From an optimization exercise on the open Yosys and OpenROAD flow, aimed at small area, a short achievable clock period and few clock cycles; shortcuts taken in it are not production practice. At most, simulation tests tie the RTL to the original design; equivalence was not proved. Some runs may be left out. An edit can pass the tests and still lose a function that they never use. For runs 1 to 7, only the layout was checked, not whether the RTL still works. Power and IR-drop figures of this design are not reliable: the tool's default activity estimate is inflated in some of its runs.

--- flow/design.v: outline only ---
// module produto_escalar: 1941 lines
// module produto_escalar_ha: 7 lines
// module produto_escalar_fa: 7 lines
module produto_escalar (
    input  logic         clk_i,
    input  logic         rst_i,
    input  logic         iniciar,
    input  logic [31:0]  a0, a1, a2, a3, a4, a5, a6, a7,
    input  logic [31:0]  b0, b1, b2, b3, b4, b5, b6, b7,
    output logic [63:0]  resultado,
    output logic         concluido
);
  // ...
==> flow/flow/run.sh <==
#!/bin/bash
set -e
echo 'export BUFFER_PORTS_ARGS = -buffer_cell sky130_fd_sc_hd__buf_1' >> config.mk
bash standard.sh SETUP_SLACK_MARGIN=7.8 finish > standard.log 2>&1
==> flow/standard.sh <==
#!/bin/bash
# synth_recipe.tcl (not shown) runs the flow's synth.tcl, then flattens the netlist and writes it again
# the make line also repeats each setting of config.mk as NAME=value (left out here)
make -C /OpenROAD-flow-scripts/flow DESIGN_CONFIG=/design/flow/config.mk WORK_HOME=/design/flow/orfs CLKGATE_MAP_FILE= SYNTH_SCRIPT=/design/flow/synth_recipe.tcl "${@:-finish}"
==> flow/config.mk <==
export PLATFORM = sky130hd
export DESIGN_NAME = produto_escalar
export DESIGN_NICKNAME = produto_escalar
export VERILOG_FILES = /design/flow/design.v
export SDC_FILE = /design/flow/constraint.sdc
export NUM_CORES = 4
export LEC_CHECK = 0
export CAP_MARGIN = 20
export CORE_MARGIN = 2
export CORE_UTILIZATION = 40
export SLEW_MARGIN = 20
export SYNTH_HIERARCHICAL = 1
export SYNTH_MINIMUM_KEEP_SIZE = 0
export BUFFER_PORTS_ARGS = -buffer_cell sky130_fd_sc_hd__buf_1
==> flow/constraint.sdc <==
create_clock -name core_clock -period 11.5 [get_ports {clk_i}]
set_input_delay 2.3000 -clock core_clock [delete_from_list [all_inputs] [get_ports {clk_i}]]
set_output_delay 2.3000 -clock core_clock [all_outputs]
set_load 0.01 [all_outputs]
Run 1, signal wires on met4:
Bar = 100 um. Supply wires on this layer in gray.
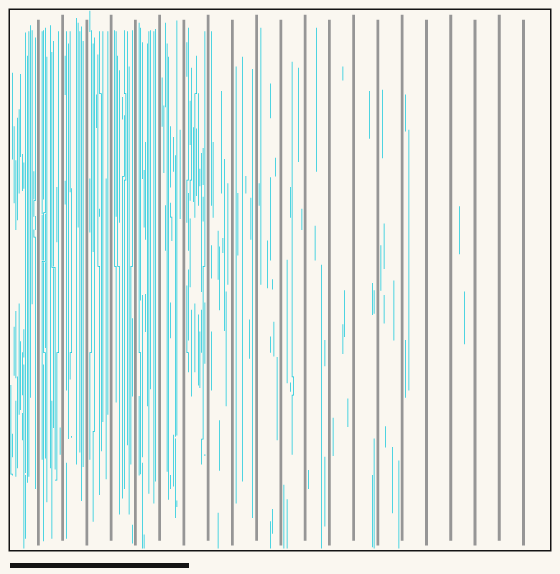
share of all routed wire: 11%
wire length on this layer: 17,400 um
nets with wire on the layer: 159
main direction: vertical
routed vias: 32,524
final WL: 160,000 um

Run 1, static IR drop:
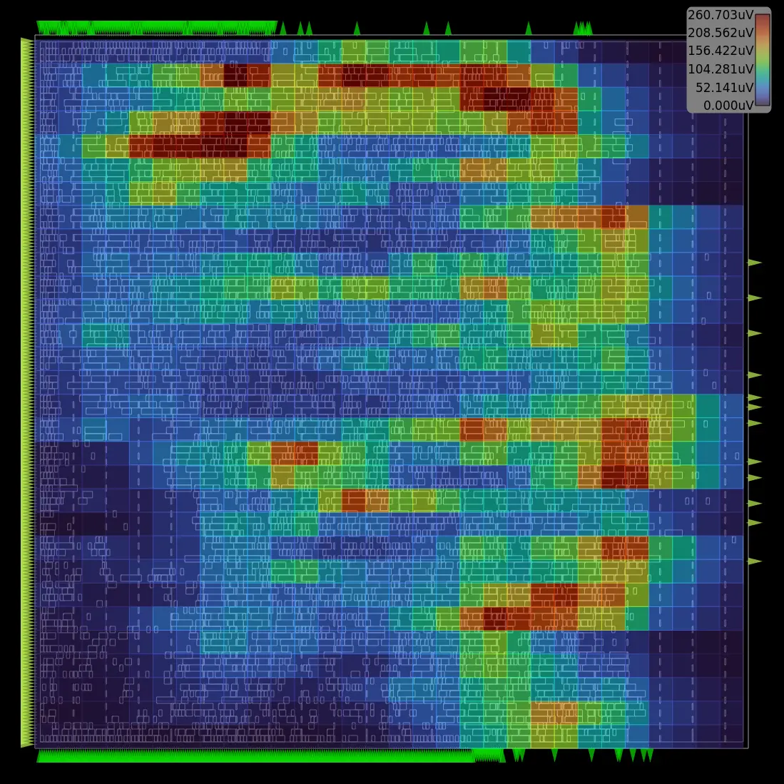

Run 1, metal 2:
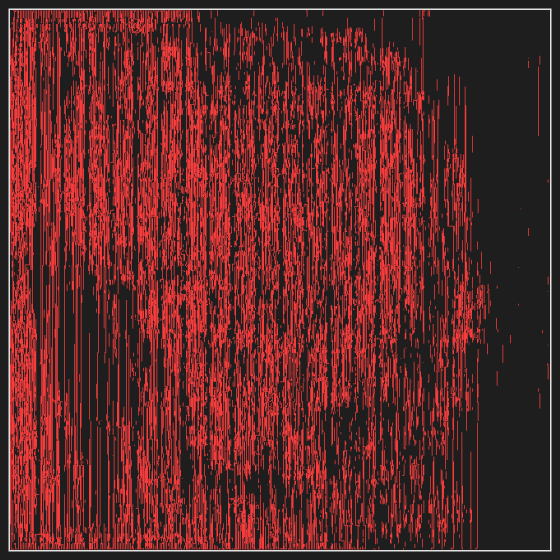
main direction: vertical
share of all routed wire: 43%
nets with wire on the layer: 4,337
wire length on this layer: 68.6 mm
met2 Usage GRT: 0.504

Run 1, signal wires on met1:
Supply wires on this layer in gray.
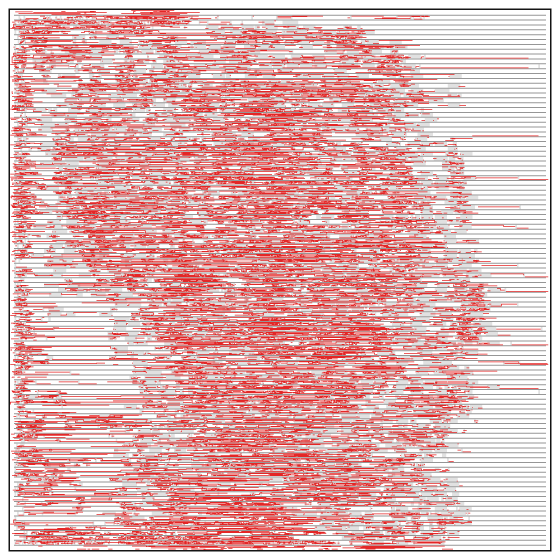
longest straight run: 157 um
main direction: horizontal
wire length on this layer: 58.0 mm
share of all routed wire: 36%
grt met1 use: 0.410

==> results.toml, run 1 <==
[route]
top_layer = "met5"
wl_met1_um = 58000
met3_length_um = 15700
postRouteAntennaNets = 0
dr_wl_met2_um = 68600
firstDrtPassIters = 8
drc = 0

[synth]
synth_top_family_by_area = "adder cells"
syn_avg_cell_area_um2 = 8.62
syn_inst = 4125
synthXorXnorAreaFrac = 0.150
yosys-top-cells-area = "fa_1 (28%), dfxtp_1 (19%), xor2_1 (12%)"
synth_top_cells_by_count = "nand2_1 (1,034), o21ai_0 (495), fa_1 (494), xor2_1 (469), clkbuf_1 (345)"
ys_seq_area_frac = 0.189
synth_cell_types = 54
synth_enable_flop_cells = 0
synthArstFlopShare = 0
ys_ff_latch = 336

[cts]
clock_path_buffers = 3
cts_setup_buffers = 37
clock-sinks = 336
cts_resized = 128
cts_tree = "yes"
path_clk_slew_ns = 0.06
cts-root-buf = "clkbuf_16"

[setup_path]
path_common_cell = "fa_1"
crit_buf_inv = 3
crit_cells = 15
slowest_stage = "fa_1"
ff2ff_setup_slack_ns = 7.37
startpoint_type = "register"
slowest_delay_ns = 0.57
worstSetupEndpointType = "register"
worstSetupPathType = "register to register"
r2r_cells = 15

[grt]
overflow = 0
gr-usage-met3 = 0.0702
antenna_found_initial = 12
track_usage = 0.338
gr-max-usage-layer = "met2"
first_global_vias = 32312

[sta]
setup_viol = 0
hold_slack_ns = 0.440
setup_ws_ns = 7.37
rsz0062_at_grt = "yes"
skew_ns = 0.0337
hold_viol_final = 0
min_period_over_period = 0.359

[floorplan]
die_x_um = 302
n_tap_cell = 1165
die_area_mm2 = 0.0913
die_h_um = 302
row_count = 109

[finish]
seq_area_frac = 0.162
largestClassByArea = "multi-input combinational cells"
multi_input_area_share = 0.661
inverters = 36
fin_nets = 5655
finalNonFillerCells = 5736
clkbuf_count = 52
largest_reg_flops = 64
clk_share = 0.0336
bufAreaShareNonClock = 0.104
diodes = 14
utilization = 0.480
regArea_mm2 = 0.00687

[place]
post-place-ws_ns = 6.40
place.gp.congestion = 0.960
place_area_mm2 = 0.0386
placedCellCount = 5573
port_buffers = 579

[run_status]
status = "timing/DRC/antenna clean"

[min_path]
hold_path_depth = 1
hold_path.class = "register to register"

[run]
maxCapViolCount = 0
## Run 2: what changed since run 1
--- a/flow/design.v
+++ b/flow/design.v
@@ -127,14 +127,14 @@
   wire [63:0] nxt0, nxt1, nxt2;
-  wire hs0 = neg_r[12] ^ pp0[24];
-  wire hc0 = neg_r[12] & pp0[24];
-  wire hs1 = pp0[25] ^ pp10[5];
-  wire hc1 = pp0[25] & pp10[5];
+  wire hs0, hc0;
+  produto_escalar_ha u_ha0 (.a(neg_r[12]), .b(pp0[24]), .s(hs0), .co(hc0));
+  wire hs1, hc1;
+  produto_escalar_ha u_ha1 (.a(pp0[25]), .b(pp10[5]), .s(hs1), .co(hc1));
   wire fs0, fc0;
   produto_escalar_fa u_fa0 (.a(neg_r[13]), .b(pp0[26]), .c(pp10[6]), .s(fs0), .co(fc0));
-  wire hs2 = pp11[4] ^ pp12[2];
-  wire hc2 = pp11[4] & pp12[2];
+  wire hs2, hc2;
+  produto_escalar_ha u_ha2 (.a(pp11[4]), .b(pp12[2]), .s(hs2), .co(hc2));
   wire fs1, fc1;
   produto_escalar_fa u_fa1 (.a(pp0[27]), .b(pp10[7]), .c(pp11[5]), .s(fs1), .co(fc1));
-  wire hs3 = pp12[3] ^ pp13[1];
-  wire hc3 = pp12[3] & pp13[1];
+  wire hs3, hc3;
+  produto_escalar_ha u_ha3 (.a(pp12[3]), .b(pp13[1]), .s(hs3), .co(hc3));
   wire fs2, fc2;
@@ -143,4 +143,4 @@
   produto_escalar_fa u_fa3 (.a(pp11[6]), .b(pp12[4]), .c(pp13[2]), .s(fs3), .co(fc3));
-  wire hs4 = pp14[0] ^ pp1[26];
-  wire hc4 = pp14[0] & pp1[26];
+  wire hs4, hc4;
+  produto_escalar_ha u_ha4 (.a(pp14[0]), .b(pp1[26]), .s(hs4), .co(hc4));
   wire fs4, fc4;
@@ -149,4 +149,4 @@
   produto_escalar_fa u_fa5 (.a(pp12[5]), .b(pp13[3]), .c(pp14[1]), .s(fs5), .co(fc5));
-  wire hs5 = pp1[27] ^ pp2[25];
-  wire hc5 = pp1[27] & pp2[25];
+  wire hs5, hc5;
+  produto_escalar_ha u_ha5 (.a(pp1[27]), .b(pp2[25]), .s(hs5), .co(hc5));
   wire fs6, fc6;
@@ -157,4 +157,4 @@
   produto_escalar_fa u_fa8 (.a(pp14[2]), .b(pp15[0]), .c(pp1[28]), .s(fs8), .co(fc8));
-  wire hs6 = pp2[26] ^ pp3[24];
-  wire hc6 = pp2[26] & pp3[24];
+  wire hs6, hc6;
+  produto_escalar_ha u_ha6 (.a(pp2[26]), .b(pp3[24]), .s(hs6), .co(hc6));
   wire fs9, fc9;
@@ -165,4 +165,4 @@
   produto_escalar_fa u_fa11 (.a(pp15[1]), .b(pp1[29]), .c(pp2[27]), .s(fs11), .co(fc11));
-  wire hs7 = pp3[25] ^ pp4[23];
-  wire hc7 = pp3[25] & pp4[23];
+  wire hs7, hc7;
+  produto_escalar_ha u_ha7 (.a(pp3[25]), .b(pp4[23]), .s(hs7), .co(hc7));
   wire fs12 = ~(pp0[32] ^ pp10[12]);
@@ -181,4 +181,4 @@
   produto_escalar_fa u_fa18 (.a(pp15[3]), .b(pp1[31]), .c(pp2[29]), .s(fs18), .co(fc18));
-  wire hs8 = pp3[27] ^ pp4[25];
-  wire hc8 = pp3[27] & pp4[25];
+  wire hs8, hc8;
+  produto_escalar_ha u_ha8 (.a(pp3[27]), .b(pp4[25]), .s(hs8), .co(hc8));
   wire fs19, fc19;
@@ -193,4 +193,4 @@
   produto_escalar_fa u_fa23 (.a(pp12[11]), .b(pp13[9]), .c(pp14[7]), .s(fs23), .co(fc23));
-  wire hs9 = pp15[5] ^ pp2[31];
-  wire hc9 = pp15[5] & pp2[31];
+  wire hs9, hc9;
+  produto_escalar_ha u_ha9 (.a(pp15[5]), .b(pp2[31]), .s(hs9), .co(hc9));
   wire fs24, fc24;
@@ -201,4 +201,4 @@
   wire fc26 = pp10[17] | pp11[15];
-  wire hs10 = pp12[13] ^ pp13[11];
-  wire hc10 = pp12[13] & pp13[11];
+  wire hs10, hc10;
+  produto_escalar_ha u_ha10 (.a(pp12[13]), .b(pp13[11]), .s(hs10), .co(hc10));
   wire fs27, fc27;
@@ -207,14 +207,14 @@
   wire hc11 = pp10[19];
-  wire hs12 = neg_r[8] ^ pp0[16];
-  wire hc12 = neg_r[8] & pp0[16];
-  wire hs13 = pp0[17] ^ pp1[15];
-  wire hc13 = pp0[17] & pp1[15];
+  wire hs12, hc12;
+  produto_escalar_ha u_ha12 (.a(neg_r[8]), .b(pp0[16]), .s(hs12), .co(hc12));
+  wire hs13, hc13;
+  produto_escalar_ha u_ha13 (.a(pp0[17]), .b(pp1[15]), .s(hs13), .co(hc13));
   wire fs28, fc28;
   produto_escalar_fa u_fa28 (.a(neg_r[9]), .b(pp0[18]), .c(pp1[16]), .s(fs28), .co(fc28));
-  wire hs14 = pp2[14] ^ pp3[12];
-  wire hc14 = pp2[14] & pp3[12];
+  wire hs14, hc14;
+  produto_escalar_ha u_ha14 (.a(pp2[14]), .b(pp3[12]), .s(hs14), .co(hc14));
   wire fs29, fc29;
   produto_escalar_fa u_fa29 (.a(pp0[19]), .b(pp1[17]), .c(pp2[15]), .s(fs29), .co(fc29));
-  wire hs15 = pp3[13] ^ pp4[11];
-  wire hc15 = pp3[13] & pp4[11];
+  wire hs15, hc15;
+  produto_escalar_ha u_ha15 (.a(pp3[13]), .b(pp4[11]), .s(hs15), .co(hc15));
   wire fs30, fc30;
@@ -223,4 +223,4 @@
   produto_escalar_fa u_fa31 (.a(pp1[18]), .b(pp2[16]), .c(pp3[14]), .s(fs31), .co(fc31));
-  wire hs16 = pp4[12] ^ pp5[10];
-  wire hc16 = pp4[12] & pp5[10];
+  wire hs16, hc16;
+  produto_escalar_ha u_ha16 (.a(pp4[12]), .b(pp5[10]), .s(hs16), .co(hc16));
   wire fs32, fc32;
@@ -229,4 +229,4 @@
   produto_escalar_fa u_fa33 (.a(pp2[17]), .b(pp3[15]), .c(pp4[13]), .s(fs33), .co(fc33));
-  wire hs17 = pp5[11] ^ pp6[9];
-  wire hc17 = pp5[11] & pp6[9];
+  wire hs17, hc17;
+  produto_escalar_ha u_ha17 (.a(pp5[11]), .b(pp6[9]), .s(hs17), .co(hc17));
   wire fs34, fc34;
@@ -237,4 +237,4 @@
   produto_escalar_fa u_fa36 (.a(pp3[16]), .b(pp4[14]), .c(pp5[12]), .s(fs36), .co(fc36));
-  wire hs18 = pp6[10] ^ pp7[8];
-  wire hc18 = pp6[10] & pp7[8];
+  wire hs18, hc18;
+  produto_escalar_ha u_ha18 (.a(pp6[10]), .b(pp7[8]), .s(hs18), .co(hc18));
   wire fs37, fc37;
@@ -245,4 +245,4 @@
   produto_escalar_fa u_fa39 (.a(pp4[15]), .b(pp5[13]), .c(pp6[11]), .s(fs39), .co(fc39));
-  wire hs19 = pp7[9] ^ pp8[7];
-  wire hc19 = pp7[9] & pp8[7];
+  wire hs19, hc19;
+  produto_escalar_ha u_ha19 (.a(pp7[9]), .b(pp8[7]), .s(hs19), .co(hc19));
   wire fs40, fc40;
@@ -389,4 +389,4 @@
   produto_escalar_fa u_fa110 (.a(pp15[11]), .b(pp5[31]), .c(pp6[29]), .s(fs110), .co(fc110));
-  wire hs20 = pp7[27] ^ pp8[25];
-  wire hc20 = pp7[27] & pp8[25];
+  wire hs20, hc20;
+  produto_escalar_ha u_ha20 (.a(pp7[27]), .b(pp8[25]), .s(hs20), .co(hc20));
   wire fs111, fc111;
@@ -401,4 +401,4 @@
   produto_escalar_fa u_fa115 (.a(pp12[19]), .b(pp13[17]), .c(pp14[15]), .s(fs115), .co(fc115));
-  wire hs21 = pp15[13] ^ pp6[31];
-  wire hc21 = pp15[13] & pp6[31];
+  wire hs21, hc21;
+  produto_escalar_ha u_ha21 (.a(pp15[13]), .b(pp6[31]), .s(hs21), .co(hc21));
   wire fs116, fc116;
@@ -409,4 +409,4 @@
   wire fc118 = pp10[25] | pp11[23];
-  wire hs22 = pp12[21] ^ pp13[19];
-  wire hc22 = pp12[21] & pp13[19];
+  wire hs22, hc22;
+  produto_escalar_ha u_ha22 (.a(pp12[21]), .b(pp13[19]), .s(hs22), .co(hc22));
   wire fs119, fc119;
@@ -415,14 +415,14 @@
   wire hc23 = pp10[27];
-  wire hs24 = neg_r[5] ^ pp0[10];
-  wire hc24 = neg_r[5] & pp0[10];
-  wire hs25 = pp0[11] ^ pp1[9];
-  wire hc25 = pp0[11] & pp1[9];
+  wire hs24, hc24;
+  produto_escalar_ha u_ha24 (.a(neg_r[5]), .b(pp0[10]), .s(hs24), .co(hc24));
+  wire hs25, hc25;
+  produto_escalar_ha u_ha25 (.a(pp0[11]), .b(pp1[9]), .s(hs25), .co(hc25));
   wire fs120, fc120;
   produto_escalar_fa u_fa120 (.a(neg_r[6]), .b(pp0[12]), .c(pp1[10]), .s(fs120), .co(fc120));
-  wire hs26 = pp2[8] ^ pp3[6];
-  wire hc26 = pp2[8] & pp3[6];
+  wire hs26, hc26;
+  produto_escalar_ha u_ha26 (.a(pp2[8]), .b(pp3[6]), .s(hs26), .co(hc26));
   wire fs121, fc121;
   produto_escalar_fa u_fa121 (.a(pp0[13]), .b(pp1[11]), .c(pp2[9]), .s(fs121), .co(fc121));
-  wire hs27 = pp3[7] ^ pp4[5];
-  wire hc27 = pp3[7] & pp4[5];
+  wire hs27, hc27;
+  produto_escalar_ha u_ha27 (.a(pp3[7]), .b(pp4[5]), .s(hs27), .co(hc27));
   wire fs122, fc122;
@@ -431,4 +431,4 @@
   produto_escalar_fa u_fa123 (.a(pp2[10]), .b(pp3[8]), .c(pp4[6]), .s(fs123), .co(fc123));
-  wire hs28 = pp5[4] ^ pp6[2];
-  wire hc28 = pp5[4] & pp6[2];
+  wire hs28, hc28;
+  produto_escalar_ha u_ha28 (.a(pp5[4]), .b(pp6[2]), .s(hs28), .co(hc28));
   wire fs124, fc124;
@@ -437,4 +437,4 @@
   produto_escalar_fa u_fa125 (.a(pp3[9]), .b(pp4[7]), .c(pp5[5]), .s(fs125), .co(fc125));
-  wire hs29 = pp6[3] ^ pp7[1];
-  wire hc29 = pp6[3] & pp7[1];
+  wire hs29, hc29;
+  produto_escalar_ha u_ha29 (.a(pp6[3]), .b(pp7[1]), .s(hs29), .co(hc29));
   wire fs126, fc126;
@@ -641,4 +641,4 @@
   produto_escalar_fa u_fa226 (.a(pp12[25]), .b(pp13[23]), .c(pp14[21]), .s(fs226), .co(fc226));
-  wire hs30 = pp15[19] ^ pp9[31];
-  wire hc30 = pp15[19] & pp9[31];
+  wire hs30, hc30;
+  produto_escalar_ha u_ha30 (.a(pp15[19]), .b(pp9[31]), .s(hs30), .co(hc30));
   wire fs227, fc227;
@@ -649,4 +649,4 @@
   wire fc229 = pp10[31] | pp11[29];
-  wire hs31 = pp12[27] ^ pp13[25];
-  wire hc31 = pp12[27] & pp13[25];
+  wire hs31, hc31;
+  produto_escalar_ha u_ha31 (.a(pp12[27]), .b(pp13[25]), .s(hs31), .co(hc31));
   wire fs230, fc230;
@@ -655,14 +655,14 @@
   wire hc32 = pp11[31];
-  wire hs33 = neg_r[3] ^ pp0[6];
-  wire hc33 = neg_r[3] & pp0[6];
-  wire hs34 = pp0[7] ^ pp1[5];
-  wire hc34 = pp0[7] & pp1[5];
+  wire hs33, hc33;
+  produto_escalar_ha u_ha33 (.a(neg_r[3]), .b(pp0[6]), .s(hs33), .co(hc33));
+  wire hs34, hc34;
+  produto_escalar_ha u_ha34 (.a(pp0[7]), .b(pp1[5]), .s(hs34), .co(hc34));
   wire fs231, fc231;
   produto_escalar_fa u_fa231 (.a(neg_r[4]), .b(pp0[8]), .c(pp1[6]), .s(fs231), .co(fc231));
-  wire hs35 = pp2[4] ^ pp3[2];
-  wire hc35 = pp2[4] & pp3[2];
+  wire hs35, hc35;
+  produto_escalar_ha u_ha35 (.a(pp2[4]), .b(pp3[2]), .s(hs35), .co(hc35));
   wire fs232, fc232;
   produto_escalar_fa u_fa232 (.a(pp0[9]), .b(pp1[7]), .c(pp2[5]), .s(fs232), .co(fc232));
-  wire hs36 = pp3[3] ^ pp4[1];
-  wire hc36 = pp3[3] & pp4[1];
+  wire hs36, hc36;
+  produto_escalar_ha u_ha36 (.a(pp3[3]), .b(pp4[1]), .s(hs36), .co(hc36));
   wire fs233, fc233;
@@ -849,4 +849,4 @@
   wire fc323 = pp12[31] | pp13[29];
-  wire hs37 = pp14[27] ^ pp15[25];
-  wire hc37 = pp14[27] & pp15[25];
+  wire hs37, hc37;
+  produto_escalar_ha u_ha37 (.a(pp14[27]), .b(pp15[25]), .s(hs37), .co(hc37));
   wire fs324, fc324;
@@ -855,6 +855,6 @@
   wire hc38 = pp13[31];
-  wire hs39 = neg_r[2] ^ pp0[4];
-  wire hc39 = neg_r[2] & pp0[4];
-  wire hs40 = pp0[5] ^ pp1[3];
-  wire hc40 = pp0[5] & pp1[3];
+  wire hs39, hc39;
+  produto_escalar_ha u_ha39 (.a(neg_r[2]), .b(pp0[4]), .s(hs39), .co(hc39));
+  wire hs40, hc40;
+  produto_escalar_ha u_ha40 (.a(pp0[5]), .b(pp1[3]), .s(hs40), .co(hc40));
   wire fs325, fc325;
@@ -1166,4 +1166,4 @@
   wire [63:0] soma0, soma1;
-  wire hs42 = acc_g[0] ^ prod0[0];
-  wire hc42 = acc_g[0] & prod0[0];
+  wire hs42, hc42;
+  produto_escalar_ha u_ha42 (.a(acc_g[0]), .b(prod0[0]), .s(hs42), .co(hc42));
   wire fs378, fc378;
@@ -1294,4 +1294,4 @@
   produto_escalar_fa u_fa440 (.a(acc_g[63]), .b(prod0[63]), .c(prod1[63]), .s(fs440), .co(fc440));
-  wire hs43 = prod1[0] ^ prod2[0];
-  wire hc43 = prod1[0] & prod2[0];
+  wire hs43, hc43;
+  produto_escalar_ha u_ha43 (.a(prod1[0]), .b(prod2[0]), .s(hs43), .co(hc43));
   wire fs441, fc441;
==> flow/flow/run.sh (replaced) <==
#!/bin/bash
set -e
echo 'export BUFFER_PORTS_ARGS = -buffer_cell sky130_fd_sc_hd__buf_1' >> config.mk
bash standard.sh SETUP_SLACK_MARGIN=7.5 finish > standard.log 2>&1
Run 2, signal wires on met1:
Supply wires on this layer in gray.
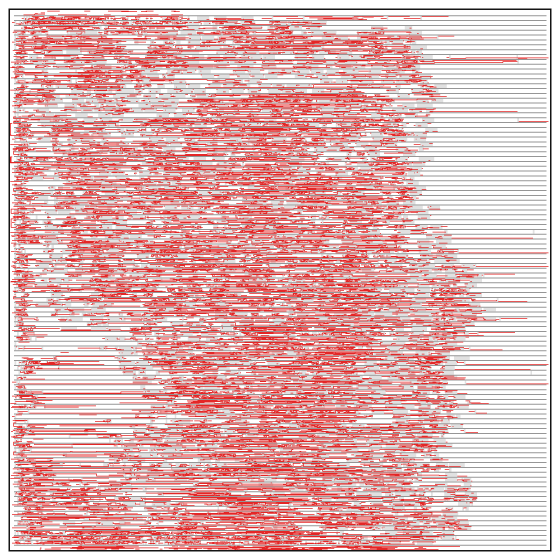
main direction: horizontal
share of all routed wire: 37%
wire length on this layer: 56.9 mm
nets with wire on the layer: 4,995
longest straight run: 98.9 um
routed vias: 32,437
final WL: 154,000 um
grt met1 use: 0.405

==> results.toml, run 2 <==
[place]
place.gp.congestion = 0.954
port_buffers = 579
place_area_mm2 = 0.0387
placedCellCount = 5562
post-place-ws_ns = 6.08

[grt]
antenna_found_initial = 22
track_usage = 0.336
gr-usage-met3 = 0.0780
gr-max-usage-layer = "met2"
first_global_vias = 32649

[setup_path]
worstSetupPathType = "register to register"
crit_cells = 15
startpoint_type = "register"
ff2ff_setup_slack_ns = 7.22
r2r_cells = 15
slowest_delay_ns = 0.55
crit_buf_inv = 3
slowest_stage = "fa_1"
worstSetupEndpointType = "register"

[sta]
rsz0062_at_grt = "yes"
min_period_over_period = 0.373
setup_viol = 0
setup_ws_ns = 7.22
hold_viol_final = 0

[finish]
inverters = 31
bufAreaShareNonClock = 0.0855
clkbuf_count = 56
utilization = 0.471
final_common_cell = "nand2_1"
area_growth_syn_to_layout_pct = 16.8
seq_area_frac = 0.164
largestClassByArea = "multi-input combinational cells"
finalNonFillerCells = 5709
fin_nets = 5621
largest_reg_flops = 64
clk_share = 0.0349
diodes = 20

[run]
maxCapViolCount = 0

[cts]
cts-root-buf = "clkbuf_16"
path_clk_slew_ns = 0.06
cts_resized = 94
clock-sinks = 336
clock_path_buffers = 3
cts_setup_buffers = 29
cts_tree = "yes"

[floorplan]
die_h_um = 302
n_tap_cell = 1165
row_count = 109
die_area_mm2 = 0.0914
start_util = 0.403
die_x_um = 302

[synth]
yosys-top-cells-area = "fa_1 (28%), dfxtp_1 (19%), xor2_1 (12%)"
synth_top_cells_by_count = "nand2_1 (1,035), fa_1 (494), o21ai_0 (487), xor2_1 (474), clkbuf_1 (344)"
syn_avg_cell_area_um2 = 8.66
ys_ff_latch = 336
synthXorXnorAreaFrac = 0.151
syn_inst = 4112
synth_cell_types = 67
synth_top_family_by_area = "adder cells"
synthArstFlopShare = 0

[min_path]
hold_path_depth = 1
hold_path.class = "register to register"

[route]
top_layer = "met5"
drc = 0
firstDrtPassIters = 13
dr_wl_met2_um = 68100

[run_status]
status = "timing/DRC/antenna clean"
Run 2, metal 2:
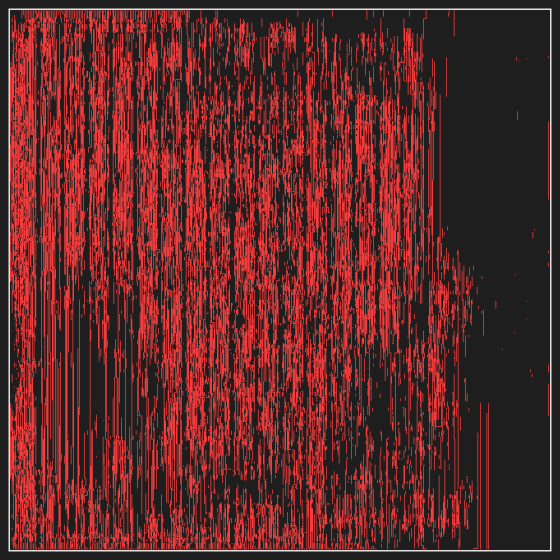
nets with wire on the layer: 4,311
wire length on this layer: 68.1 mm
met2 Usage GRT: 0.514

## Run 3: large edit since run 2, in outline
flow/design.v: 1955 -> 1955 lines; modules unchanged: 2
  produto_escalar: edited, 1941 -> 1941 lines
Run 3, signal wires on met1:
Supply wires on this layer in gray.
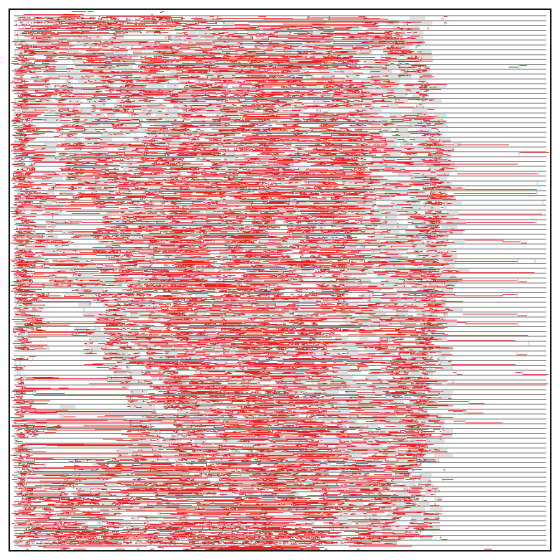
wire length on this layer: 58.0 mm
longest straight run: 129 um
share of all routed wire: 38%
main direction: horizontal
routed vias: 32,018
grt met1 use: 0.413
final WL: 154,000 um

==> results.toml, run 3 <==
[sta]
setup_ws_ns = 7.16
hold_slack_ns = 0.473
relSlewSlack = 0.143
min_period_over_period = 0.378
rsz0062_at_grt = "yes"
worstMarginPinSlew_ns = 1.29
setup_viol = 0
hold_viol_final = 0
skew_ns = 0.0355

[floorplan]
n_tap_cell = 1165
die_area_mm2 = 0.0915
die_x_um = 302
die_h_um = 302
start_util = 0.403
row_count = 109

[finish]
clkbuf_count = 48
largest_reg_flops = 64
bufAreaShareNonClock = 0.0816
fin_nets = 5654
multi_input_area_share = 0.679
seq_area_frac = 0.165
finalNonFillerCells = 5709
largestClassByArea = "multi-input combinational cells"
regArea_mm2 = 0.00682
utilization = 0.469
final_common_cell = "nand2_1"
inverters = 36
area_growth_syn_to_layout_pct = 16.2

[setup_path]
worstSetupPathType = "register to register"
worstPathRequired_ns = 11.99
slowest_delay_ns = 0.51
worstSetupEndpointType = "register"
crit_chain = "buf_8 -> buf_16 -> buf_12 -> nor2b_4 -> fa_1 -> fa_1 -> ha_4 -> nand4_1 -> nor4_4 -> nand2_2 -> nor4_4 -> buf_6 -> a31oi_4 -> o21a_4 -> o311a_1 -> o21bai_2 -> ha_2 -> nor2_1 -> xnor2_1"
crit_buf_inv = 4
startpoint_type = "register"
slowest_stage = "fa_1"
ff2ff_setup_slack_ns = 7.16
r2r_cells = 19
crit_cells = 19

[synth]
synthXorXnorAreaFrac = 0.145
synth_enable_flop_cells = 0
synth_cell_types = 43
ys_ff_latch = 336
synthArstFlopShare = 0
syn_avg_cell_area_um2 = 8.63
syn_inst = 4130
synth_top_cells_by_count = "nand2_1 (1,035), o21ai_0 (500), fa_1 (494), xor2_1 (457), clkbuf_1 (347)"
ys_seq_area_frac = 0.189
synth_top_family_by_area = "adder cells"

[grt]
grt_util_met2 = 0.501
first_global_vias = 31910
track_usage = 0.332
gr-usage-met3 = 0.0826
overflow = 0
grt_first_pass_wirelength_um = 221000
antenna_found_initial = 14

[min_path]
hold_path_depth = 1
hold_path.class = "register to register"

[cts]
cts_tree = "yes"
clock-sinks = 336
cts-root-buf = "clkbuf_16"
cts_resized = 112
cts_setup_buffers = 33
hold_buffers = 0
path_clk_slew_ns = 0.06

[place]
place_area_mm2 = 0.0387
post-place-ws_ns = 6.16
placedCellCount = 5573
place.gp.congestion = 1.02
port_buffers = 579

[route]
drtIter0Drc = 3488
drc = 0
top_layer = "met5"
postRouteAntennaNets = 0
wl_met1_um = 58000
met3_length_um = 16300
firstDrtPassIters = 13
dr_wl_met2_um = 66000

[run_status]
status = "timing/DRC/antenna clean"

[run]
maxCapViolCount = 0
Run 3, signal wires on met4:
Bar = 100 um. Supply wires on this layer in gray.
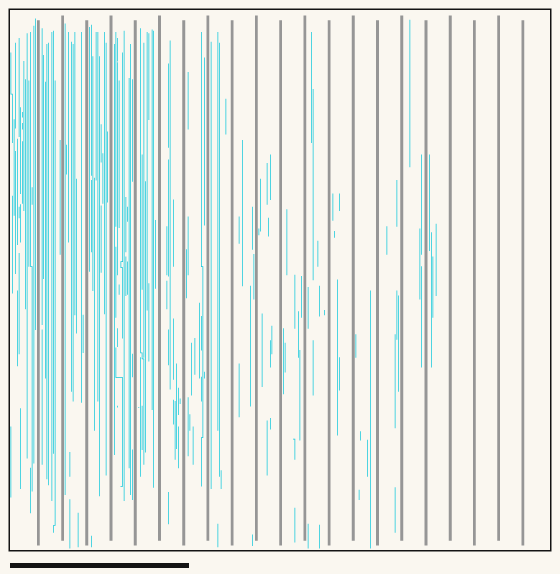
longest straight run: 264 um
nets with wire on the layer: 136
share of all routed wire: 9.0%

## Run 4: what changed since run 3
--- a/flow/design.v
+++ b/flow/design.v
@@ -127,14 +127,14 @@
   wire [63:0] nxt0, nxt1, nxt2;
-  wire hs0, hc0;
-  produto_escalar_ha u_ha0 (.a(neg_r[12]), .b(pp0[24]), .s(hs0), .co(hc0));
-  wire hs1, hc1;
-  produto_escalar_ha u_ha1 (.a(pp0[25]), .b(pp10[5]), .s(hs1), .co(hc1));
+  wire hs0 = neg_r[12] ^ pp0[24];
+  wire hc0 = neg_r[12] & pp0[24];
+  wire hs1 = pp0[25] ^ pp10[5];
+  wire hc1 = pp0[25] & pp10[5];
   wire fs0, fc0;
   produto_escalar_fa u_fa0 (.a(neg_r[13]), .b(pp0[26]), .c(pp10[6]), .s(fs0), .co(fc0));
-  wire hs2, hc2;
-  produto_escalar_ha u_ha2 (.a(pp11[4]), .b(pp12[2]), .s(hs2), .co(hc2));
+  wire hs2 = pp11[4] ^ pp12[2];
+  wire hc2 = pp11[4] & pp12[2];
   wire fs1, fc1;
   produto_escalar_fa u_fa1 (.a(pp0[27]), .b(pp10[7]), .c(pp11[5]), .s(fs1), .co(fc1));
-  wire hs3, hc3;
-  produto_escalar_ha u_ha3 (.a(pp12[3]), .b(pp13[1]), .s(hs3), .co(hc3));
+  wire hs3 = pp12[3] ^ pp13[1];
+  wire hc3 = pp12[3] & pp13[1];
   wire fs2, fc2;
@@ -143,4 +143,4 @@
   produto_escalar_fa u_fa3 (.a(pp11[6]), .b(pp12[4]), .c(pp13[2]), .s(fs3), .co(fc3));
-  wire hs4, hc4;
-  produto_escalar_ha u_ha4 (.a(pp14[0]), .b(pp1[26]), .s(hs4), .co(hc4));
+  wire hs4 = pp14[0] ^ pp1[26];
+  wire hc4 = pp14[0] & pp1[26];
   wire fs4, fc4;
@@ -149,4 +149,4 @@
   produto_escalar_fa u_fa5 (.a(pp12[5]), .b(pp13[3]), .c(pp14[1]), .s(fs5), .co(fc5));
-  wire hs5, hc5;
-  produto_escalar_ha u_ha5 (.a(pp1[27]), .b(pp2[25]), .s(hs5), .co(hc5));
+  wire hs5 = pp1[27] ^ pp2[25];
+  wire hc5 = pp1[27] & pp2[25];
   wire fs6, fc6;
@@ -157,4 +157,4 @@
   produto_escalar_fa u_fa8 (.a(pp14[2]), .b(pp15[0]), .c(pp1[28]), .s(fs8), .co(fc8));
-  wire hs6, hc6;
-  produto_escalar_ha u_ha6 (.a(pp2[26]), .b(pp3[24]), .s(hs6), .co(hc6));
+  wire hs6 = pp2[26] ^ pp3[24];
+  wire hc6 = pp2[26] & pp3[24];
   wire fs9, fc9;
@@ -165,4 +165,4 @@
   produto_escalar_fa u_fa11 (.a(pp15[1]), .b(pp1[29]), .c(pp2[27]), .s(fs11), .co(fc11));
-  wire hs7, hc7;
-  produto_escalar_ha u_ha7 (.a(pp3[25]), .b(pp4[23]), .s(hs7), .co(hc7));
+  wire hs7 = pp3[25] ^ pp4[23];
+  wire hc7 = pp3[25] & pp4[23];
   wire fs12 = ~(pp0[32] ^ pp10[12]);
@@ -181,4 +181,4 @@
   produto_escalar_fa u_fa18 (.a(pp15[3]), .b(pp1[31]), .c(pp2[29]), .s(fs18), .co(fc18));
-  wire hs8, hc8;
-  produto_escalar_ha u_ha8 (.a(pp3[27]), .b(pp4[25]), .s(hs8), .co(hc8));
+  wire hs8 = pp3[27] ^ pp4[25];
+  wire hc8 = pp3[27] & pp4[25];
   wire fs19, fc19;
@@ -193,4 +193,4 @@
   produto_escalar_fa u_fa23 (.a(pp12[11]), .b(pp13[9]), .c(pp14[7]), .s(fs23), .co(fc23));
-  wire hs9, hc9;
-  produto_escalar_ha u_ha9 (.a(pp15[5]), .b(pp2[31]), .s(hs9), .co(hc9));
+  wire hs9 = pp15[5] ^ pp2[31];
+  wire hc9 = pp15[5] & pp2[31];
   wire fs24, fc24;
@@ -201,4 +201,4 @@
   wire fc26 = pp10[17] | pp11[15];
-  wire hs10, hc10;
-  produto_escalar_ha u_ha10 (.a(pp12[13]), .b(pp13[11]), .s(hs10), .co(hc10));
+  wire hs10 = pp12[13] ^ pp13[11];
+  wire hc10 = pp12[13] & pp13[11];
   wire fs27, fc27;
@@ -207,14 +207,14 @@
   wire hc11 = pp10[19];
-  wire hs12, hc12;
-  produto_escalar_ha u_ha12 (.a(neg_r[8]), .b(pp0[16]), .s(hs12), .co(hc12));
-  wire hs13, hc13;
-  produto_escalar_ha u_ha13 (.a(pp0[17]), .b(pp1[15]), .s(hs13), .co(hc13));
+  wire hs12 = neg_r[8] ^ pp0[16];
+  wire hc12 = neg_r[8] & pp0[16];
+  wire hs13 = pp0[17] ^ pp1[15];
+  wire hc13 = pp0[17] & pp1[15];
   wire fs28, fc28;
   produto_escalar_fa u_fa28 (.a(neg_r[9]), .b(pp0[18]), .c(pp1[16]), .s(fs28), .co(fc28));
-  wire hs14, hc14;
-  produto_escalar_ha u_ha14 (.a(pp2[14]), .b(pp3[12]), .s(hs14), .co(hc14));
+  wire hs14 = pp2[14] ^ pp3[12];
+  wire hc14 = pp2[14] & pp3[12];
   wire fs29, fc29;
   produto_escalar_fa u_fa29 (.a(pp0[19]), .b(pp1[17]), .c(pp2[15]), .s(fs29), .co(fc29));
-  wire hs15, hc15;
-  produto_escalar_ha u_ha15 (.a(pp3[13]), .b(pp4[11]), .s(hs15), .co(hc15));
+  wire hs15 = pp3[13] ^ pp4[11];
+  wire hc15 = pp3[13] & pp4[11];
   wire fs30, fc30;
@@ -223,4 +223,4 @@
   produto_escalar_fa u_fa31 (.a(pp1[18]), .b(pp2[16]), .c(pp3[14]), .s(fs31), .co(fc31));
-  wire hs16, hc16;
-  produto_escalar_ha u_ha16 (.a(pp4[12]), .b(pp5[10]), .s(hs16), .co(hc16));
+  wire hs16 = pp4[12] ^ pp5[10];
+  wire hc16 = pp4[12] & pp5[10];
   wire fs32, fc32;
@@ -229,4 +229,4 @@
   produto_escalar_fa u_fa33 (.a(pp2[17]), .b(pp3[15]), .c(pp4[13]), .s(fs33), .co(fc33));
-  wire hs17, hc17;
-  produto_escalar_ha u_ha17 (.a(pp5[11]), .b(pp6[9]), .s(hs17), .co(hc17));
+  wire hs17 = pp5[11] ^ pp6[9];
+  wire hc17 = pp5[11] & pp6[9];
   wire fs34, fc34;
@@ -237,4 +237,4 @@
   produto_escalar_fa u_fa36 (.a(pp3[16]), .b(pp4[14]), .c(pp5[12]), .s(fs36), .co(fc36));
-  wire hs18, hc18;
-  produto_escalar_ha u_ha18 (.a(pp6[10]), .b(pp7[8]), .s(hs18), .co(hc18));
+  wire hs18 = pp6[10] ^ pp7[8];
+  wire hc18 = pp6[10] & pp7[8];
   wire fs37, fc37;
@@ -245,4 +245,4 @@
   produto_escalar_fa u_fa39 (.a(pp4[15]), .b(pp5[13]), .c(pp6[11]), .s(fs39), .co(fc39));
-  wire hs19, hc19;
-  produto_escalar_ha u_ha19 (.a(pp7[9]), .b(pp8[7]), .s(hs19), .co(hc19));
+  wire hs19 = pp7[9] ^ pp8[7];
+  wire hc19 = pp7[9] & pp8[7];
   wire fs40, fc40;
@@ -389,4 +389,4 @@
   produto_escalar_fa u_fa110 (.a(pp15[11]), .b(pp5[31]), .c(pp6[29]), .s(fs110), .co(fc110));
-  wire hs20, hc20;
-  produto_escalar_ha u_ha20 (.a(pp7[27]), .b(pp8[25]), .s(hs20), .co(hc20));
+  wire hs20 = pp7[27] ^ pp8[25];
+  wire hc20 = pp7[27] & pp8[25];
   wire fs111, fc111;
@@ -401,4 +401,4 @@
   produto_escalar_fa u_fa115 (.a(pp12[19]), .b(pp13[17]), .c(pp14[15]), .s(fs115), .co(fc115));
-  wire hs21, hc21;
-  produto_escalar_ha u_ha21 (.a(pp15[13]), .b(pp6[31]), .s(hs21), .co(hc21));
+  wire hs21 = pp15[13] ^ pp6[31];
+  wire hc21 = pp15[13] & pp6[31];
   wire fs116, fc116;
@@ -409,4 +409,4 @@
   wire fc118 = pp10[25] | pp11[23];
-  wire hs22, hc22;
-  produto_escalar_ha u_ha22 (.a(pp12[21]), .b(pp13[19]), .s(hs22), .co(hc22));
+  wire hs22 = pp12[21] ^ pp13[19];
+  wire hc22 = pp12[21] & pp13[19];
   wire fs119, fc119;
@@ -415,14 +415,14 @@
   wire hc23 = pp10[27];
-  wire hs24, hc24;
-  produto_escalar_ha u_ha24 (.a(neg_r[5]), .b(pp0[10]), .s(hs24), .co(hc24));
-  wire hs25, hc25;
-  produto_escalar_ha u_ha25 (.a(pp0[11]), .b(pp1[9]), .s(hs25), .co(hc25));
+  wire hs24 = neg_r[5] ^ pp0[10];
+  wire hc24 = neg_r[5] & pp0[10];
+  wire hs25 = pp0[11] ^ pp1[9];
+  wire hc25 = pp0[11] & pp1[9];
   wire fs120, fc120;
   produto_escalar_fa u_fa120 (.a(neg_r[6]), .b(pp0[12]), .c(pp1[10]), .s(fs120), .co(fc120));
-  wire hs26, hc26;
-  produto_escalar_ha u_ha26 (.a(pp2[8]), .b(pp3[6]), .s(hs26), .co(hc26));
+  wire hs26 = pp2[8] ^ pp3[6];
+  wire hc26 = pp2[8] & pp3[6];
   wire fs121, fc121;
   produto_escalar_fa u_fa121 (.a(pp0[13]), .b(pp1[11]), .c(pp2[9]), .s(fs121), .co(fc121));
-  wire hs27, hc27;
-  produto_escalar_ha u_ha27 (.a(pp3[7]), .b(pp4[5]), .s(hs27), .co(hc27));
+  wire hs27 = pp3[7] ^ pp4[5];
+  wire hc27 = pp3[7] & pp4[5];
   wire fs122, fc122;
@@ -431,4 +431,4 @@
   produto_escalar_fa u_fa123 (.a(pp2[10]), .b(pp3[8]), .c(pp4[6]), .s(fs123), .co(fc123));
-  wire hs28, hc28;
-  produto_escalar_ha u_ha28 (.a(pp5[4]), .b(pp6[2]), .s(hs28), .co(hc28));
+  wire hs28 = pp5[4] ^ pp6[2];
+  wire hc28 = pp5[4] & pp6[2];
   wire fs124, fc124;
@@ -437,4 +437,4 @@
   produto_escalar_fa u_fa125 (.a(pp3[9]), .b(pp4[7]), .c(pp5[5]), .s(fs125), .co(fc125));
-  wire hs29, hc29;
-  produto_escalar_ha u_ha29 (.a(pp6[3]), .b(pp7[1]), .s(hs29), .co(hc29));
+  wire hs29 = pp6[3] ^ pp7[1];
+  wire hc29 = pp6[3] & pp7[1];
   wire fs126, fc126;
@@ -641,4 +641,4 @@
   produto_escalar_fa u_fa226 (.a(pp12[25]), .b(pp13[23]), .c(pp14[21]), .s(fs226), .co(fc226));
-  wire hs30, hc30;
-  produto_escalar_ha u_ha30 (.a(pp15[19]), .b(pp9[31]), .s(hs30), .co(hc30));
+  wire hs30 = pp15[19] ^ pp9[31];
+  wire hc30 = pp15[19] & pp9[31];
   wire fs227, fc227;
@@ -649,4 +649,4 @@
   wire fc229 = pp10[31] | pp11[29];
-  wire hs31, hc31;
-  produto_escalar_ha u_ha31 (.a(pp12[27]), .b(pp13[25]), .s(hs31), .co(hc31));
+  wire hs31 = pp12[27] ^ pp13[25];
+  wire hc31 = pp12[27] & pp13[25];
   wire fs230, fc230;
@@ -655,14 +655,14 @@
   wire hc32 = pp11[31];
-  wire hs33, hc33;
-  produto_escalar_ha u_ha33 (.a(neg_r[3]), .b(pp0[6]), .s(hs33), .co(hc33));
-  wire hs34, hc34;
-  produto_escalar_ha u_ha34 (.a(pp0[7]), .b(pp1[5]), .s(hs34), .co(hc34));
+  wire hs33 = neg_r[3] ^ pp0[6];
+  wire hc33 = neg_r[3] & pp0[6];
+  wire hs34 = pp0[7] ^ pp1[5];
+  wire hc34 = pp0[7] & pp1[5];
   wire fs231, fc231;
   produto_escalar_fa u_fa231 (.a(neg_r[4]), .b(pp0[8]), .c(pp1[6]), .s(fs231), .co(fc231));
-  wire hs35, hc35;
-  produto_escalar_ha u_ha35 (.a(pp2[4]), .b(pp3[2]), .s(hs35), .co(hc35));
+  wire hs35 = pp2[4] ^ pp3[2];
+  wire hc35 = pp2[4] & pp3[2];
   wire fs232, fc232;
   produto_escalar_fa u_fa232 (.a(pp0[9]), .b(pp1[7]), .c(pp2[5]), .s(fs232), .co(fc232));
-  wire hs36, hc36;
-  produto_escalar_ha u_ha36 (.a(pp3[3]), .b(pp4[1]), .s(hs36), .co(hc36));
+  wire hs36 = pp3[3] ^ pp4[1];
+  wire hc36 = pp3[3] & pp4[1];
   wire fs233, fc233;
@@ -849,4 +849,4 @@
   wire fc323 = pp12[31] | pp13[29];
-  wire hs37, hc37;
-  produto_escalar_ha u_ha37 (.a(pp14[27]), .b(pp15[25]), .s(hs37), .co(hc37));
+  wire hs37 = pp14[27] ^ pp15[25];
+  wire hc37 = pp14[27] & pp15[25];
   wire fs324, fc324;
@@ -855,6 +855,6 @@
   wire hc38 = pp13[31];
-  wire hs39, hc39;
-  produto_escalar_ha u_ha39 (.a(neg_r[2]), .b(pp0[4]), .s(hs39), .co(hc39));
-  wire hs40, hc40;
-  produto_escalar_ha u_ha40 (.a(pp0[5]), .b(pp1[3]), .s(hs40), .co(hc40));
+  wire hs39 = neg_r[2] ^ pp0[4];
+  wire hc39 = neg_r[2] & pp0[4];
+  wire hs40 = pp0[5] ^ pp1[3];
+  wire hc40 = pp0[5] & pp1[3];
   wire fs325, fc325;
@@ -1166,4 +1166,4 @@
   wire [63:0] soma0, soma1;
-  wire hs42, hc42;
-  produto_escalar_ha u_ha42 (.a(acc_g[0]), .b(prod0[0]), .s(hs42), .co(hc42));
+  wire hs42 = acc_g[0] ^ prod0[0];
+  wire hc42 = acc_g[0] & prod0[0];
   wire fs378, fc378;
@@ -1294,4 +1294,4 @@
   produto_escalar_fa u_fa440 (.a(acc_g[63]), .b(prod0[63]), .c(prod1[63]), .s(fs440), .co(fc440));
-  wire hs43, hc43;
-  produto_escalar_ha u_ha43 (.a(prod1[0]), .b(prod2[0]), .s(hs43), .co(hc43));
+  wire hs43 = prod1[0] ^ prod2[0];
+  wire hc43 = prod1[0] & prod2[0];
   wire fs441, fc441;
Run 4, signal wires on met1:
Supply wires on this layer in gray.
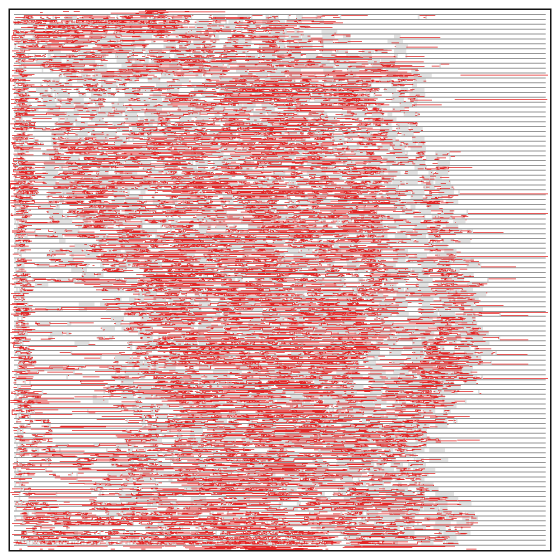
main direction: horizontal
wire length on this layer: 55.3 mm
share of all routed wire: 36%
nets with wire on the layer: 5,018
grt met1 use: 0.402
final WL: 155,000 um
routed vias: 32,303

==> results.toml, run 4 <==
[run_status]
status = "timing/DRC/antenna clean"

[floorplan]
row_count = 109
n_tap_cell = 1165
start_util = 0.403
die_h_um = 302
die_area_mm2 = 0.0911
die_x_um = 302

[sta]
hold_slack_ns = 0.473
min_period_over_period = 0.389
hold_viol_final = 0
fmax_ghz = 0.223
setup_viol = 0
skew_ns = 0.0366
setup_ws_ns = 7.02
rsz0062_at_grt = "yes"
relSlewSlack = 0.247
worstMarginPinSlew_ns = 1.13

[place]
post-place-ws_ns = 6.00
placedCellCount = 5558
port_buffers = 579
place_area_mm2 = 0.0385
place.gp.congestion = 0.958

[synth]
synth_top_family_by_area = "adder cells"
synthXorXnorAreaFrac = 0.146
synth_top_cells_by_count = "nand2_1 (1,037), o21ai_0 (495), fa_1 (494), xor2_1 (457), clkbuf_1 (339)"
synth_enable_flop_cells = 0
synth.most_common_cell = "nand2_1"
synth_top_area_frac = 0.279
syn_inst = 4106
syn_avg_cell_area_um2 = 8.64
yosys-top-cells-area = "fa_1 (28%), dfxtp_1 (19%), xor2_1 (11%)"
synth_cell_types = 51
ys_ff_latch = 336
synthArstFlopShare = 0
synth_area_leader_cell = "fa_1"
ys_seq_area_frac = 0.190
yosys.area_share.simple = 0.153

[route]
dr_wl_met2_um = 66700
drtIter0Drc = 3835
viasPerCell = 5.67
top_layer = "met5"
met3_length_um = 16100
drc = 0
firstDrtPassIters = 11
wl_met1_um = 55300
postRouteAntennaNets = 0

[finish]
final_common_cell = "nand2_1"
seq_area_frac = 0.165
filler_cell_count = 8533
regArea_mm2 = 0.00683
inverters = 37
numSequentialCells = 336
bufAreaShareNonClock = 0.0830
diodes = 20
utilization = 0.469
clkbuf_count = 52
largest_reg_flops = 64
clk_share = 0.0364
largestClassByArea = "multi-input combinational cells"
finalNonFillerCells = 5701
fin_nets = 5635
area_growth_syn_to_layout_pct = 16.4
multi_input_area_share = 0.675

[cts]
cts-root-buf = "clkbuf_16"
cts_resized = 73
path_clk_slew_ns = 0.06
cts_buffers = 42
cts_setup_buffers = 24
cts_tree = "yes"
clock_path_buffers = 3
hold_buffers = 0
clock-sinks = 336

[grt]
gr-usage-met3 = 0.0886
first_global_vias = 32126
track_usage = 0.338
grt_util_met2 = 0.507
grt_first_pass_wirelength_um = 222000
grt_max_degree = 67
overflow = 0
antenna_found_initial = 24
gr-max-usage-layer = "met2"

[min_path]
hold_path_depth = 1
hold_path.class = "register to register"

[setup_path]
crit_buf_inv = 3
slowest_stage = "fa_1"
crit_chain = "buf_12 -> buf_12 -> nor2b_1 -> fa_1 -> fa_1 -> ha_1 -> a21oi_2 -> o21ai_0 -> a21oi_2 -> nor2b_4 -> a311oi_4 -> buf_12 -> nor2_4 -> a21oi_4 -> nand2_2 -> a221o_1 -> ha_4 -> nor2_4 -> xnor2_1"
worstSetupEndpointType = "register"
worstPathRequired_ns = 12.03
ff2ff_setup_slack_ns = 7.02
slowest_delay_ns = 0.45
arrival_ns = 5.01
r2r_cells = 19
crit_cells = 19
startpoint_type = "register"
path_common_cell = "buf_12"
worstSetupPathType = "register to register"

[run]
maxCapViolCount = 0
Run 4, signal wires on met4:
Bar = 100 um. Supply wires on this layer in gray.
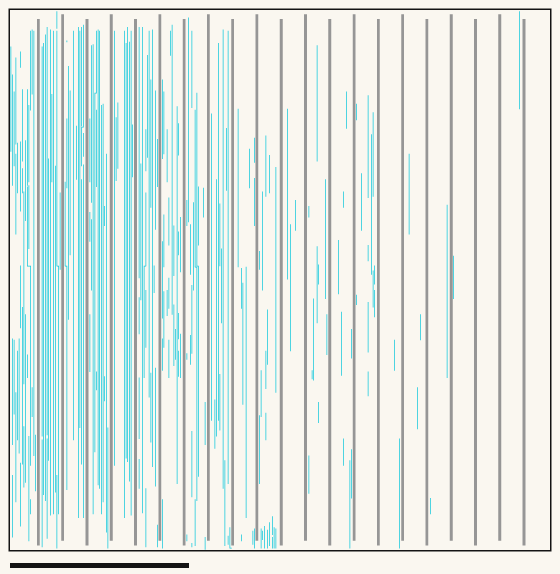
nets with wire on the layer: 169
wire length on this layer: 16,400 um
main direction: vertical
longest straight run: 274 um

--- run 5: outline of the changes from run 4 ---
flow/design.v: 1955 -> 2065 lines; modules unchanged: 2
  produto_escalar: edited, 1941 -> 2025 lines
  produto_escalar_pgn: new, 7 lines
  produto_escalar_gn: new, 6 lines
  produto_escalar_pgp: new, 7 lines
  produto_escalar_gp: new, 6 lines
==> module produto_escalar_pgn as of run 5 <==
module produto_escalar_pgn (
    input  logic gh, ph, gl, pl,
    output logic g, p
);
  assign g = ~(gh | (ph & gl));
  assign p = ~(ph & pl);
endmodule
==> module produto_escalar_gn as of run 5 <==
module produto_escalar_gn (
    input  logic gh, ph, gl,
    output logic g
);
  assign g = ~(gh | (ph & gl));
endmodule
==> module produto_escalar_gp as of run 5 <==
module produto_escalar_gp (
    input  logic gh, ph, gl,
    output logic g
);
  assign g = ~(gh & (ph | gl));
endmodule
==> module produto_escalar_pgp as of run 5 <==
module produto_escalar_pgp (
    input  logic gh, ph, gl, pl,
    output logic g, p
);
  assign g = ~(gh & (ph | gl));
  assign p = ~(ph | pl);
endmodule
Run 5, metal 2:
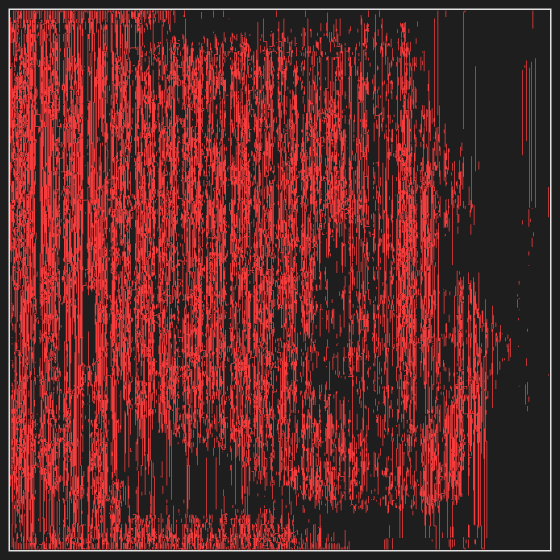
nets with wire on the layer: 4,425
share of all routed wire: 42%
wire length on this layer: 76.7 mm
final WL: 184,000 um
routed vias: 35,379

==> results.toml, run 5 <==
[synth]
synth_top_area_frac = 0.267
synth.most_common_cell = "nand2_1"
yosys-top-cells-area = "fa_1 (27%), dfxtp_1 (18%), xor2_1 (11%)"
synth_top_cells_by_count = "nand2_1 (1,079), o21ai_0 (507), fa_1 (494), xor2_1 (478), dfxtp_1 (336)"
synth_enable_flop_cells = 0
synth_ff_type = "dfxtp_1"
synthArstFlopShare = 0
synthMuxAreaShare = 0
synth_compound_area_frac = 0.176
synth_area_leader_cell = "fa_1"
synthesis.area_mm2 = 0.0370
syn_avg_cell_area_um2 = 8.48
synth_cell_types = 36
synth_top_family_by_area = "adder cells"
syn_inst = 4363
ys_seq_area_frac = 0.182
yosys_warnings = 7
synthAdderAreaFrac = 0.305
synthXorXnorAreaFrac = 0.140
ys_ff_latch = 336
yosys.area_share.simple = 0.152

[route]
viasPerCell = 5.95
dr_wl_met2_um = 76700
met3_length_um = 25500
top_layer = "met5"
wl_met1_um = 64100
drtIter0Drc = 4536
firstDrtPassIters = 17
postRouteAntennaNets = 0
detail_route.wl_per_cell_um = 30.9
drc = 0

[finish]
filler_cell_count = 9014
clkbuf_count = 50
regArea_mm2 = 0.00680
multi_input_area_share = 0.688
seq_area_frac = 0.162
inverters = 41
largest_reg_flops = 64
postLayoutCellArea_mm2 = 0.0419
multi_input_area_mm2 = 0.0289
fin_nets = 5821
clk_share = 0.0356
numSequentialCells = 336
diodes = 26
largestClassByArea = "multi-input combinational cells"
final_cell_mix = "nand2_1 (1,079), buf_1 (577), o21ai_0 (507)"
finalNonFillerCells = 5945
area_growth_syn_to_layout_pct = 13.4
bufAreaShareNonClock = 0.0733
final_common_cell = "nand2_1"
nNonClkBuffers = 676
layout-drive-gt1-share = 0.0917
utilization = 0.457
num-multi-input-gates = 3604

[cts]
cts_resized = 36
cts-root-buf = "clkbuf_16"
cts_tree = "yes"
h-tree-depth = 2
path_clk_slew_ns = 0.06
hold_buffers = 0
cts_setup_buffers = 3
clock_path_buffers = 3
cts_buffers = 41
clkLatencyLatePin_ns = 0.62
clock-sinks = 336

[sta]
rsz0062_at_grt = "yes"
fmax_ghz = 0.246
worstMarginPinSlew_ns = 1.17
hold_viol_final = 0
min_period_over_period = 0.354
setup_viol = 0
maxSlewViolCount = 0
hold_slack_ns = 0.452
fin_crit_ns = 4.07
setup_ws_ns = 7.43
relSlewSlack = 0.218
skew_ns = 0.0476
tns_ns = 0

[setup_path]
worstPathMaxFanout = 4
path_delay_family = "compound AO/OA/AOI/OAI gates"
ff2ff_setup_slack_ns = 7.54
worstSetupEndpointType = "register"
crit_buf_inv = 1
startpoint_type = "input pin"
slowest_stage = "nand3_1"
worstPathRequired_ns = 11.91
worstSetupPathType = "input pin to register"
r2r_cells = 9
crit_cells = 6
crit_chain = "buf_1 -> a222oi_1 -> nand3_1 -> o21ai_0 -> a21oi_1 -> a2111oi_0"
arrival_ns = 4.48
slowest_delay_ns = 0.60

[floorplan]
die_area_mm2 = 0.0949
io_pins = 580
die_x_um = 308
die_h_um = 308
start_util = 0.403
n_tap_cell = 1186
fp.coreArea_mm2 = 0.0917
row_count = 111

[place]
post-place-ws_ns = 6.60
place_area_mm2 = 0.0399
place.gp.congestion = 1.05
placedCellCount = 5832
port_buffers = 579

[grt]
antenna_found_initial = 51
overflow = 0
gr-max-usage-layer = "met2"
first_global_vias = 34245
grt_max_degree = 67
gr-usage-met3 = 0.177
grt_first_pass_wirelength_um = 259000
track_usage = 0.387
grt_util_met2 = 0.557

[run]
maxCapViolCount = 0

[min_path]
hold_path_depth = 1
hold_path.class = "register to register"

[run_status]
status = "timing/DRC/antenna clean"
Run 5, signal wires on met1:
Supply wires on this layer in gray.
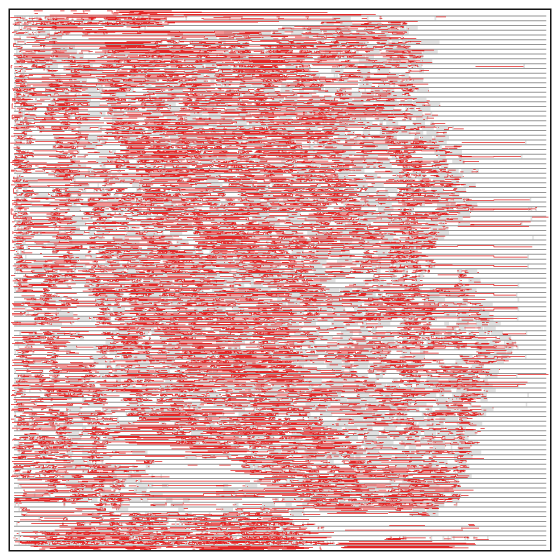
wire length on this layer: 64.1 mm
nets with wire on the layer: 5,198
main direction: horizontal
share of all routed wire: 35%
grt met1 use: 0.448

## Run 6: what changed since run 5
==> flow/flow/run.sh (replaced) <==
#!/bin/bash
set -e
echo 'export BUFFER_PORTS_ARGS = -buffer_cell sky130_fd_sc_hd__buf_1' >> config.mk
bash standard.sh SETUP_SLACK_MARGIN=7.8 finish > standard.log 2>&1
Run 6, signal wires on met4:
Bar = 100 um. Supply wires on this layer in gray.
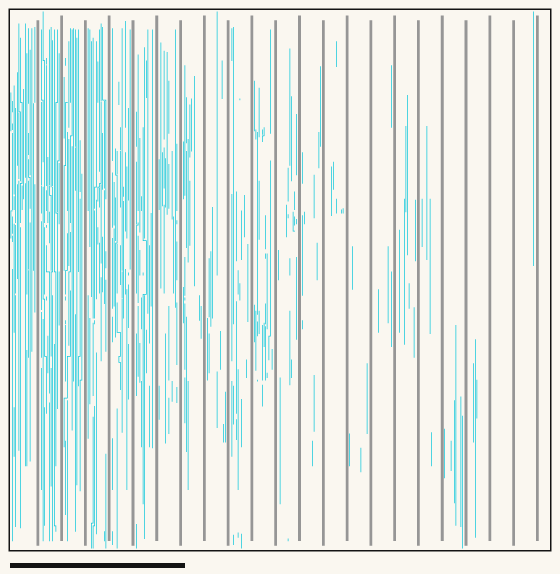
share of all routed wire: 9.8%
nets with wire on the layer: 211
longest straight run: 255 um
wire length on this layer: 17,900 um
main direction: vertical
routed vias: 35,776
final WL: 182,000 um

==> results.toml, run 6 <==
[run_status]
status = "timing/DRC/antenna clean"

[synth]
yosys_warnings = 7
synthMuxAreaShare = 0
synthesis.area_mm2 = 0.0370
ys_seq_area_frac = 0.182
synth_cell_types = 36
synthArstFlopShare = 0
yosys.area_share.simple = 0.152
synth_top_family_by_area = "adder cells"
syn_inst = 4363
synth.most_common_cell = "nand2_1"
syn_avg_cell_area_um2 = 8.48
synth_ff_type = "dfxtp_1"
synth_top_cells_by_count = "nand2_1 (1,079), o21ai_0 (507), fa_1 (494), xor2_1 (478), dfxtp_1 (336)"

[place]
post-place-ws_ns = 6.91
place.gp.congestion = 1.00
placedCellCount = 5830
port_buffers = 579

[grt]
grt_util_met2 = 0.546
gr-usage-met3 = 0.134
antenna_found_initial = 38
grt_max_degree = 66

[cts]
hold_buffers = 0
clock-sinks = 336
cts_resized = 151
clock_path_buffers = 3
cts_tree = "yes"
h-tree-depth = 2
cts-root-buf = "clkbuf_16"
clkLatencyLatePin_ns = 0.61

[min_path]
hold_path_depth = 1

[setup_path]
crit_chain = "buf_4 -> xor2_1 -> fa_1 -> fa_1 -> fa_1 -> fa_1 -> fa_1"
worstPathMaxFanout = 34
path_delay_family = "adder cells"
crit_buf_inv = 1
ff2ff_setup_slack_ns = 7.78
startpoint_type = "register"
slowest_delay_ns = 0.60
r2r_cells = 7
worstSetupPathType = "register to register"
worstSetupEndpointType = "register"
worstPathRequired_ns = 11.97

[finish]
final_common_cell = "nand2_1"
numSequentialCells = 336
inverters = 41
utilization = 0.481
fin_nets = 5891
area_growth_syn_to_layout_pct = 19.3
filler_cell_count = 8761
finalNonFillerCells = 6017
multi_input_area_share = 0.674
postLayoutCellArea_mm2 = 0.0441
clkbuf_count = 53
nNonClkBuffers = 743
bufAreaShareNonClock = 0.0969
largest_reg_flops = 64
diodes = 25
multi_input_area_mm2 = 0.0297

[floorplan]
start_util = 0.403
row_count = 111
die_h_um = 308
die_area_mm2 = 0.0949

[route]
detail_route.wl_per_cell_um = 30.3
viasPerCell = 5.95
postRouteAntennaNets = 0
drtIter0Drc = 4466
wl_met1_um = 65100

[sta]
setup_ws_ns = 7.78
hold_viol_final = 0
setup_viol = 0
rsz0062_at_grt = "yes"
maxSlewViolCount = 0
skew_ns = 0.0383
fmax_ghz = 0.269
worstMarginPinSlew_ns = 1.31

[run]
maxCapViolCount = 0
Run 6, signal wires on met1:
Supply wires on this layer in gray.
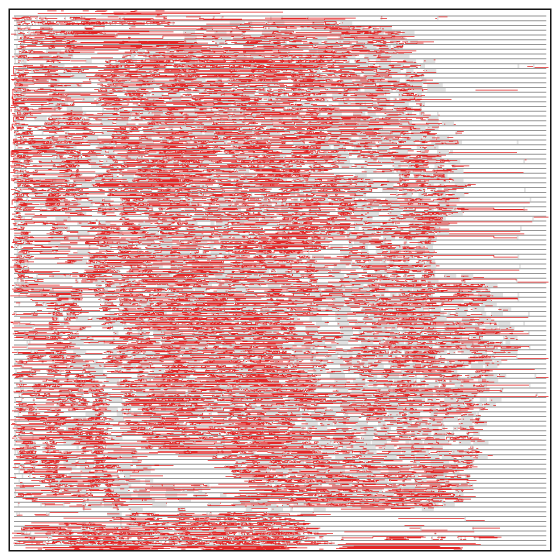
longest straight run: 104 um
wire length on this layer: 65.1 mm
nets with wire on the layer: 5,284
main direction: horizontal
share of all routed wire: 36%
grt met1 use: 0.450

## Run 7: what changed since run 6
==> flow/flow/run.sh (replaced) <==
#!/bin/bash
set -e
echo 'export BUFFER_PORTS_ARGS = -buffer_cell sky130_fd_sc_hd__buf_1' >> config.mk
bash standard.sh SETUP_SLACK_MARGIN=8.1 finish > standard.log 2>&1
Run 7, static IR drop:
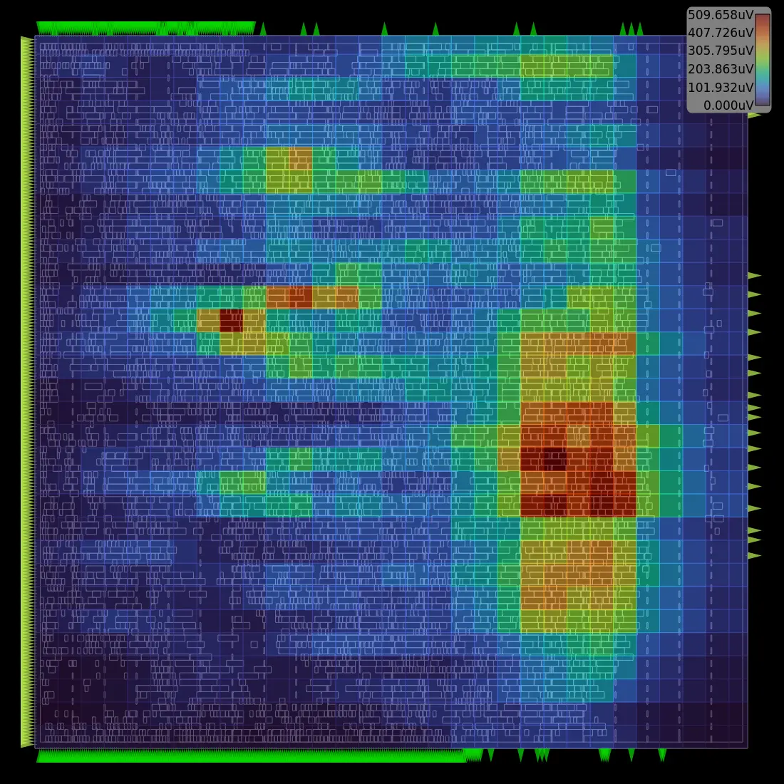

==> results.toml, run 7 <==
[run_status]
status = "timing/DRC/antenna clean"

[cts]
clock_path_buffers = 3
cts_buffers = 41
path_clk_slew_ns = 0.06
cts_resized = 844
cts_setup_buffers = 164
clkLatencyLatePin_ns = 0.61
h-tree-depth = 2
hold_buffers = 0
clock-sinks = 336
cts_tree = "yes"
cts-root-buf = "clkbuf_16"

[finish]
inverters = 41
regArea_mm2 = 0.00710
seq_area_frac = 0.142
final_common_cell = "nand2_1"
largestClassByArea = "multi-input combinational cells"
fin_nets = 6112
utilization = 0.547
filler_cell_count = 7992
postLayoutCellArea_mm2 = 0.0501
area_growth_syn_to_layout_pct = 35.6
diodes = 22
clkbuf_count = 56
finalNonFillerCells = 6231
multi_input_area_mm2 = 0.0316
largest_reg_flops = 64
numSequentialCells = 336
nNonClkBuffers = 967
clk_share = 0.0298
multi_input_area_share = 0.630
bufAreaShareNonClock = 0.164
num-multi-input-gates = 3604
final_cell_mix = "nand2_1 (1,015), buf_1 (503), xor2_1 (471)"
layout-drive-gt1-share = 0.250

[sta]
worstMarginPinSlew_ns = 0.934
hold_slack_ns = 0.441
relSlewSlack = 0.378
skew_ns = 0.0418
hold_viol_final = 0
tns_ns = 0
maxSlewViolCount = 0
setup_ws_ns = 7.74
setup_viol = 0
min_period_over_period = 0.327
fin_crit_ns = 3.76
rsz0062_at_grt = "yes"
fmax_ghz = 0.266

[floorplan]
io_pins = 580
fp.coreArea_mm2 = 0.0917
die_area_mm2 = 0.0949
row_count = 111
start_util = 0.403
die_x_um = 308
n_tap_cell = 1186

[grt]
track_usage = 0.411
antenna_found_initial = 34
overflow = 0
grt_max_degree = 65
gr-max-usage-layer = "met2"
grt_first_pass_wirelength_um = 275000
use_met1 = 0.457
first_global_vias = 37036

[synth]
synthXorXnorAreaFrac = 0.140
synthAdderAreaFrac = 0.305
syn_inst = 4363
synthArstFlopShare = 0
syn_avg_cell_area_um2 = 8.48
synth_area_leader_cell = "fa_1"
ys_seq_area_frac = 0.182
yosys-top-cells-area = "fa_1 (27%), dfxtp_1 (18%), xor2_1 (11%)"
synthesis.area_mm2 = 0.0370
synth.most_common_cell = "nand2_1"
synth_ff_type = "dfxtp_1"
yosys.area_share.simple = 0.152
synth_top_area_frac = 0.267
yosys_warnings = 7
synth_top_family_by_area = "adder cells"
synth_cell_types = 36
synth_top_cells_by_count = "nand2_1 (1,079), o21ai_0 (507), fa_1 (494), xor2_1 (478), dfxtp_1 (336)"
synth_compound_area_frac = 0.176
synth_enable_flop_cells = 0
ys_ff_latch = 336

[run]
maxCapViolCount = 0

[route]
drtIter0Drc = 5340
drc = 0
dr_wl_met2_um = 80900
met3_length_um = 28100
detail_route.wl_per_cell_um = 32.0
wirelength_um = 199000
firstDrtPassIters = 11
viasPerCell = 6.08
top_layer = "met5"
wl_met1_um = 66800
postRouteAntennaNets = 0

[setup_path]
worstPathRequired_ns = 12.00
path_delay_family = "adder cells"
slowest_delay_ns = 0.56
startpoint_type = "register"
crit_buf_inv = 4
r2r_cells = 16
crit_chain = "buf_12 -> buf_12 -> buf_16 -> nor2b_4 -> fa_1 -> fa_1 -> ha_4 -> nand2_4 -> nor2_4 -> buf_6 -> nand2_4 -> o21ai_4 -> a21oi_4 -> o21ai_4 -> a21oi_2 -> xnor2_1"
worstPathMaxFanout = 8
worstSetupEndpointType = "register"
worstSetupPathType = "register to register"
arrival_ns = 4.26
slowest_stage = "fa_1"
ff2ff_setup_slack_ns = 7.74
crit_cells = 16

[place]
placedCellCount = 5834
place_area_mm2 = 0.0403
place.gp.congestion = 1.04
port_buffers = 579
post-place-ws_ns = 6.98

[min_path]
hold_path.class = "register to register"
hold_path_depth = 1
Run 7, signal wires on met3:
Bar = 100 um.
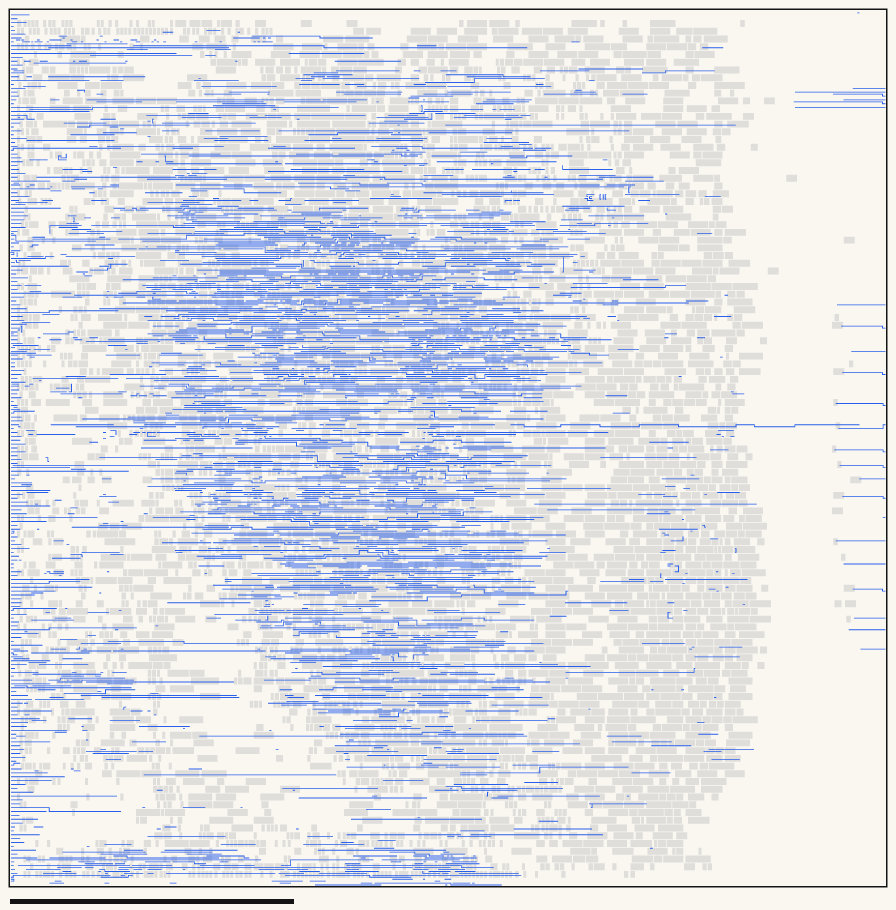
wire length on this layer: 28.1 mm
nets with wire on the layer: 971
share of all routed wire: 14%
met3 usage: 0.190
routed vias: 37,914

## Run 8: what changed since run 7
--- a/flow/design.v
+++ b/flow/design.v
@@ -16,3 +16,2 @@
   wire inicio  = iniciar & ~iniciar_prev & ~ocupado;
-  wire en      = inicio | (|fase[7:1]);
   always_ff @(posedge clk_i) begin
@@ -29,3 +28,3 @@
   end
-  wire [31:0] a_sel = ({32{~ocupado}} & a0) | ({32{fase[1]}} & a1) |
+  wire [31:0] a_sel = ({32{inicio}}   & a0) | ({32{fase[1]}} & a1) |
                       ({32{fase[2]}} & a2) | ({32{fase[3]}} & a3) |
@@ -38,50 +37,50 @@
   wire [15:0] one_d, dif_d, neg_d;
-  assign one_d[0] = en & (b_sel[0] ^ 1'b0);
-  assign dif_d[0] = en & (b_sel[1] ^ b_sel[0]);
-  assign neg_d[0] = en & b_sel[1];
-  assign one_d[1] = en & (b_sel[2] ^ b_sel[1]);
-  assign dif_d[1] = en & (b_sel[3] ^ b_sel[2]);
-  assign neg_d[1] = en & b_sel[3];
-  assign one_d[2] = en & (b_sel[4] ^ b_sel[3]);
-  assign dif_d[2] = en & (b_sel[5] ^ b_sel[4]);
-  assign neg_d[2] = en & b_sel[5];
-  assign one_d[3] = en & (b_sel[6] ^ b_sel[5]);
-  assign dif_d[3] = en & (b_sel[7] ^ b_sel[6]);
-  assign neg_d[3] = en & b_sel[7];
-  assign one_d[4] = en & (b_sel[8] ^ b_sel[7]);
-  assign dif_d[4] = en & (b_sel[9] ^ b_sel[8]);
-  assign neg_d[4] = en & b_sel[9];
-  assign one_d[5] = en & (b_sel[10] ^ b_sel[9]);
-  assign dif_d[5] = en & (b_sel[11] ^ b_sel[10]);
-  assign neg_d[5] = en & b_sel[11];
-  assign one_d[6] = en & (b_sel[12] ^ b_sel[11]);
-  assign dif_d[6] = en & (b_sel[13] ^ b_sel[12]);
-  assign neg_d[6] = en & b_sel[13];
-  assign one_d[7] = en & (b_sel[14] ^ b_sel[13]);
-  assign dif_d[7] = en & (b_sel[15] ^ b_sel[14]);
-  assign neg_d[7] = en & b_sel[15];
-  assign one_d[8] = en & (b_sel[16] ^ b_sel[15]);
-  assign dif_d[8] = en & (b_sel[17] ^ b_sel[16]);
-  assign neg_d[8] = en & b_sel[17];
-  assign one_d[9] = en & (b_sel[18] ^ b_sel[17]);
-  assign dif_d[9] = en & (b_sel[19] ^ b_sel[18]);
-  assign neg_d[9] = en & b_sel[19];
-  assign one_d[10] = en & (b_sel[20] ^ b_sel[19]);
-  assign dif_d[10] = en & (b_sel[21] ^ b_sel[20]);
-  assign neg_d[10] = en & b_sel[21];
-  assign one_d[11] = en & (b_sel[22] ^ b_sel[21]);
-  assign dif_d[11] = en & (b_sel[23] ^ b_sel[22]);
-  assign neg_d[11] = en & b_sel[23];
-  assign one_d[12] = en & (b_sel[24] ^ b_sel[23]);
-  assign dif_d[12] = en & (b_sel[25] ^ b_sel[24]);
-  assign neg_d[12] = en & b_sel[25];
-  assign one_d[13] = en & (b_sel[26] ^ b_sel[25]);
-  assign dif_d[13] = en & (b_sel[27] ^ b_sel[26]);
-  assign neg_d[13] = en & b_sel[27];
-  assign one_d[14] = en & (b_sel[28] ^ b_sel[27]);
-  assign dif_d[14] = en & (b_sel[29] ^ b_sel[28]);
-  assign neg_d[14] = en & b_sel[29];
-  assign one_d[15] = en & (b_sel[30] ^ b_sel[29]);
-  assign dif_d[15] = en & (b_sel[31] ^ b_sel[30]);
-  assign neg_d[15] = en & b_sel[31];
+  assign one_d[0] = b_sel[0] ^ 1'b0;
+  assign dif_d[0] = b_sel[1] ^ b_sel[0];
+  assign neg_d[0] = b_sel[1];
+  assign one_d[1] = b_sel[2] ^ b_sel[1];
+  assign dif_d[1] = b_sel[3] ^ b_sel[2];
+  assign neg_d[1] = b_sel[3];
+  assign one_d[2] = b_sel[4] ^ b_sel[3];
+  assign dif_d[2] = b_sel[5] ^ b_sel[4];
+  assign neg_d[2] = b_sel[5];
+  assign one_d[3] = b_sel[6] ^ b_sel[5];
+  assign dif_d[3] = b_sel[7] ^ b_sel[6];
+  assign neg_d[3] = b_sel[7];
+  assign one_d[4] = b_sel[8] ^ b_sel[7];
+  assign dif_d[4] = b_sel[9] ^ b_sel[8];
+  assign neg_d[4] = b_sel[9];
+  assign one_d[5] = b_sel[10] ^ b_sel[9];
+  assign dif_d[5] = b_sel[11] ^ b_sel[10];
+  assign neg_d[5] = b_sel[11];
+  assign one_d[6] = b_sel[12] ^ b_sel[11];
+  assign dif_d[6] = b_sel[13] ^ b_sel[12];
+  assign neg_d[6] = b_sel[13];
+  assign one_d[7] = b_sel[14] ^ b_sel[13];
+  assign dif_d[7] = b_sel[15] ^ b_sel[14];
+  assign neg_d[7] = b_sel[15];
+  assign one_d[8] = b_sel[16] ^ b_sel[15];
+  assign dif_d[8] = b_sel[17] ^ b_sel[16];
+  assign neg_d[8] = b_sel[17];
+  assign one_d[9] = b_sel[18] ^ b_sel[17];
+  assign dif_d[9] = b_sel[19] ^ b_sel[18];
+  assign neg_d[9] = b_sel[19];
+  assign one_d[10] = b_sel[20] ^ b_sel[19];
+  assign dif_d[10] = b_sel[21] ^ b_sel[20];
+  assign neg_d[10] = b_sel[21];
+  assign one_d[11] = b_sel[22] ^ b_sel[21];
+  assign dif_d[11] = b_sel[23] ^ b_sel[22];
+  assign neg_d[11] = b_sel[23];
+  assign one_d[12] = b_sel[24] ^ b_sel[23];
+  assign dif_d[12] = b_sel[25] ^ b_sel[24];
+  assign neg_d[12] = b_sel[25];
+  assign one_d[13] = b_sel[26] ^ b_sel[25];
+  assign dif_d[13] = b_sel[27] ^ b_sel[26];
+  assign neg_d[13] = b_sel[27];
+  assign one_d[14] = b_sel[28] ^ b_sel[27];
+  assign dif_d[14] = b_sel[29] ^ b_sel[28];
+  assign neg_d[14] = b_sel[29];
+  assign one_d[15] = b_sel[30] ^ b_sel[29];
+  assign dif_d[15] = b_sel[31] ^ b_sel[30];
+  assign neg_d[15] = b_sel[31];
   always_ff @(posedge clk_i) begin
==> flow/flow/run.sh (replaced) <==
#!/bin/bash
set -e
echo 'export BUFFER_PORTS_ARGS = -buffer_cell sky130_fd_sc_hd__buf_1' >> config.mk
bash standard.sh SETUP_SLACK_MARGIN=7.8 finish > standard.log 2>&1
Run 8, static IR drop:
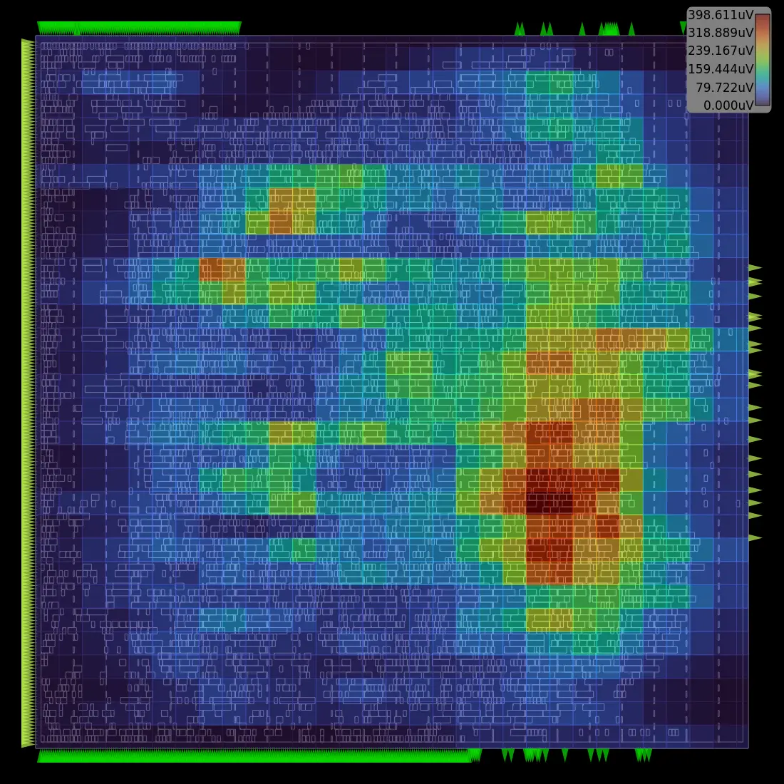

==> results.toml, run 8 <==
[synth]
syn_avg_cell_area_um2 = 8.71
synth_ff_type = "dfxtp_1"
yosys-top-cells-area = "fa_1 (27%), dfxtp_1 (19%), xor2_1 (12%)"
ys_seq_area_frac = 0.186
synth_cell_types = 29
synth.most_common_cell = "nand2_1"
synth_area_leader_cell = "fa_1"
synth_enable_flop_cells = 0
ys_ff_latch = 336
synth_top_area_frac = 0.273
synthAdderAreaFrac = 0.312
synth_top_family_by_area = "adder cells"
synth_top_cells_by_count = "nand2_1 (1,015), xor2_1 (514), fa_1 (494), o21ai_0 (477), clkbuf_1 (337)"
synthArstFlopShare = 0
synthMuxAreaShare = 0
yosys.area_share.simple = 0.134
yosys_warnings = 7
syn_inst = 4159
synthXorXnorAreaFrac = 0.152
synth_compound_area_frac = 0.173

[grt]
gr-max-usage-layer = "met2"
gr-usage-met3 = 0.131
grt_max_degree = 65
antenna_found_initial = 33
grt_util_met2 = 0.577
overflow = 0
track_usage = 0.391
use_met1 = 0.453
grt_first_pass_wirelength_um = 257000

[cts]
clock_path_buffers = 3
hold_buffers = 0
clock-sinks = 336
cts_buffers = 42
cts_tree = "yes"
cts_resized = 125
h-tree-depth = 2
cts-root-buf = "clkbuf_16"
clkLatencyLatePin_ns = 0.62
cts_setup_buffers = 14
path_clk_slew_ns = 0.06

[sta]
relSlewSlack = 0.231
hold_slack_ns = 0.444
setup_ws_ns = 7.75
tns_ns = 0
maxSlewViolCount = 0
hold_viol_final = 0
fmax_ghz = 0.267
setup_viol = 0
fin_crit_ns = 3.75
skew_ns = 0.0394
rsz0062_at_grt = "yes"
worstMarginPinSlew_ns = 1.15
min_period_over_period = 0.326

[setup_path]
worstPathMaxFanout = 14
ff2ff_setup_slack_ns = 7.75
worstSetupEndpointType = "register"
path_delay_family = "adder cells"
r2r_cells = 9
worstSetupPathType = "register to register"
path_common_cell = "fa_1"
crit_cells = 9
slowest_stage = "fa_2"
startpoint_type = "register"
arrival_ns = 4.26
worstPathRequired_ns = 12.01
slowest_delay_ns = 0.66
crit_buf_inv = 1
crit_chain = "buf_12 -> nand2_1 -> o21ai_1 -> xor2_1 -> fa_1 -> fa_1 -> fa_1 -> fa_1 -> fa_2"

[floorplan]
n_tap_cell = 1176
die_h_um = 305
fp.coreArea_mm2 = 0.0899
row_count = 110
die_area_mm2 = 0.0930
io_pins = 580
start_util = 0.403
die_x_um = 305

[finish]
postLayoutCellArea_mm2 = 0.0430
largestClassByArea = "multi-input combinational cells"
area_growth_syn_to_layout_pct = 18.5
clkbuf_count = 55
layout-drive-gt1-share = 0.124
finalNonFillerCells = 5791
largest_reg_flops = 64
numSequentialCells = 336
multi_input_area_mm2 = 0.0286
multi_input_area_share = 0.666
bufAreaShareNonClock = 0.101
num-multi-input-gates = 3415
inverters = 36
clk_share = 0.0326
regArea_mm2 = 0.00691
diodes = 21
fin_nets = 5684
utilization = 0.478
final_common_cell = "nand2_1"
final_cell_mix = "nand2_1 (995), buf_1 (578), xor2_1 (514)"
nNonClkBuffers = 732

[route]
firstDrtPassIters = 8
postRouteAntennaNets = 0
drc = 0
met3_length_um = 23500
wl_met1_um = 65000
dr_wl_met2_um = 78700
drtIter0Drc = 4122
top_layer = "met5"
detail_route.wl_per_cell_um = 32.6
viasPerCell = 5.87

[place]
place_area_mm2 = 0.0391
post-place-ws_ns = 6.72
port_buffers = 579
placedCellCount = 5612
place.gp.congestion = 0.987

[run]
maxCapViolCount = 0

[min_path]
hold_path.class = "register to register"
hold_path_depth = 1

[run_status]
status = "timing/DRC/antenna clean"
Testbench counts for the RTL of run 8, summed over its fixed seeds: cycles 26,400.
Run 8, signal wires on met4:
Bar = 100 um. Supply wires on this layer in gray.
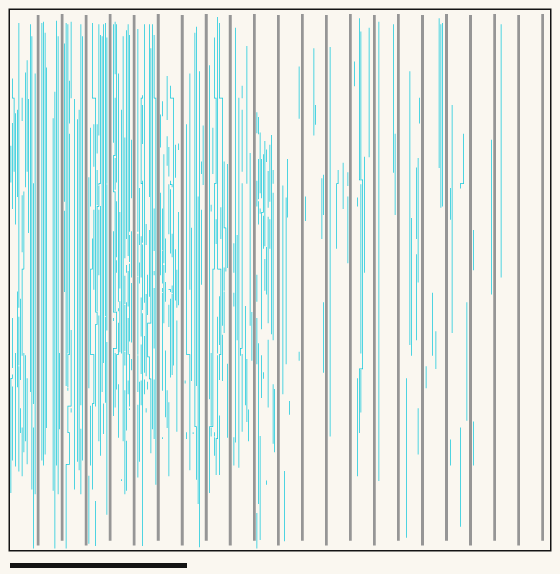
share of all routed wire: 11%
main direction: vertical
longest straight run: 269 um
wire length on this layer: 21.2 mm
final WL: 189,000 um
routed vias: 33,998

## Run 9: what changed since run 8
==> flow/flow/run.sh (replaced) <==
#!/bin/bash
set -e
echo 'export BUFFER_PORTS_ARGS = -buffer_cell sky130_fd_sc_hd__buf_1' >> config.mk
bash standard.sh SETUP_SLACK_MARGIN=7.5 finish > standard.log 2>&1
Run 9, metal 2:
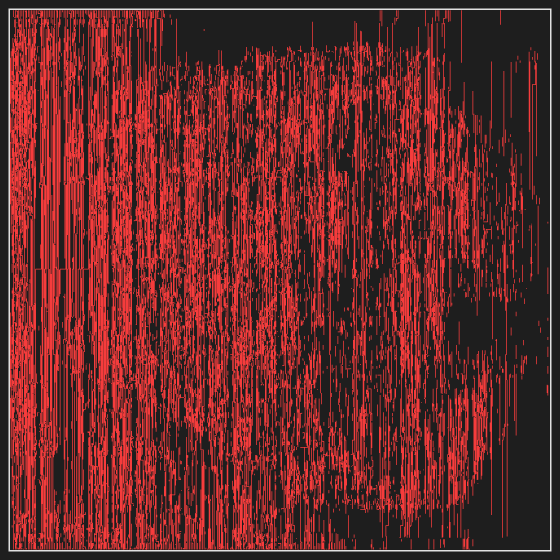
share of all routed wire: 43%
wire length on this layer: 77.2 mm
main direction: vertical
final WL: 181,000 um
routed vias: 33,229
met2 Usage GRT: 0.561

==> results.toml, run 9 <==
[synth]
syn_inst = 4159
synth_ff_type = "dfxtp_1"
synthArstFlopShare = 0
synthesis.area_mm2 = 0.0362
synth_top_cells_by_count = "nand2_1 (1,015), xor2_1 (514), fa_1 (494), o21ai_0 (477), clkbuf_1 (337)"
synthXorXnorAreaFrac = 0.152
synthMuxAreaShare = 0
synth_top_area_frac = 0.273
yosys.area_share.simple = 0.134
syn_avg_cell_area_um2 = 8.71
synth.most_common_cell = "nand2_1"
ys_ff_latch = 336
synthAdderAreaFrac = 0.312
synth_area_leader_cell = "fa_1"
synth_compound_area_frac = 0.173
ys_seq_area_frac = 0.186
synth_top_family_by_area = "adder cells"
yosys-top-cells-area = "fa_1 (27%), dfxtp_1 (19%), xor2_1 (12%)"
synth_enable_flop_cells = 0
synth_cell_types = 29

[floorplan]
die_h_um = 305
fp.coreArea_mm2 = 0.0899
row_count = 110
die_x_um = 305
die_area_mm2 = 0.0930
start_util = 0.403
io_pins = 580
n_tap_cell = 1176

[route]
drc = 0
postRouteAntennaNets = 0
met3_length_um = 20500
top_layer = "met5"
dr_wl_met2_um = 77200
wl_met1_um = 65200
viasPerCell = 5.78
detail_route.wl_per_cell_um = 31.5
drtIter0Drc = 3931
firstDrtPassIters = 6

[grt]
antenna_found_initial = 41
grt_first_pass_wirelength_um = 254000
use_met1 = 0.457
overflow = 0
track_usage = 0.388
gr-usage-met3 = 0.140
gr-max-usage-layer = "met2"
first_global_vias = 32554

[setup_path]
crit_chain = "nand2_1 -> o21ai_0 -> xnor2_1 -> ha_1 -> inv_1 -> fa_1 -> fa_1 -> fa_1 -> fa_1"
ff2ff_setup_slack_ns = 7.58
crit_cells = 9
worstPathRequired_ns = 12.00
startpoint_type = "register"
worstPathMaxFanout = 32
worstSetupEndpointType = "register"
path_delay_family = "adder cells"
slowest_stage = "dfxtp_2"
r2r_cells = 9
worstSetupPathType = "register to register"
slowest_delay_ns = 1.06
path_common_cell = "fa_1"
crit_buf_inv = 1
arrival_ns = 4.42

[finish]
clk_share = 0.0392
largestClassByArea = "multi-input combinational cells"
numSequentialCells = 336
final_cell_mix = "nand2_1 (1,015), buf_1 (578), xor2_1 (514)"
largest_reg_flops = 64
layout-drive-gt1-share = 0.0927
regArea_mm2 = 0.00684
postLayoutCellArea_mm2 = 0.0412
finalNonFillerCells = 5750
area_growth_syn_to_layout_pct = 13.7
nNonClkBuffers = 673
fin_nets = 5627
seq_area_frac = 0.166
bufAreaShareNonClock = 0.0725
filler_cell_count = 8758
clkbuf_count = 58
final_common_cell = "nand2_1"
num-multi-input-gates = 3415
multi_input_area_mm2 = 0.0281
inverters = 36
diodes = 32
multi_input_area_share = 0.682
utilization = 0.459

[cts]
clock_path_buffers = 3
cts_resized = 20
cts_tree = "yes"
clkLatencyLatePin_ns = 0.64
path_clk_slew_ns = 0.06
cts_setup_buffers = 2
h-tree-depth = 2
cts-root-buf = "clkbuf_16"
hold_buffers = 0
clock-sinks = 336
cts_buffers = 44

[sta]
setup_ws_ns = 7.58
maxSlewViolCount = 0
setup_viol = 0
hold_slack_ns = 0.440
fin_crit_ns = 3.92
relSlewSlack = 0.225
skew_ns = 0.0409
min_period_over_period = 0.341
worstMarginPinSlew_ns = 1.16
hold_viol_final = 0
rsz0062_at_grt = "no"
tns_ns = 0
fmax_ghz = 0.255

[place]
post-place-ws_ns = 6.64
placedCellCount = 5626
place_area_mm2 = 0.0392
place.gp.congestion = 1.00
port_buffers = 579

[min_path]
hold_path.class = "register to register"
hold_path_depth = 1

[run]
maxCapViolCount = 0

[run_status]
status = "timing/DRC/antenna clean"
Run 9, static IR drop:
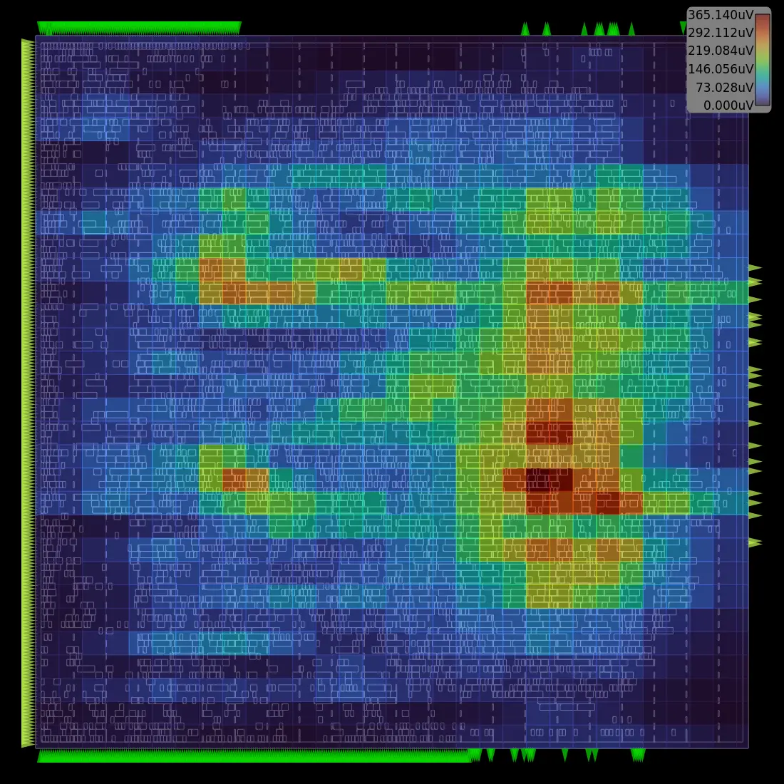

==> run 10: too many edits to list; what changed since run 9 <==
flow/design.v: 2064 -> 2064 lines; modules unchanged: 6
  produto_escalar: edited, 2024 -> 2024 lines
Run 10, metal 2:
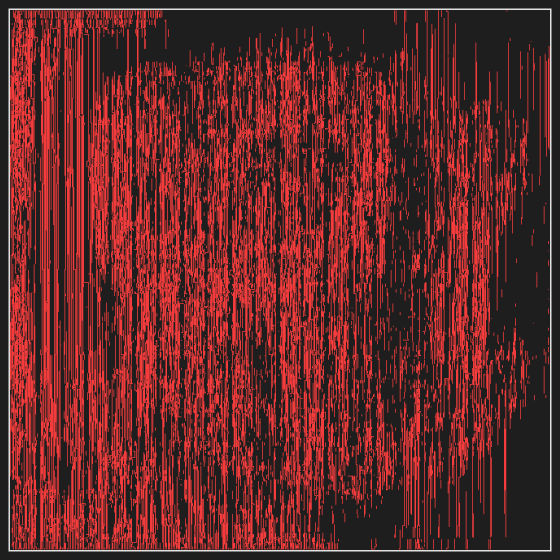
share of all routed wire: 44%
nets with wire on the layer: 4,268
wire length on this layer: 73.6 mm
routed vias: 32,267
met2 Usage GRT: 0.550
final WL: 169,000 um

==> results.toml, run 10 <==
[grt]
gr-max-usage-layer = "met2"
grt_first_pass_wirelength_um = 240000
grt_max_degree = 65
track_usage = 0.359
gr-usage-met3 = 0.0748
first_global_vias = 32118
antenna_found_initial = 24

[synth]
synth_ff_type = "dfxtp_1"
synth_top_area_frac = 0.272
synth_area_leader_cell = "fa_1"
synth_top_family_by_area = "adder cells"
ys_seq_area_frac = 0.185
synth_cell_types = 30
syn_inst = 4159
yosys_warnings = 7
synth_enable_flop_cells = 0
yosys.area_share.simple = 0.135
synthArstFlopShare = 0
synthXorXnorAreaFrac = 0.151
synthAdderAreaFrac = 0.311
yosys-top-cells-area = "fa_1 (27%), dfxtp_1 (19%), xor2_1 (12%)"
syn_avg_cell_area_um2 = 8.73

[finish]
finalNonFillerCells = 5713
regArea_mm2 = 0.00682
inverters = 36
nNonClkBuffers = 653
diodes = 14
largestClassByArea = "multi-input combinational cells"
layout-drive-gt1-share = 0.0858
filler_cell_count = 8857
num-multi-input-gates = 3416
clk_share = 0.0363
multi_input_area_share = 0.688
area_growth_syn_to_layout_pct = 12.1
final_cell_mix = "nand2_1 (1,015), buf_1 (579), xor2_1 (514)"
utilization = 0.452
postLayoutCellArea_mm2 = 0.0407
numSequentialCells = 336
bufAreaShareNonClock = 0.0673
largest_reg_flops = 64
multi_input_area_mm2 = 0.0280

[cts]
clkLatencyLatePin_ns = 0.60
hold_buffers = 0
clock-sinks = 336
cts-root-buf = "clkbuf_16"
cts_tree = "yes"
path_clk_slew_ns = 0.06
h-tree-depth = 2
cts_resized = 5
clock_path_buffers = 3

[min_path]
hold_path_depth = 2
hold_path.class = "register to register"

[route]
wl_met1_um = 63300
drtIter0Drc = 3915
dr_wl_met2_um = 73600
detail_route.wl_per_cell_um = 29.6
postRouteAntennaNets = 0
top_layer = "met5"

[sta]
setup_viol = 0
skew_ns = 0.0229
tns_ns = 0
hold_slack_ns = 0.484
maxSlewViolCount = 0
setup_ws_ns = 7.56
hold_viol_final = 0
fin_crit_ns = 3.94
relSlewSlack = 0.214

[floorplan]
die_h_um = 305
io_pins = 580
die_area_mm2 = 0.0932
die_x_um = 305

[place]
port_buffers = 579
post-place-ws_ns = 7.14
place.gp.congestion = 1.00

[setup_path]
r2r_cells = 8
path_common_cell = "fa_1"
slowest_delay_ns = 1.02
startpoint_type = "register"
worstSetupPathType = "register to register"
arrival_ns = 4.40
crit_cells = 8
ff2ff_setup_slack_ns = 7.56
worstSetupEndpointType = "register"
slowest_stage = "dfxtp_2"
crit_chain = "nand2_1 -> o21ai_1 -> xor2_1 -> fa_1 -> fa_1 -> fa_1 -> fa_1 -> fa_1"

[run_status]
status = "timing/DRC/antenna clean"
Testbench counts for the RTL of run 10, summed over its fixed seeds: cycles 26,400.
Run 10, signal wires on met1:
Supply wires on this layer in gray.
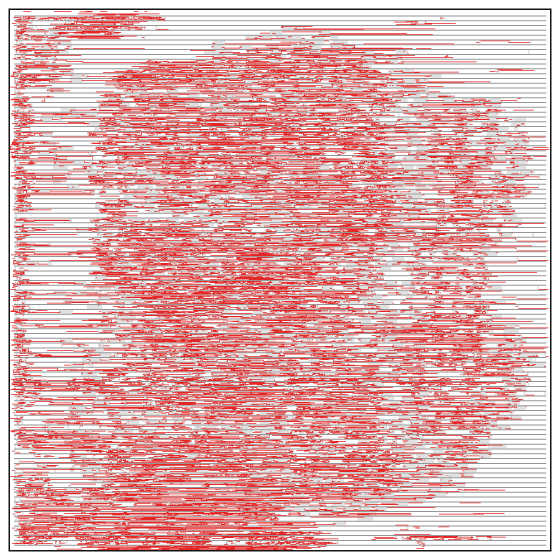
longest straight run: 110 um
main direction: horizontal
grt met1 use: 0.444

## Run 11: what changed since run 10
==> flow/flow/run.sh (replaced) <==
#!/bin/bash
set -e
echo 'export BUFFER_PORTS_ARGS = -buffer_cell sky130_fd_sc_hd__buf_1' >> config.mk
bash standard.sh SETUP_SLACK_MARGIN=7.95 finish > standard.log 2>&1
Run 11, signal wires on met1:
Supply wires on this layer in gray.
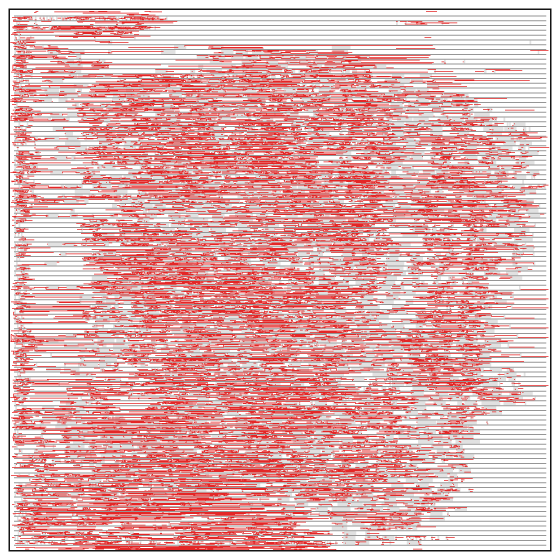
longest straight run: 140 um
nets with wire on the layer: 5,118
share of all routed wire: 36%
main direction: horizontal
wire length on this layer: 64.1 mm
final WL: 180,000 um
routed vias: 33,355
grt met1 use: 0.444

==> results.toml, run 11 <==
[run_status]
status = "timing/DRC/antenna clean"

[grt]
track_usage = 0.364
grt_first_pass_wirelength_um = 243000
gr-usage-met3 = 0.0912
first_global_vias = 32270
grt_max_degree = 66
gr-max-usage-layer = "met2"
overflow = 0
antenna_found_initial = 31

[cts]
cts_resized = 105
clock-sinks = 336
path_clk_slew_ns = 0.06
cts_tree = "yes"
cts_buffers = 45
cts_setup_buffers = 8
clkLatencyLatePin_ns = 0.61
clock_path_buffers = 3
cts-root-buf = "clkbuf_16"
h-tree-depth = 2
hold_buffers = 0

[place]
post-dp-hpwl_um = 123000
place_area_mm2 = 0.0392
placedCellCount = 5626
post-place-ws_ns = 7.44
place.gp.congestion = 0.984
port_buffers = 579

[route]
wl_met1_um = 64100
viasPerCell = 5.75
drtIter0Drc = 4251
postRouteAntennaNets = 0
detail_route.wl_per_cell_um = 31.0
met3_length_um = 21200
top_layer = "met5"
drc = 0
firstDrtPassIters = 10
dr_wl_met2_um = 76700

[finish]
filler_cell_count = 8732
regArea_mm2 = 0.00690
numSequentialCells = 336
clkbuf_count = 60
utilization = 0.478
largestClassByArea = "multi-input combinational cells"
area_growth_syn_to_layout_pct = 18.6
clk_share = 0.0394
bufAreaShareNonClock = 0.106
final_common_cell = "nand2_1"
multi_input_area_share = 0.656
inverters = 36
num-multi-input-gates = 3416
nNonClkBuffers = 738
finalNonFillerCells = 5805
layout-drive-gt1-share = 0.113
multi_input_area_mm2 = 0.0282
diodes = 20
largest_reg_flops = 64
postLayoutCellArea_mm2 = 0.0430
fin_nets = 5694
seq_area_frac = 0.160
final_cell_mix = "nand2_1 (1,015), buf_1 (576), xor2_1 (514)"

[floorplan]
io_pins = 580
die_x_um = 305
row_count = 110
die_area_mm2 = 0.0932
start_util = 0.403
die_h_um = 305
n_tap_cell = 1176
fp.coreArea_mm2 = 0.0900

[synth]
synthesis.area_mm2 = 0.0363
ys_seq_area_frac = 0.185
yosys_warnings = 7
synth_area_leader_cell = "fa_1"
synthArstFlopShare = 0
syn_avg_cell_area_um2 = 8.73
synth_cell_types = 30
synthXorXnorAreaFrac = 0.151
synthAdderAreaFrac = 0.311
syn_inst = 4159
synthMuxAreaShare = 0
synth_top_family_by_area = "adder cells"
synth_top_area_frac = 0.272
synth_enable_flop_cells = 0
synth_compound_area_frac = 0.173
synth.most_common_cell = "nand2_1"
yosys.area_share.simple = 0.135
synth_top_cells_by_count = "nand2_1 (1,015), xor2_1 (514), fa_1 (494), o21ai_1 (491), dfxtp_1 (336)"
ys_ff_latch = 336
yosys-top-cells-area = "fa_1 (27%), dfxtp_1 (19%), xor2_1 (12%)"
synth_ff_type = "dfxtp_1"

[setup_path]
arrival_ns = 4.00
worstPathMaxFanout = 32
crit_chain = "buf_4 -> nand2_1 -> o21ai_1 -> xor2_1 -> fa_1 -> fa_1 -> fa_1 -> fa_1"
crit_buf_inv = 1
worstSetupPathType = "register to register"
worstSetupEndpointType = "register"
worstPathRequired_ns = 11.96
r2r_cells = 8
ff2ff_setup_slack_ns = 7.96
startpoint_type = "register"
slowest_delay_ns = 0.65
path_delay_family = "adder cells"
path_common_cell = "fa_1"
slowest_stage = "fa_1"
crit_cells = 8

[min_path]
hold_path_depth = 2
hold_path.class = "register to register"

[sta]
rsz0062_at_grt = "yes"
relSlewSlack = 0.381
setup_ws_ns = 7.96
hold_viol_final = 0
skew_ns = 0.0328
min_period_over_period = 0.308
setup_viol = 0
fmax_ghz = 0.283
hold_slack_ns = 0.492
fin_crit_ns = 3.54
worstMarginPinSlew_ns = 0.929
maxSlewViolCount = 0
tns_ns = 0

[run]
maxCapViolCount = 0
Run 11, metal 2:
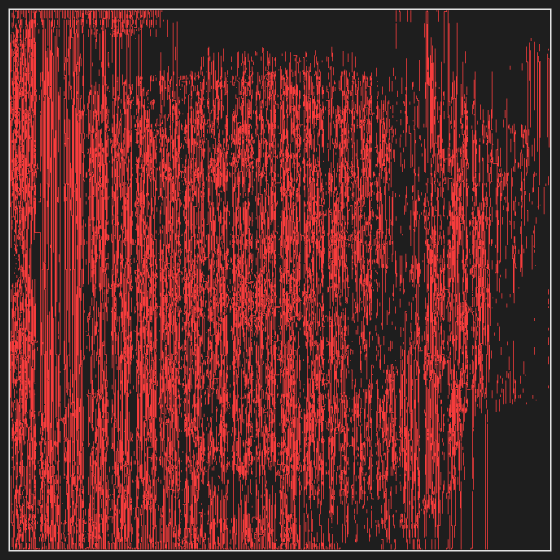
longest straight run: 239 um
main direction: vertical
nets with wire on the layer: 4,348
met2 Usage GRT: 0.553

## Run 12: what changed since run 11
==> flow/flow/run.sh (replaced) <==
#!/bin/bash
set -e
echo 'export BUFFER_PORTS_ARGS = -buffer_cell sky130_fd_sc_hd__buf_1' >> config.mk
bash standard.sh SETUP_SLACK_MARGIN=7.8 finish > standard.log 2>&1
Run 12, signal wires on met1:
Supply wires on this layer in gray.
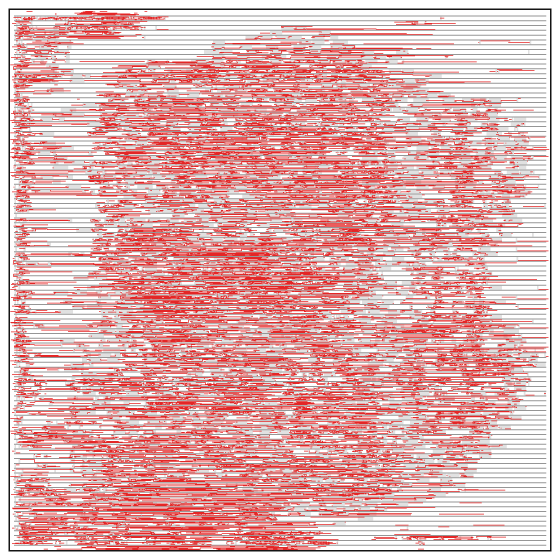
wire length on this layer: 63.8 mm
longest straight run: 99.4 um
share of all routed wire: 37%
nets with wire on the layer: 5,048
routed vias: 32,405
grt met1 use: 0.443
final WL: 170,000 um

==> results.toml, run 12 <==
[run]
maxCapViolCount = 0

[finish]
clk_share = 0.0359
seq_area_frac = 0.167
bufAreaShareNonClock = 0.0753
inverters = 36
area_growth_syn_to_layout_pct = 13.4
largest_reg_flops = 64
diodes = 15
final_common_cell = "nand2_1"
multi_input_area_share = 0.682
nNonClkBuffers = 663
clkbuf_count = 61
layout-drive-gt1-share = 0.0900
postLayoutCellArea_mm2 = 0.0412
regArea_mm2 = 0.00686

[cts]
cts_tree = "yes"
clock_path_buffers = 3
path_clk_slew_ns = 0.05
cts_setup_buffers = 3
h-tree-depth = 2
cts_resized = 33
clkLatencyLatePin_ns = 0.60
clock-sinks = 336
cts_buffers = 44
cts-root-buf = "clkbuf_16"

[setup_path]
worstPathMaxFanout = 34
crit_cells = 7
crit_chain = "buf_4 -> xor2_1 -> fa_1 -> fa_1 -> fa_1 -> fa_1 -> fa_1"
arrival_ns = 4.16
r2r_cells = 7
worstSetupPathType = "register to register"
startpoint_type = "register"

[grt]
first_global_vias = 32157
overflow = 0
grt_max_degree = 65
grt_util_met2 = 0.549
gr-max-usage-layer = "met2"
antenna_found_initial = 25

[synth]
yosys-top-cells-area = "fa_1 (27%), dfxtp_1 (19%), xor2_1 (12%)"
synth_enable_flop_cells = 0
synth_compound_area_frac = 0.173
synthMuxAreaShare = 0
synth.most_common_cell = "nand2_1"
synth_area_leader_cell = "fa_1"
synthesis.area_mm2 = 0.0363
synth_top_family_by_area = "adder cells"
syn_inst = 4159
synthAdderAreaFrac = 0.311
yosys_warnings = 7
synthXorXnorAreaFrac = 0.151
synth_cell_types = 30
ys_ff_latch = 336
synth_top_area_frac = 0.272
synth_top_cells_by_count = "nand2_1 (1,015), xor2_1 (514), fa_1 (494), o21ai_1 (491), dfxtp_1 (336)"
ys_seq_area_frac = 0.185
synthArstFlopShare = 0
syn_avg_cell_area_um2 = 8.73
yosys.area_share.simple = 0.135

[sta]
tns_ns = 0
skew_ns = 0.0192
fmax_ghz = 0.270
setup_ws_ns = 7.79
worstMarginPinSlew_ns = 0.963
maxSlewViolCount = 0
hold_slack_ns = 0.482
hold_viol_final = 0
relSlewSlack = 0.358
rsz0062_at_grt = "yes"

[floorplan]
die_area_mm2 = 0.0932
fp.coreArea_mm2 = 0.0900
n_tap_cell = 1176
die_x_um = 305
start_util = 0.403
die_h_um = 305

[min_path]
hold_path_depth = 2
hold_path.class = "register to register"

[route]
postRouteAntennaNets = 0
viasPerCell = 5.66
drtIter0Drc = 3962
wl_met1_um = 63800
drc = 0

[place]
place.gp.congestion = 1.00
place_area_mm2 = 0.0392
placedCellCount = 5616
post-place-ws_ns = 7.14
post-dp-hpwl_um = 123000
port_buffers = 579

[run_status]
status = "timing/DRC/antenna clean"
Run 12, signal wires on met3:
Bar = 100 um.
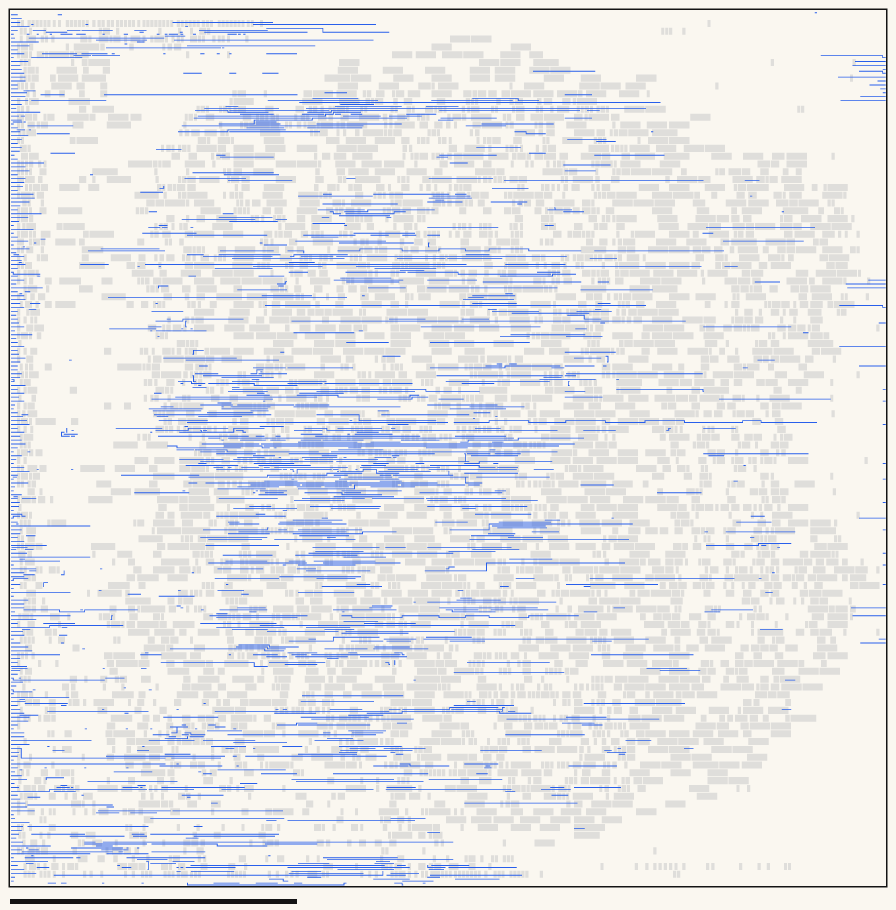
longest straight run: 137 um
nets with wire on the layer: 661
wire length on this layer: 16,400 um
met3 usage: 0.0781

## Run 13: what changed since run 12
--- a/flow/config.mk
+++ b/flow/config.mk
@@ -9,3 +9,3 @@
 export CORE_MARGIN = 2
-export CORE_UTILIZATION = 40
+export CORE_UTILIZATION = 50
 export SLEW_MARGIN = 20
Run 13, signal wires on met3:
Bar = 100 um.
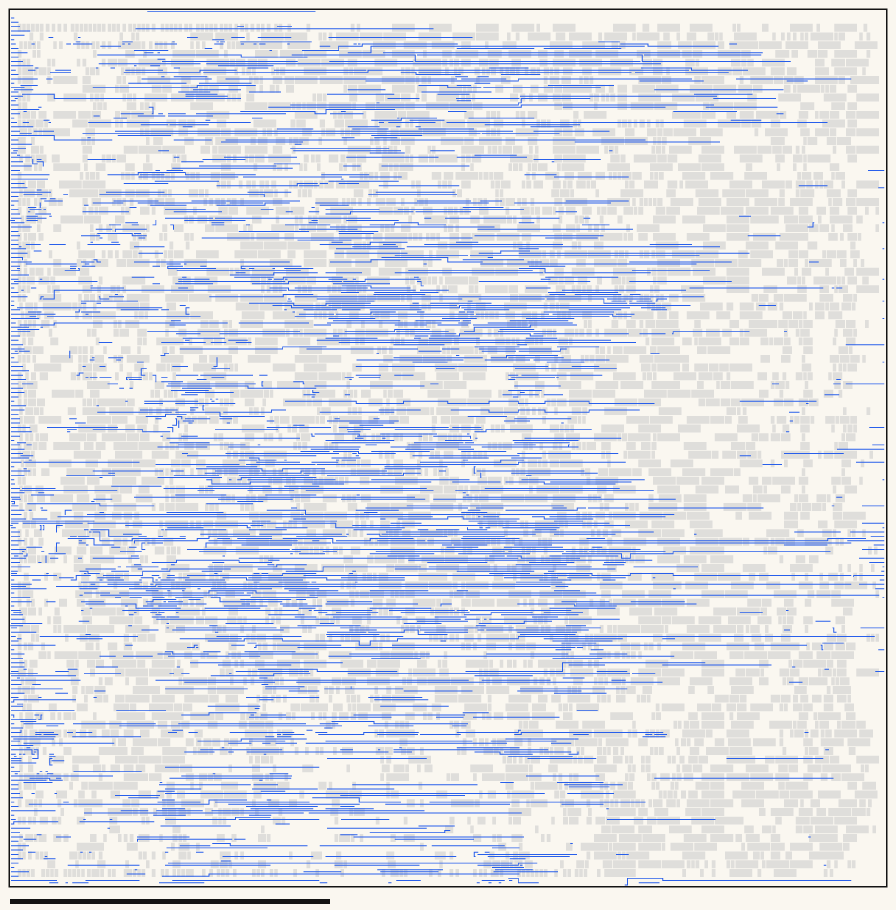
nets with wire on the layer: 778
main direction: horizontal
wire length on this layer: 26.0 mm
routed vias: 34,084
met3 usage: 0.262
final WL: 184,000 um

==> results.toml, run 13 <==
[floorplan]
die_area_mm2 = 0.0748
fp.coreArea_mm2 = 0.0717
io_pins = 580
row_count = 98
die_h_um = 273
n_tap_cell = 950
die_x_um = 273
start_util = 0.506

[cts]
clkLatencyLatePin_ns = 0.62
cts_tree = "yes"
cts_setup_buffers = 1
cts-root-buf = "clkbuf_16"
path_clk_slew_ns = 0.06
clock-sinks = 336
cts_buffers = 43
hold_buffers = 0
cts_resized = 41
h-tree-depth = 2
clock_path_buffers = 3

[setup_path]
worstPathMaxFanout = 34
r2r_cells = 7
worstSetupPathType = "register to register"
ff2ff_setup_slack_ns = 7.79
arrival_ns = 4.19
startpoint_type = "register"
path_common_cell = "fa_1"
crit_cells = 7
worstPathRequired_ns = 11.99
worstSetupEndpointType = "register"
slowest_stage = "buf_4"

[run_status]
status = "timing/DRC/antenna clean"

[finish]
largestClassByArea = "multi-input combinational cells"
inverters = 36
clkbuf_count = 50
area_growth_syn_to_layout_pct = 13.6
num-multi-input-gates = 3416
regArea_mm2 = 0.00684
diodes = 38
clk_share = 0.0352
fin_nets = 5627
finalNonFillerCells = 5525
multi_input_area_mm2 = 0.0281
postLayoutCellArea_mm2 = 0.0413
nNonClkBuffers = 673
multi_input_area_share = 0.682
utilization = 0.575
final_common_cell = "nand2_1"
numSequentialCells = 336
largest_reg_flops = 64
bufAreaShareNonClock = 0.0827
seq_area_frac = 0.166
layout-drive-gt1-share = 0.0930
final_cell_mix = "nand2_1 (1,014), buf_1 (579), xor2_1 (514)"

[synth]
synth_top_area_frac = 0.272
synthMuxAreaShare = 0
synthesis.area_mm2 = 0.0363
yosys.area_share.simple = 0.135
synthArstFlopShare = 0
synthXorXnorAreaFrac = 0.151
syn_inst = 4159
synth_top_family_by_area = "adder cells"
synth_enable_flop_cells = 0
synth.most_common_cell = "nand2_1"
synth_compound_area_frac = 0.173
synth_ff_type = "dfxtp_1"
yosys-top-cells-area = "fa_1 (27%), dfxtp_1 (19%), xor2_1 (12%)"
synthAdderAreaFrac = 0.311
ys_ff_latch = 336
yosys_warnings = 7
synth_top_cells_by_count = "nand2_1 (1,015), xor2_1 (514), fa_1 (494), o21ai_1 (491), dfxtp_1 (336)"
synth_area_leader_cell = "fa_1"
synth_cell_types = 30
ys_seq_area_frac = 0.185
syn_avg_cell_area_um2 = 8.73

[grt]
overflow = 0
grt_util_met2 = 0.661
grt_first_pass_wirelength_um = 256000
first_global_vias = 32605
gr-max-usage-layer = "met2"
use_met1 = 0.578
antenna_found_initial = 48
grt_max_degree = 67
track_usage = 0.494

[sta]
setup_viol = 0
rsz0062_at_grt = "yes"
skew_ns = 0.0451
fmax_ghz = 0.270
maxSlewViolCount = 0
min_period_over_period = 0.322
hold_viol_final = 0
tns_ns = 0
setup_ws_ns = 7.79
worstMarginPinSlew_ns = 1.14
fin_crit_ns = 3.71
hold_slack_ns = 0.486
relSlewSlack = 0.241

[place]
place_area_mm2 = 0.0389
post-dp-hpwl_um = 126000
post-place-ws_ns = 7.47
place.gp.congestion = 1.07
port_buffers = 579
placedCellCount = 5395

[route]
wl_met1_um = 65700
detail_route.wl_per_cell_um = 33.2
dr_wl_met2_um = 74100
drtIter0Drc = 4789
met3_length_um = 26000
drc = 0
viasPerCell = 6.17
postRouteAntennaNets = 0
firstDrtPassIters = 9

[run]
maxCapViolCount = 0

[min_path]
hold_path_depth = 2
hold_path.class = "register to register"
Run 13, static IR drop:
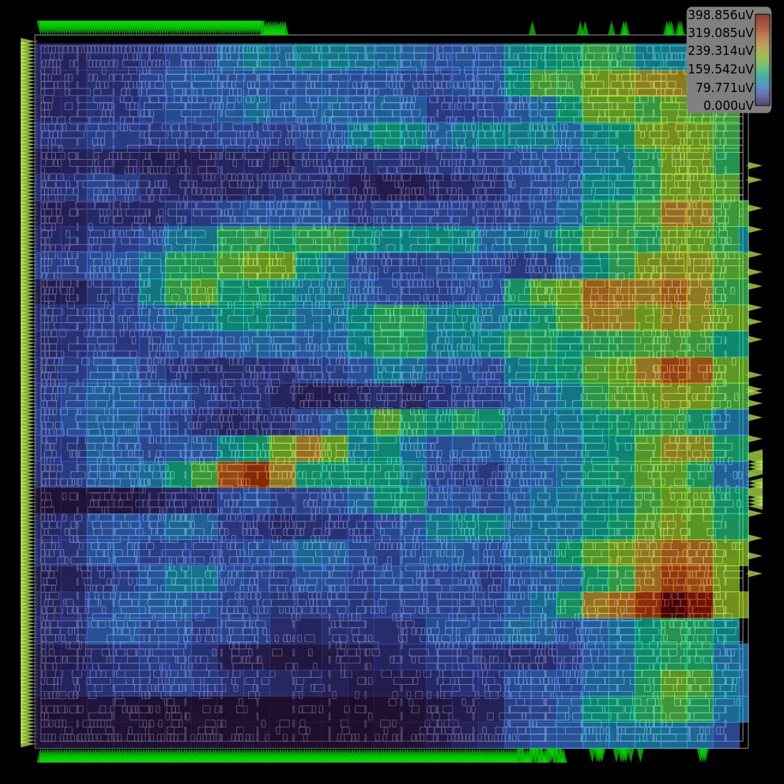


## Gallery

Signal wires on met4.
Bar = 100 um. Supply wires on this layer in gray.
panel A
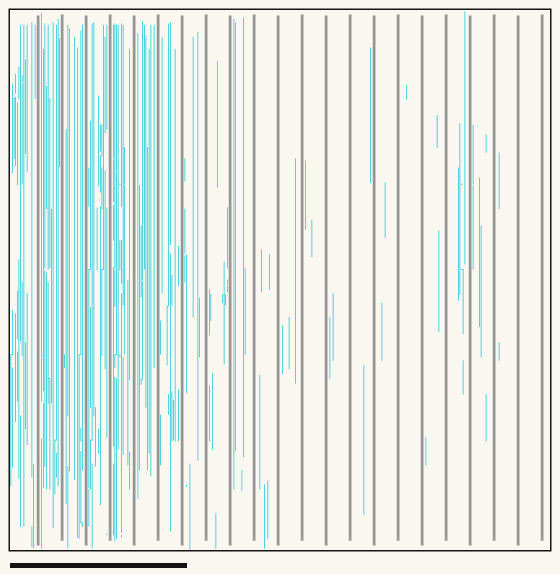
panel B
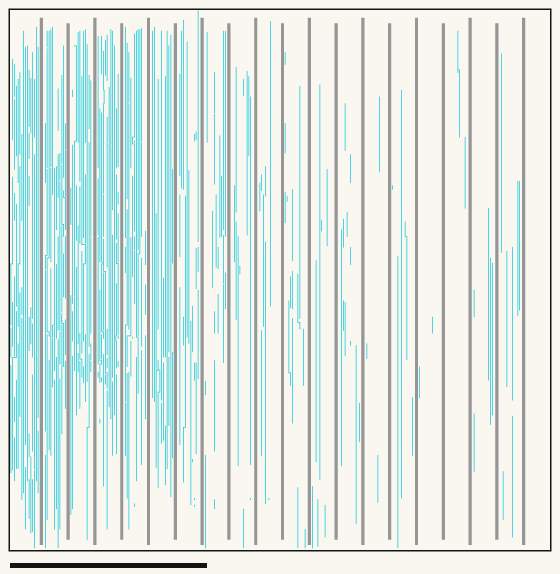
panel C
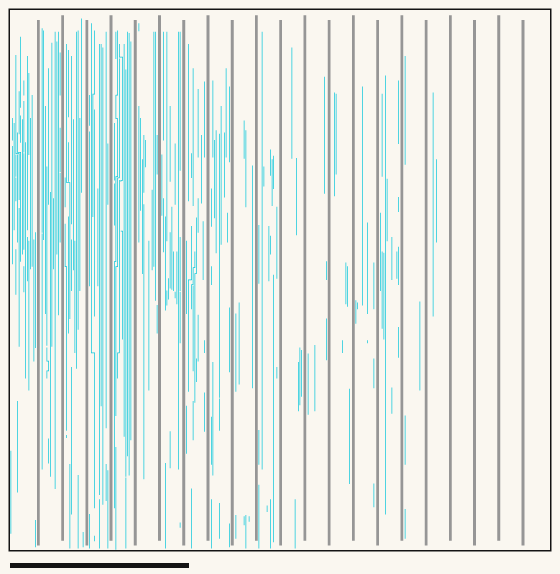
- panel B = run 13
- panel C = run 2
- panel A = run 10
Of these, smallest die: panel B

==> separate check: timing with driven ports <==
In the flow no input, the clock included, has a driving cell. The finished layouts below were timed again as built, in two steps. Step 1 (the two cells are an assumption about what drives the block):
set clk [get_ports {clk_i}]
set_driving_cell -lib_cell sky130_fd_sc_hd__clkbuf_16 $clk
set_driving_cell -lib_cell sky130_fd_sc_hd__buf_2 [delete_from_list [all_inputs] $clk]
Step 2, shift: input delay + t, output delay - t, t = (earliest + latest rising clock arrival at the registers) / 2. This alone moves slack from input paths to output paths. Three values: ideal ports, drivers, drivers and shift; two values: the first two.
run | t, ns | setup WS [ns] | hold slack, ns | worst setup path at the end | slew at the worst register clock pin (ns)
run 1 | 0.650 | 7.372 / 7.372 / 7.333 | 0.440 / 0.440 / 0.440 | input to register | 0.07 / 0.07
run 2 | 0.653 | 7.216 / 7.216 / 7.216 | 0.483 / 0.483 / 0.483 | register to register | 0.07 / 0.07
run 3 | 0.649 | 7.157 / 7.157 / 7.042 | 0.473 / 0.473 / 0.473 | input to register | 0.07 / 0.07
run 4 | 0.653 | 7.022 / 7.022 / 7.022 | 0.473 / 0.473 / 0.473 | register to register | 0.06 / 0.06
run 5 | 0.666 | 7.433 / 7.482 / 6.816 | 0.452 / 0.452 / 0.452 | input to register | 0.07 / 0.07
run 6 | 0.663 | 7.778 / 7.746 / 7.172 | 0.477 / 0.477 / 0.477 | input to register | 0.07 / 0.07
run 7 | 0.659 | 7.735 / 7.735 / 7.460 | 0.441 / 0.441 / 0.441 | input to register | 0.08 / 0.08
run 8 | 0.678 | 7.749 / 7.749 / 7.229 | 0.444 / 0.444 / 0.444 | input to register | 0.07 / 0.07
run 9 | 0.684 | 7.582 / 7.582 / 6.970 | 0.440 / 0.440 / 0.440 | input to register | 0.07 / 0.07
run 10 | 0.653 | 7.559 / 7.559 / 7.333 | 0.484 / 0.484 / 0.484 | input to register | 0.06 / 0.06
run 11 | 0.651 | 7.962 / 7.938 / 7.605 | 0.492 / 0.492 / 0.492 | input to register | 0.07 / 0.07
run 12 | 0.653 | 7.792 / 7.792 / 7.389 | 0.482 / 0.482 / 0.482 | input to register | 0.06 / 0.06
run 13 | 0.661 | 7.794 / 7.761 / 7.223 | 0.486 / 0.486 / 0.486 | input to register | 0.07 / 0.07
After both steps setup and hold are still met in every run listed. The setup slack of run 5, which loses most, moves by +0.049 ns with the drivers and by -0.617 ns with both steps.
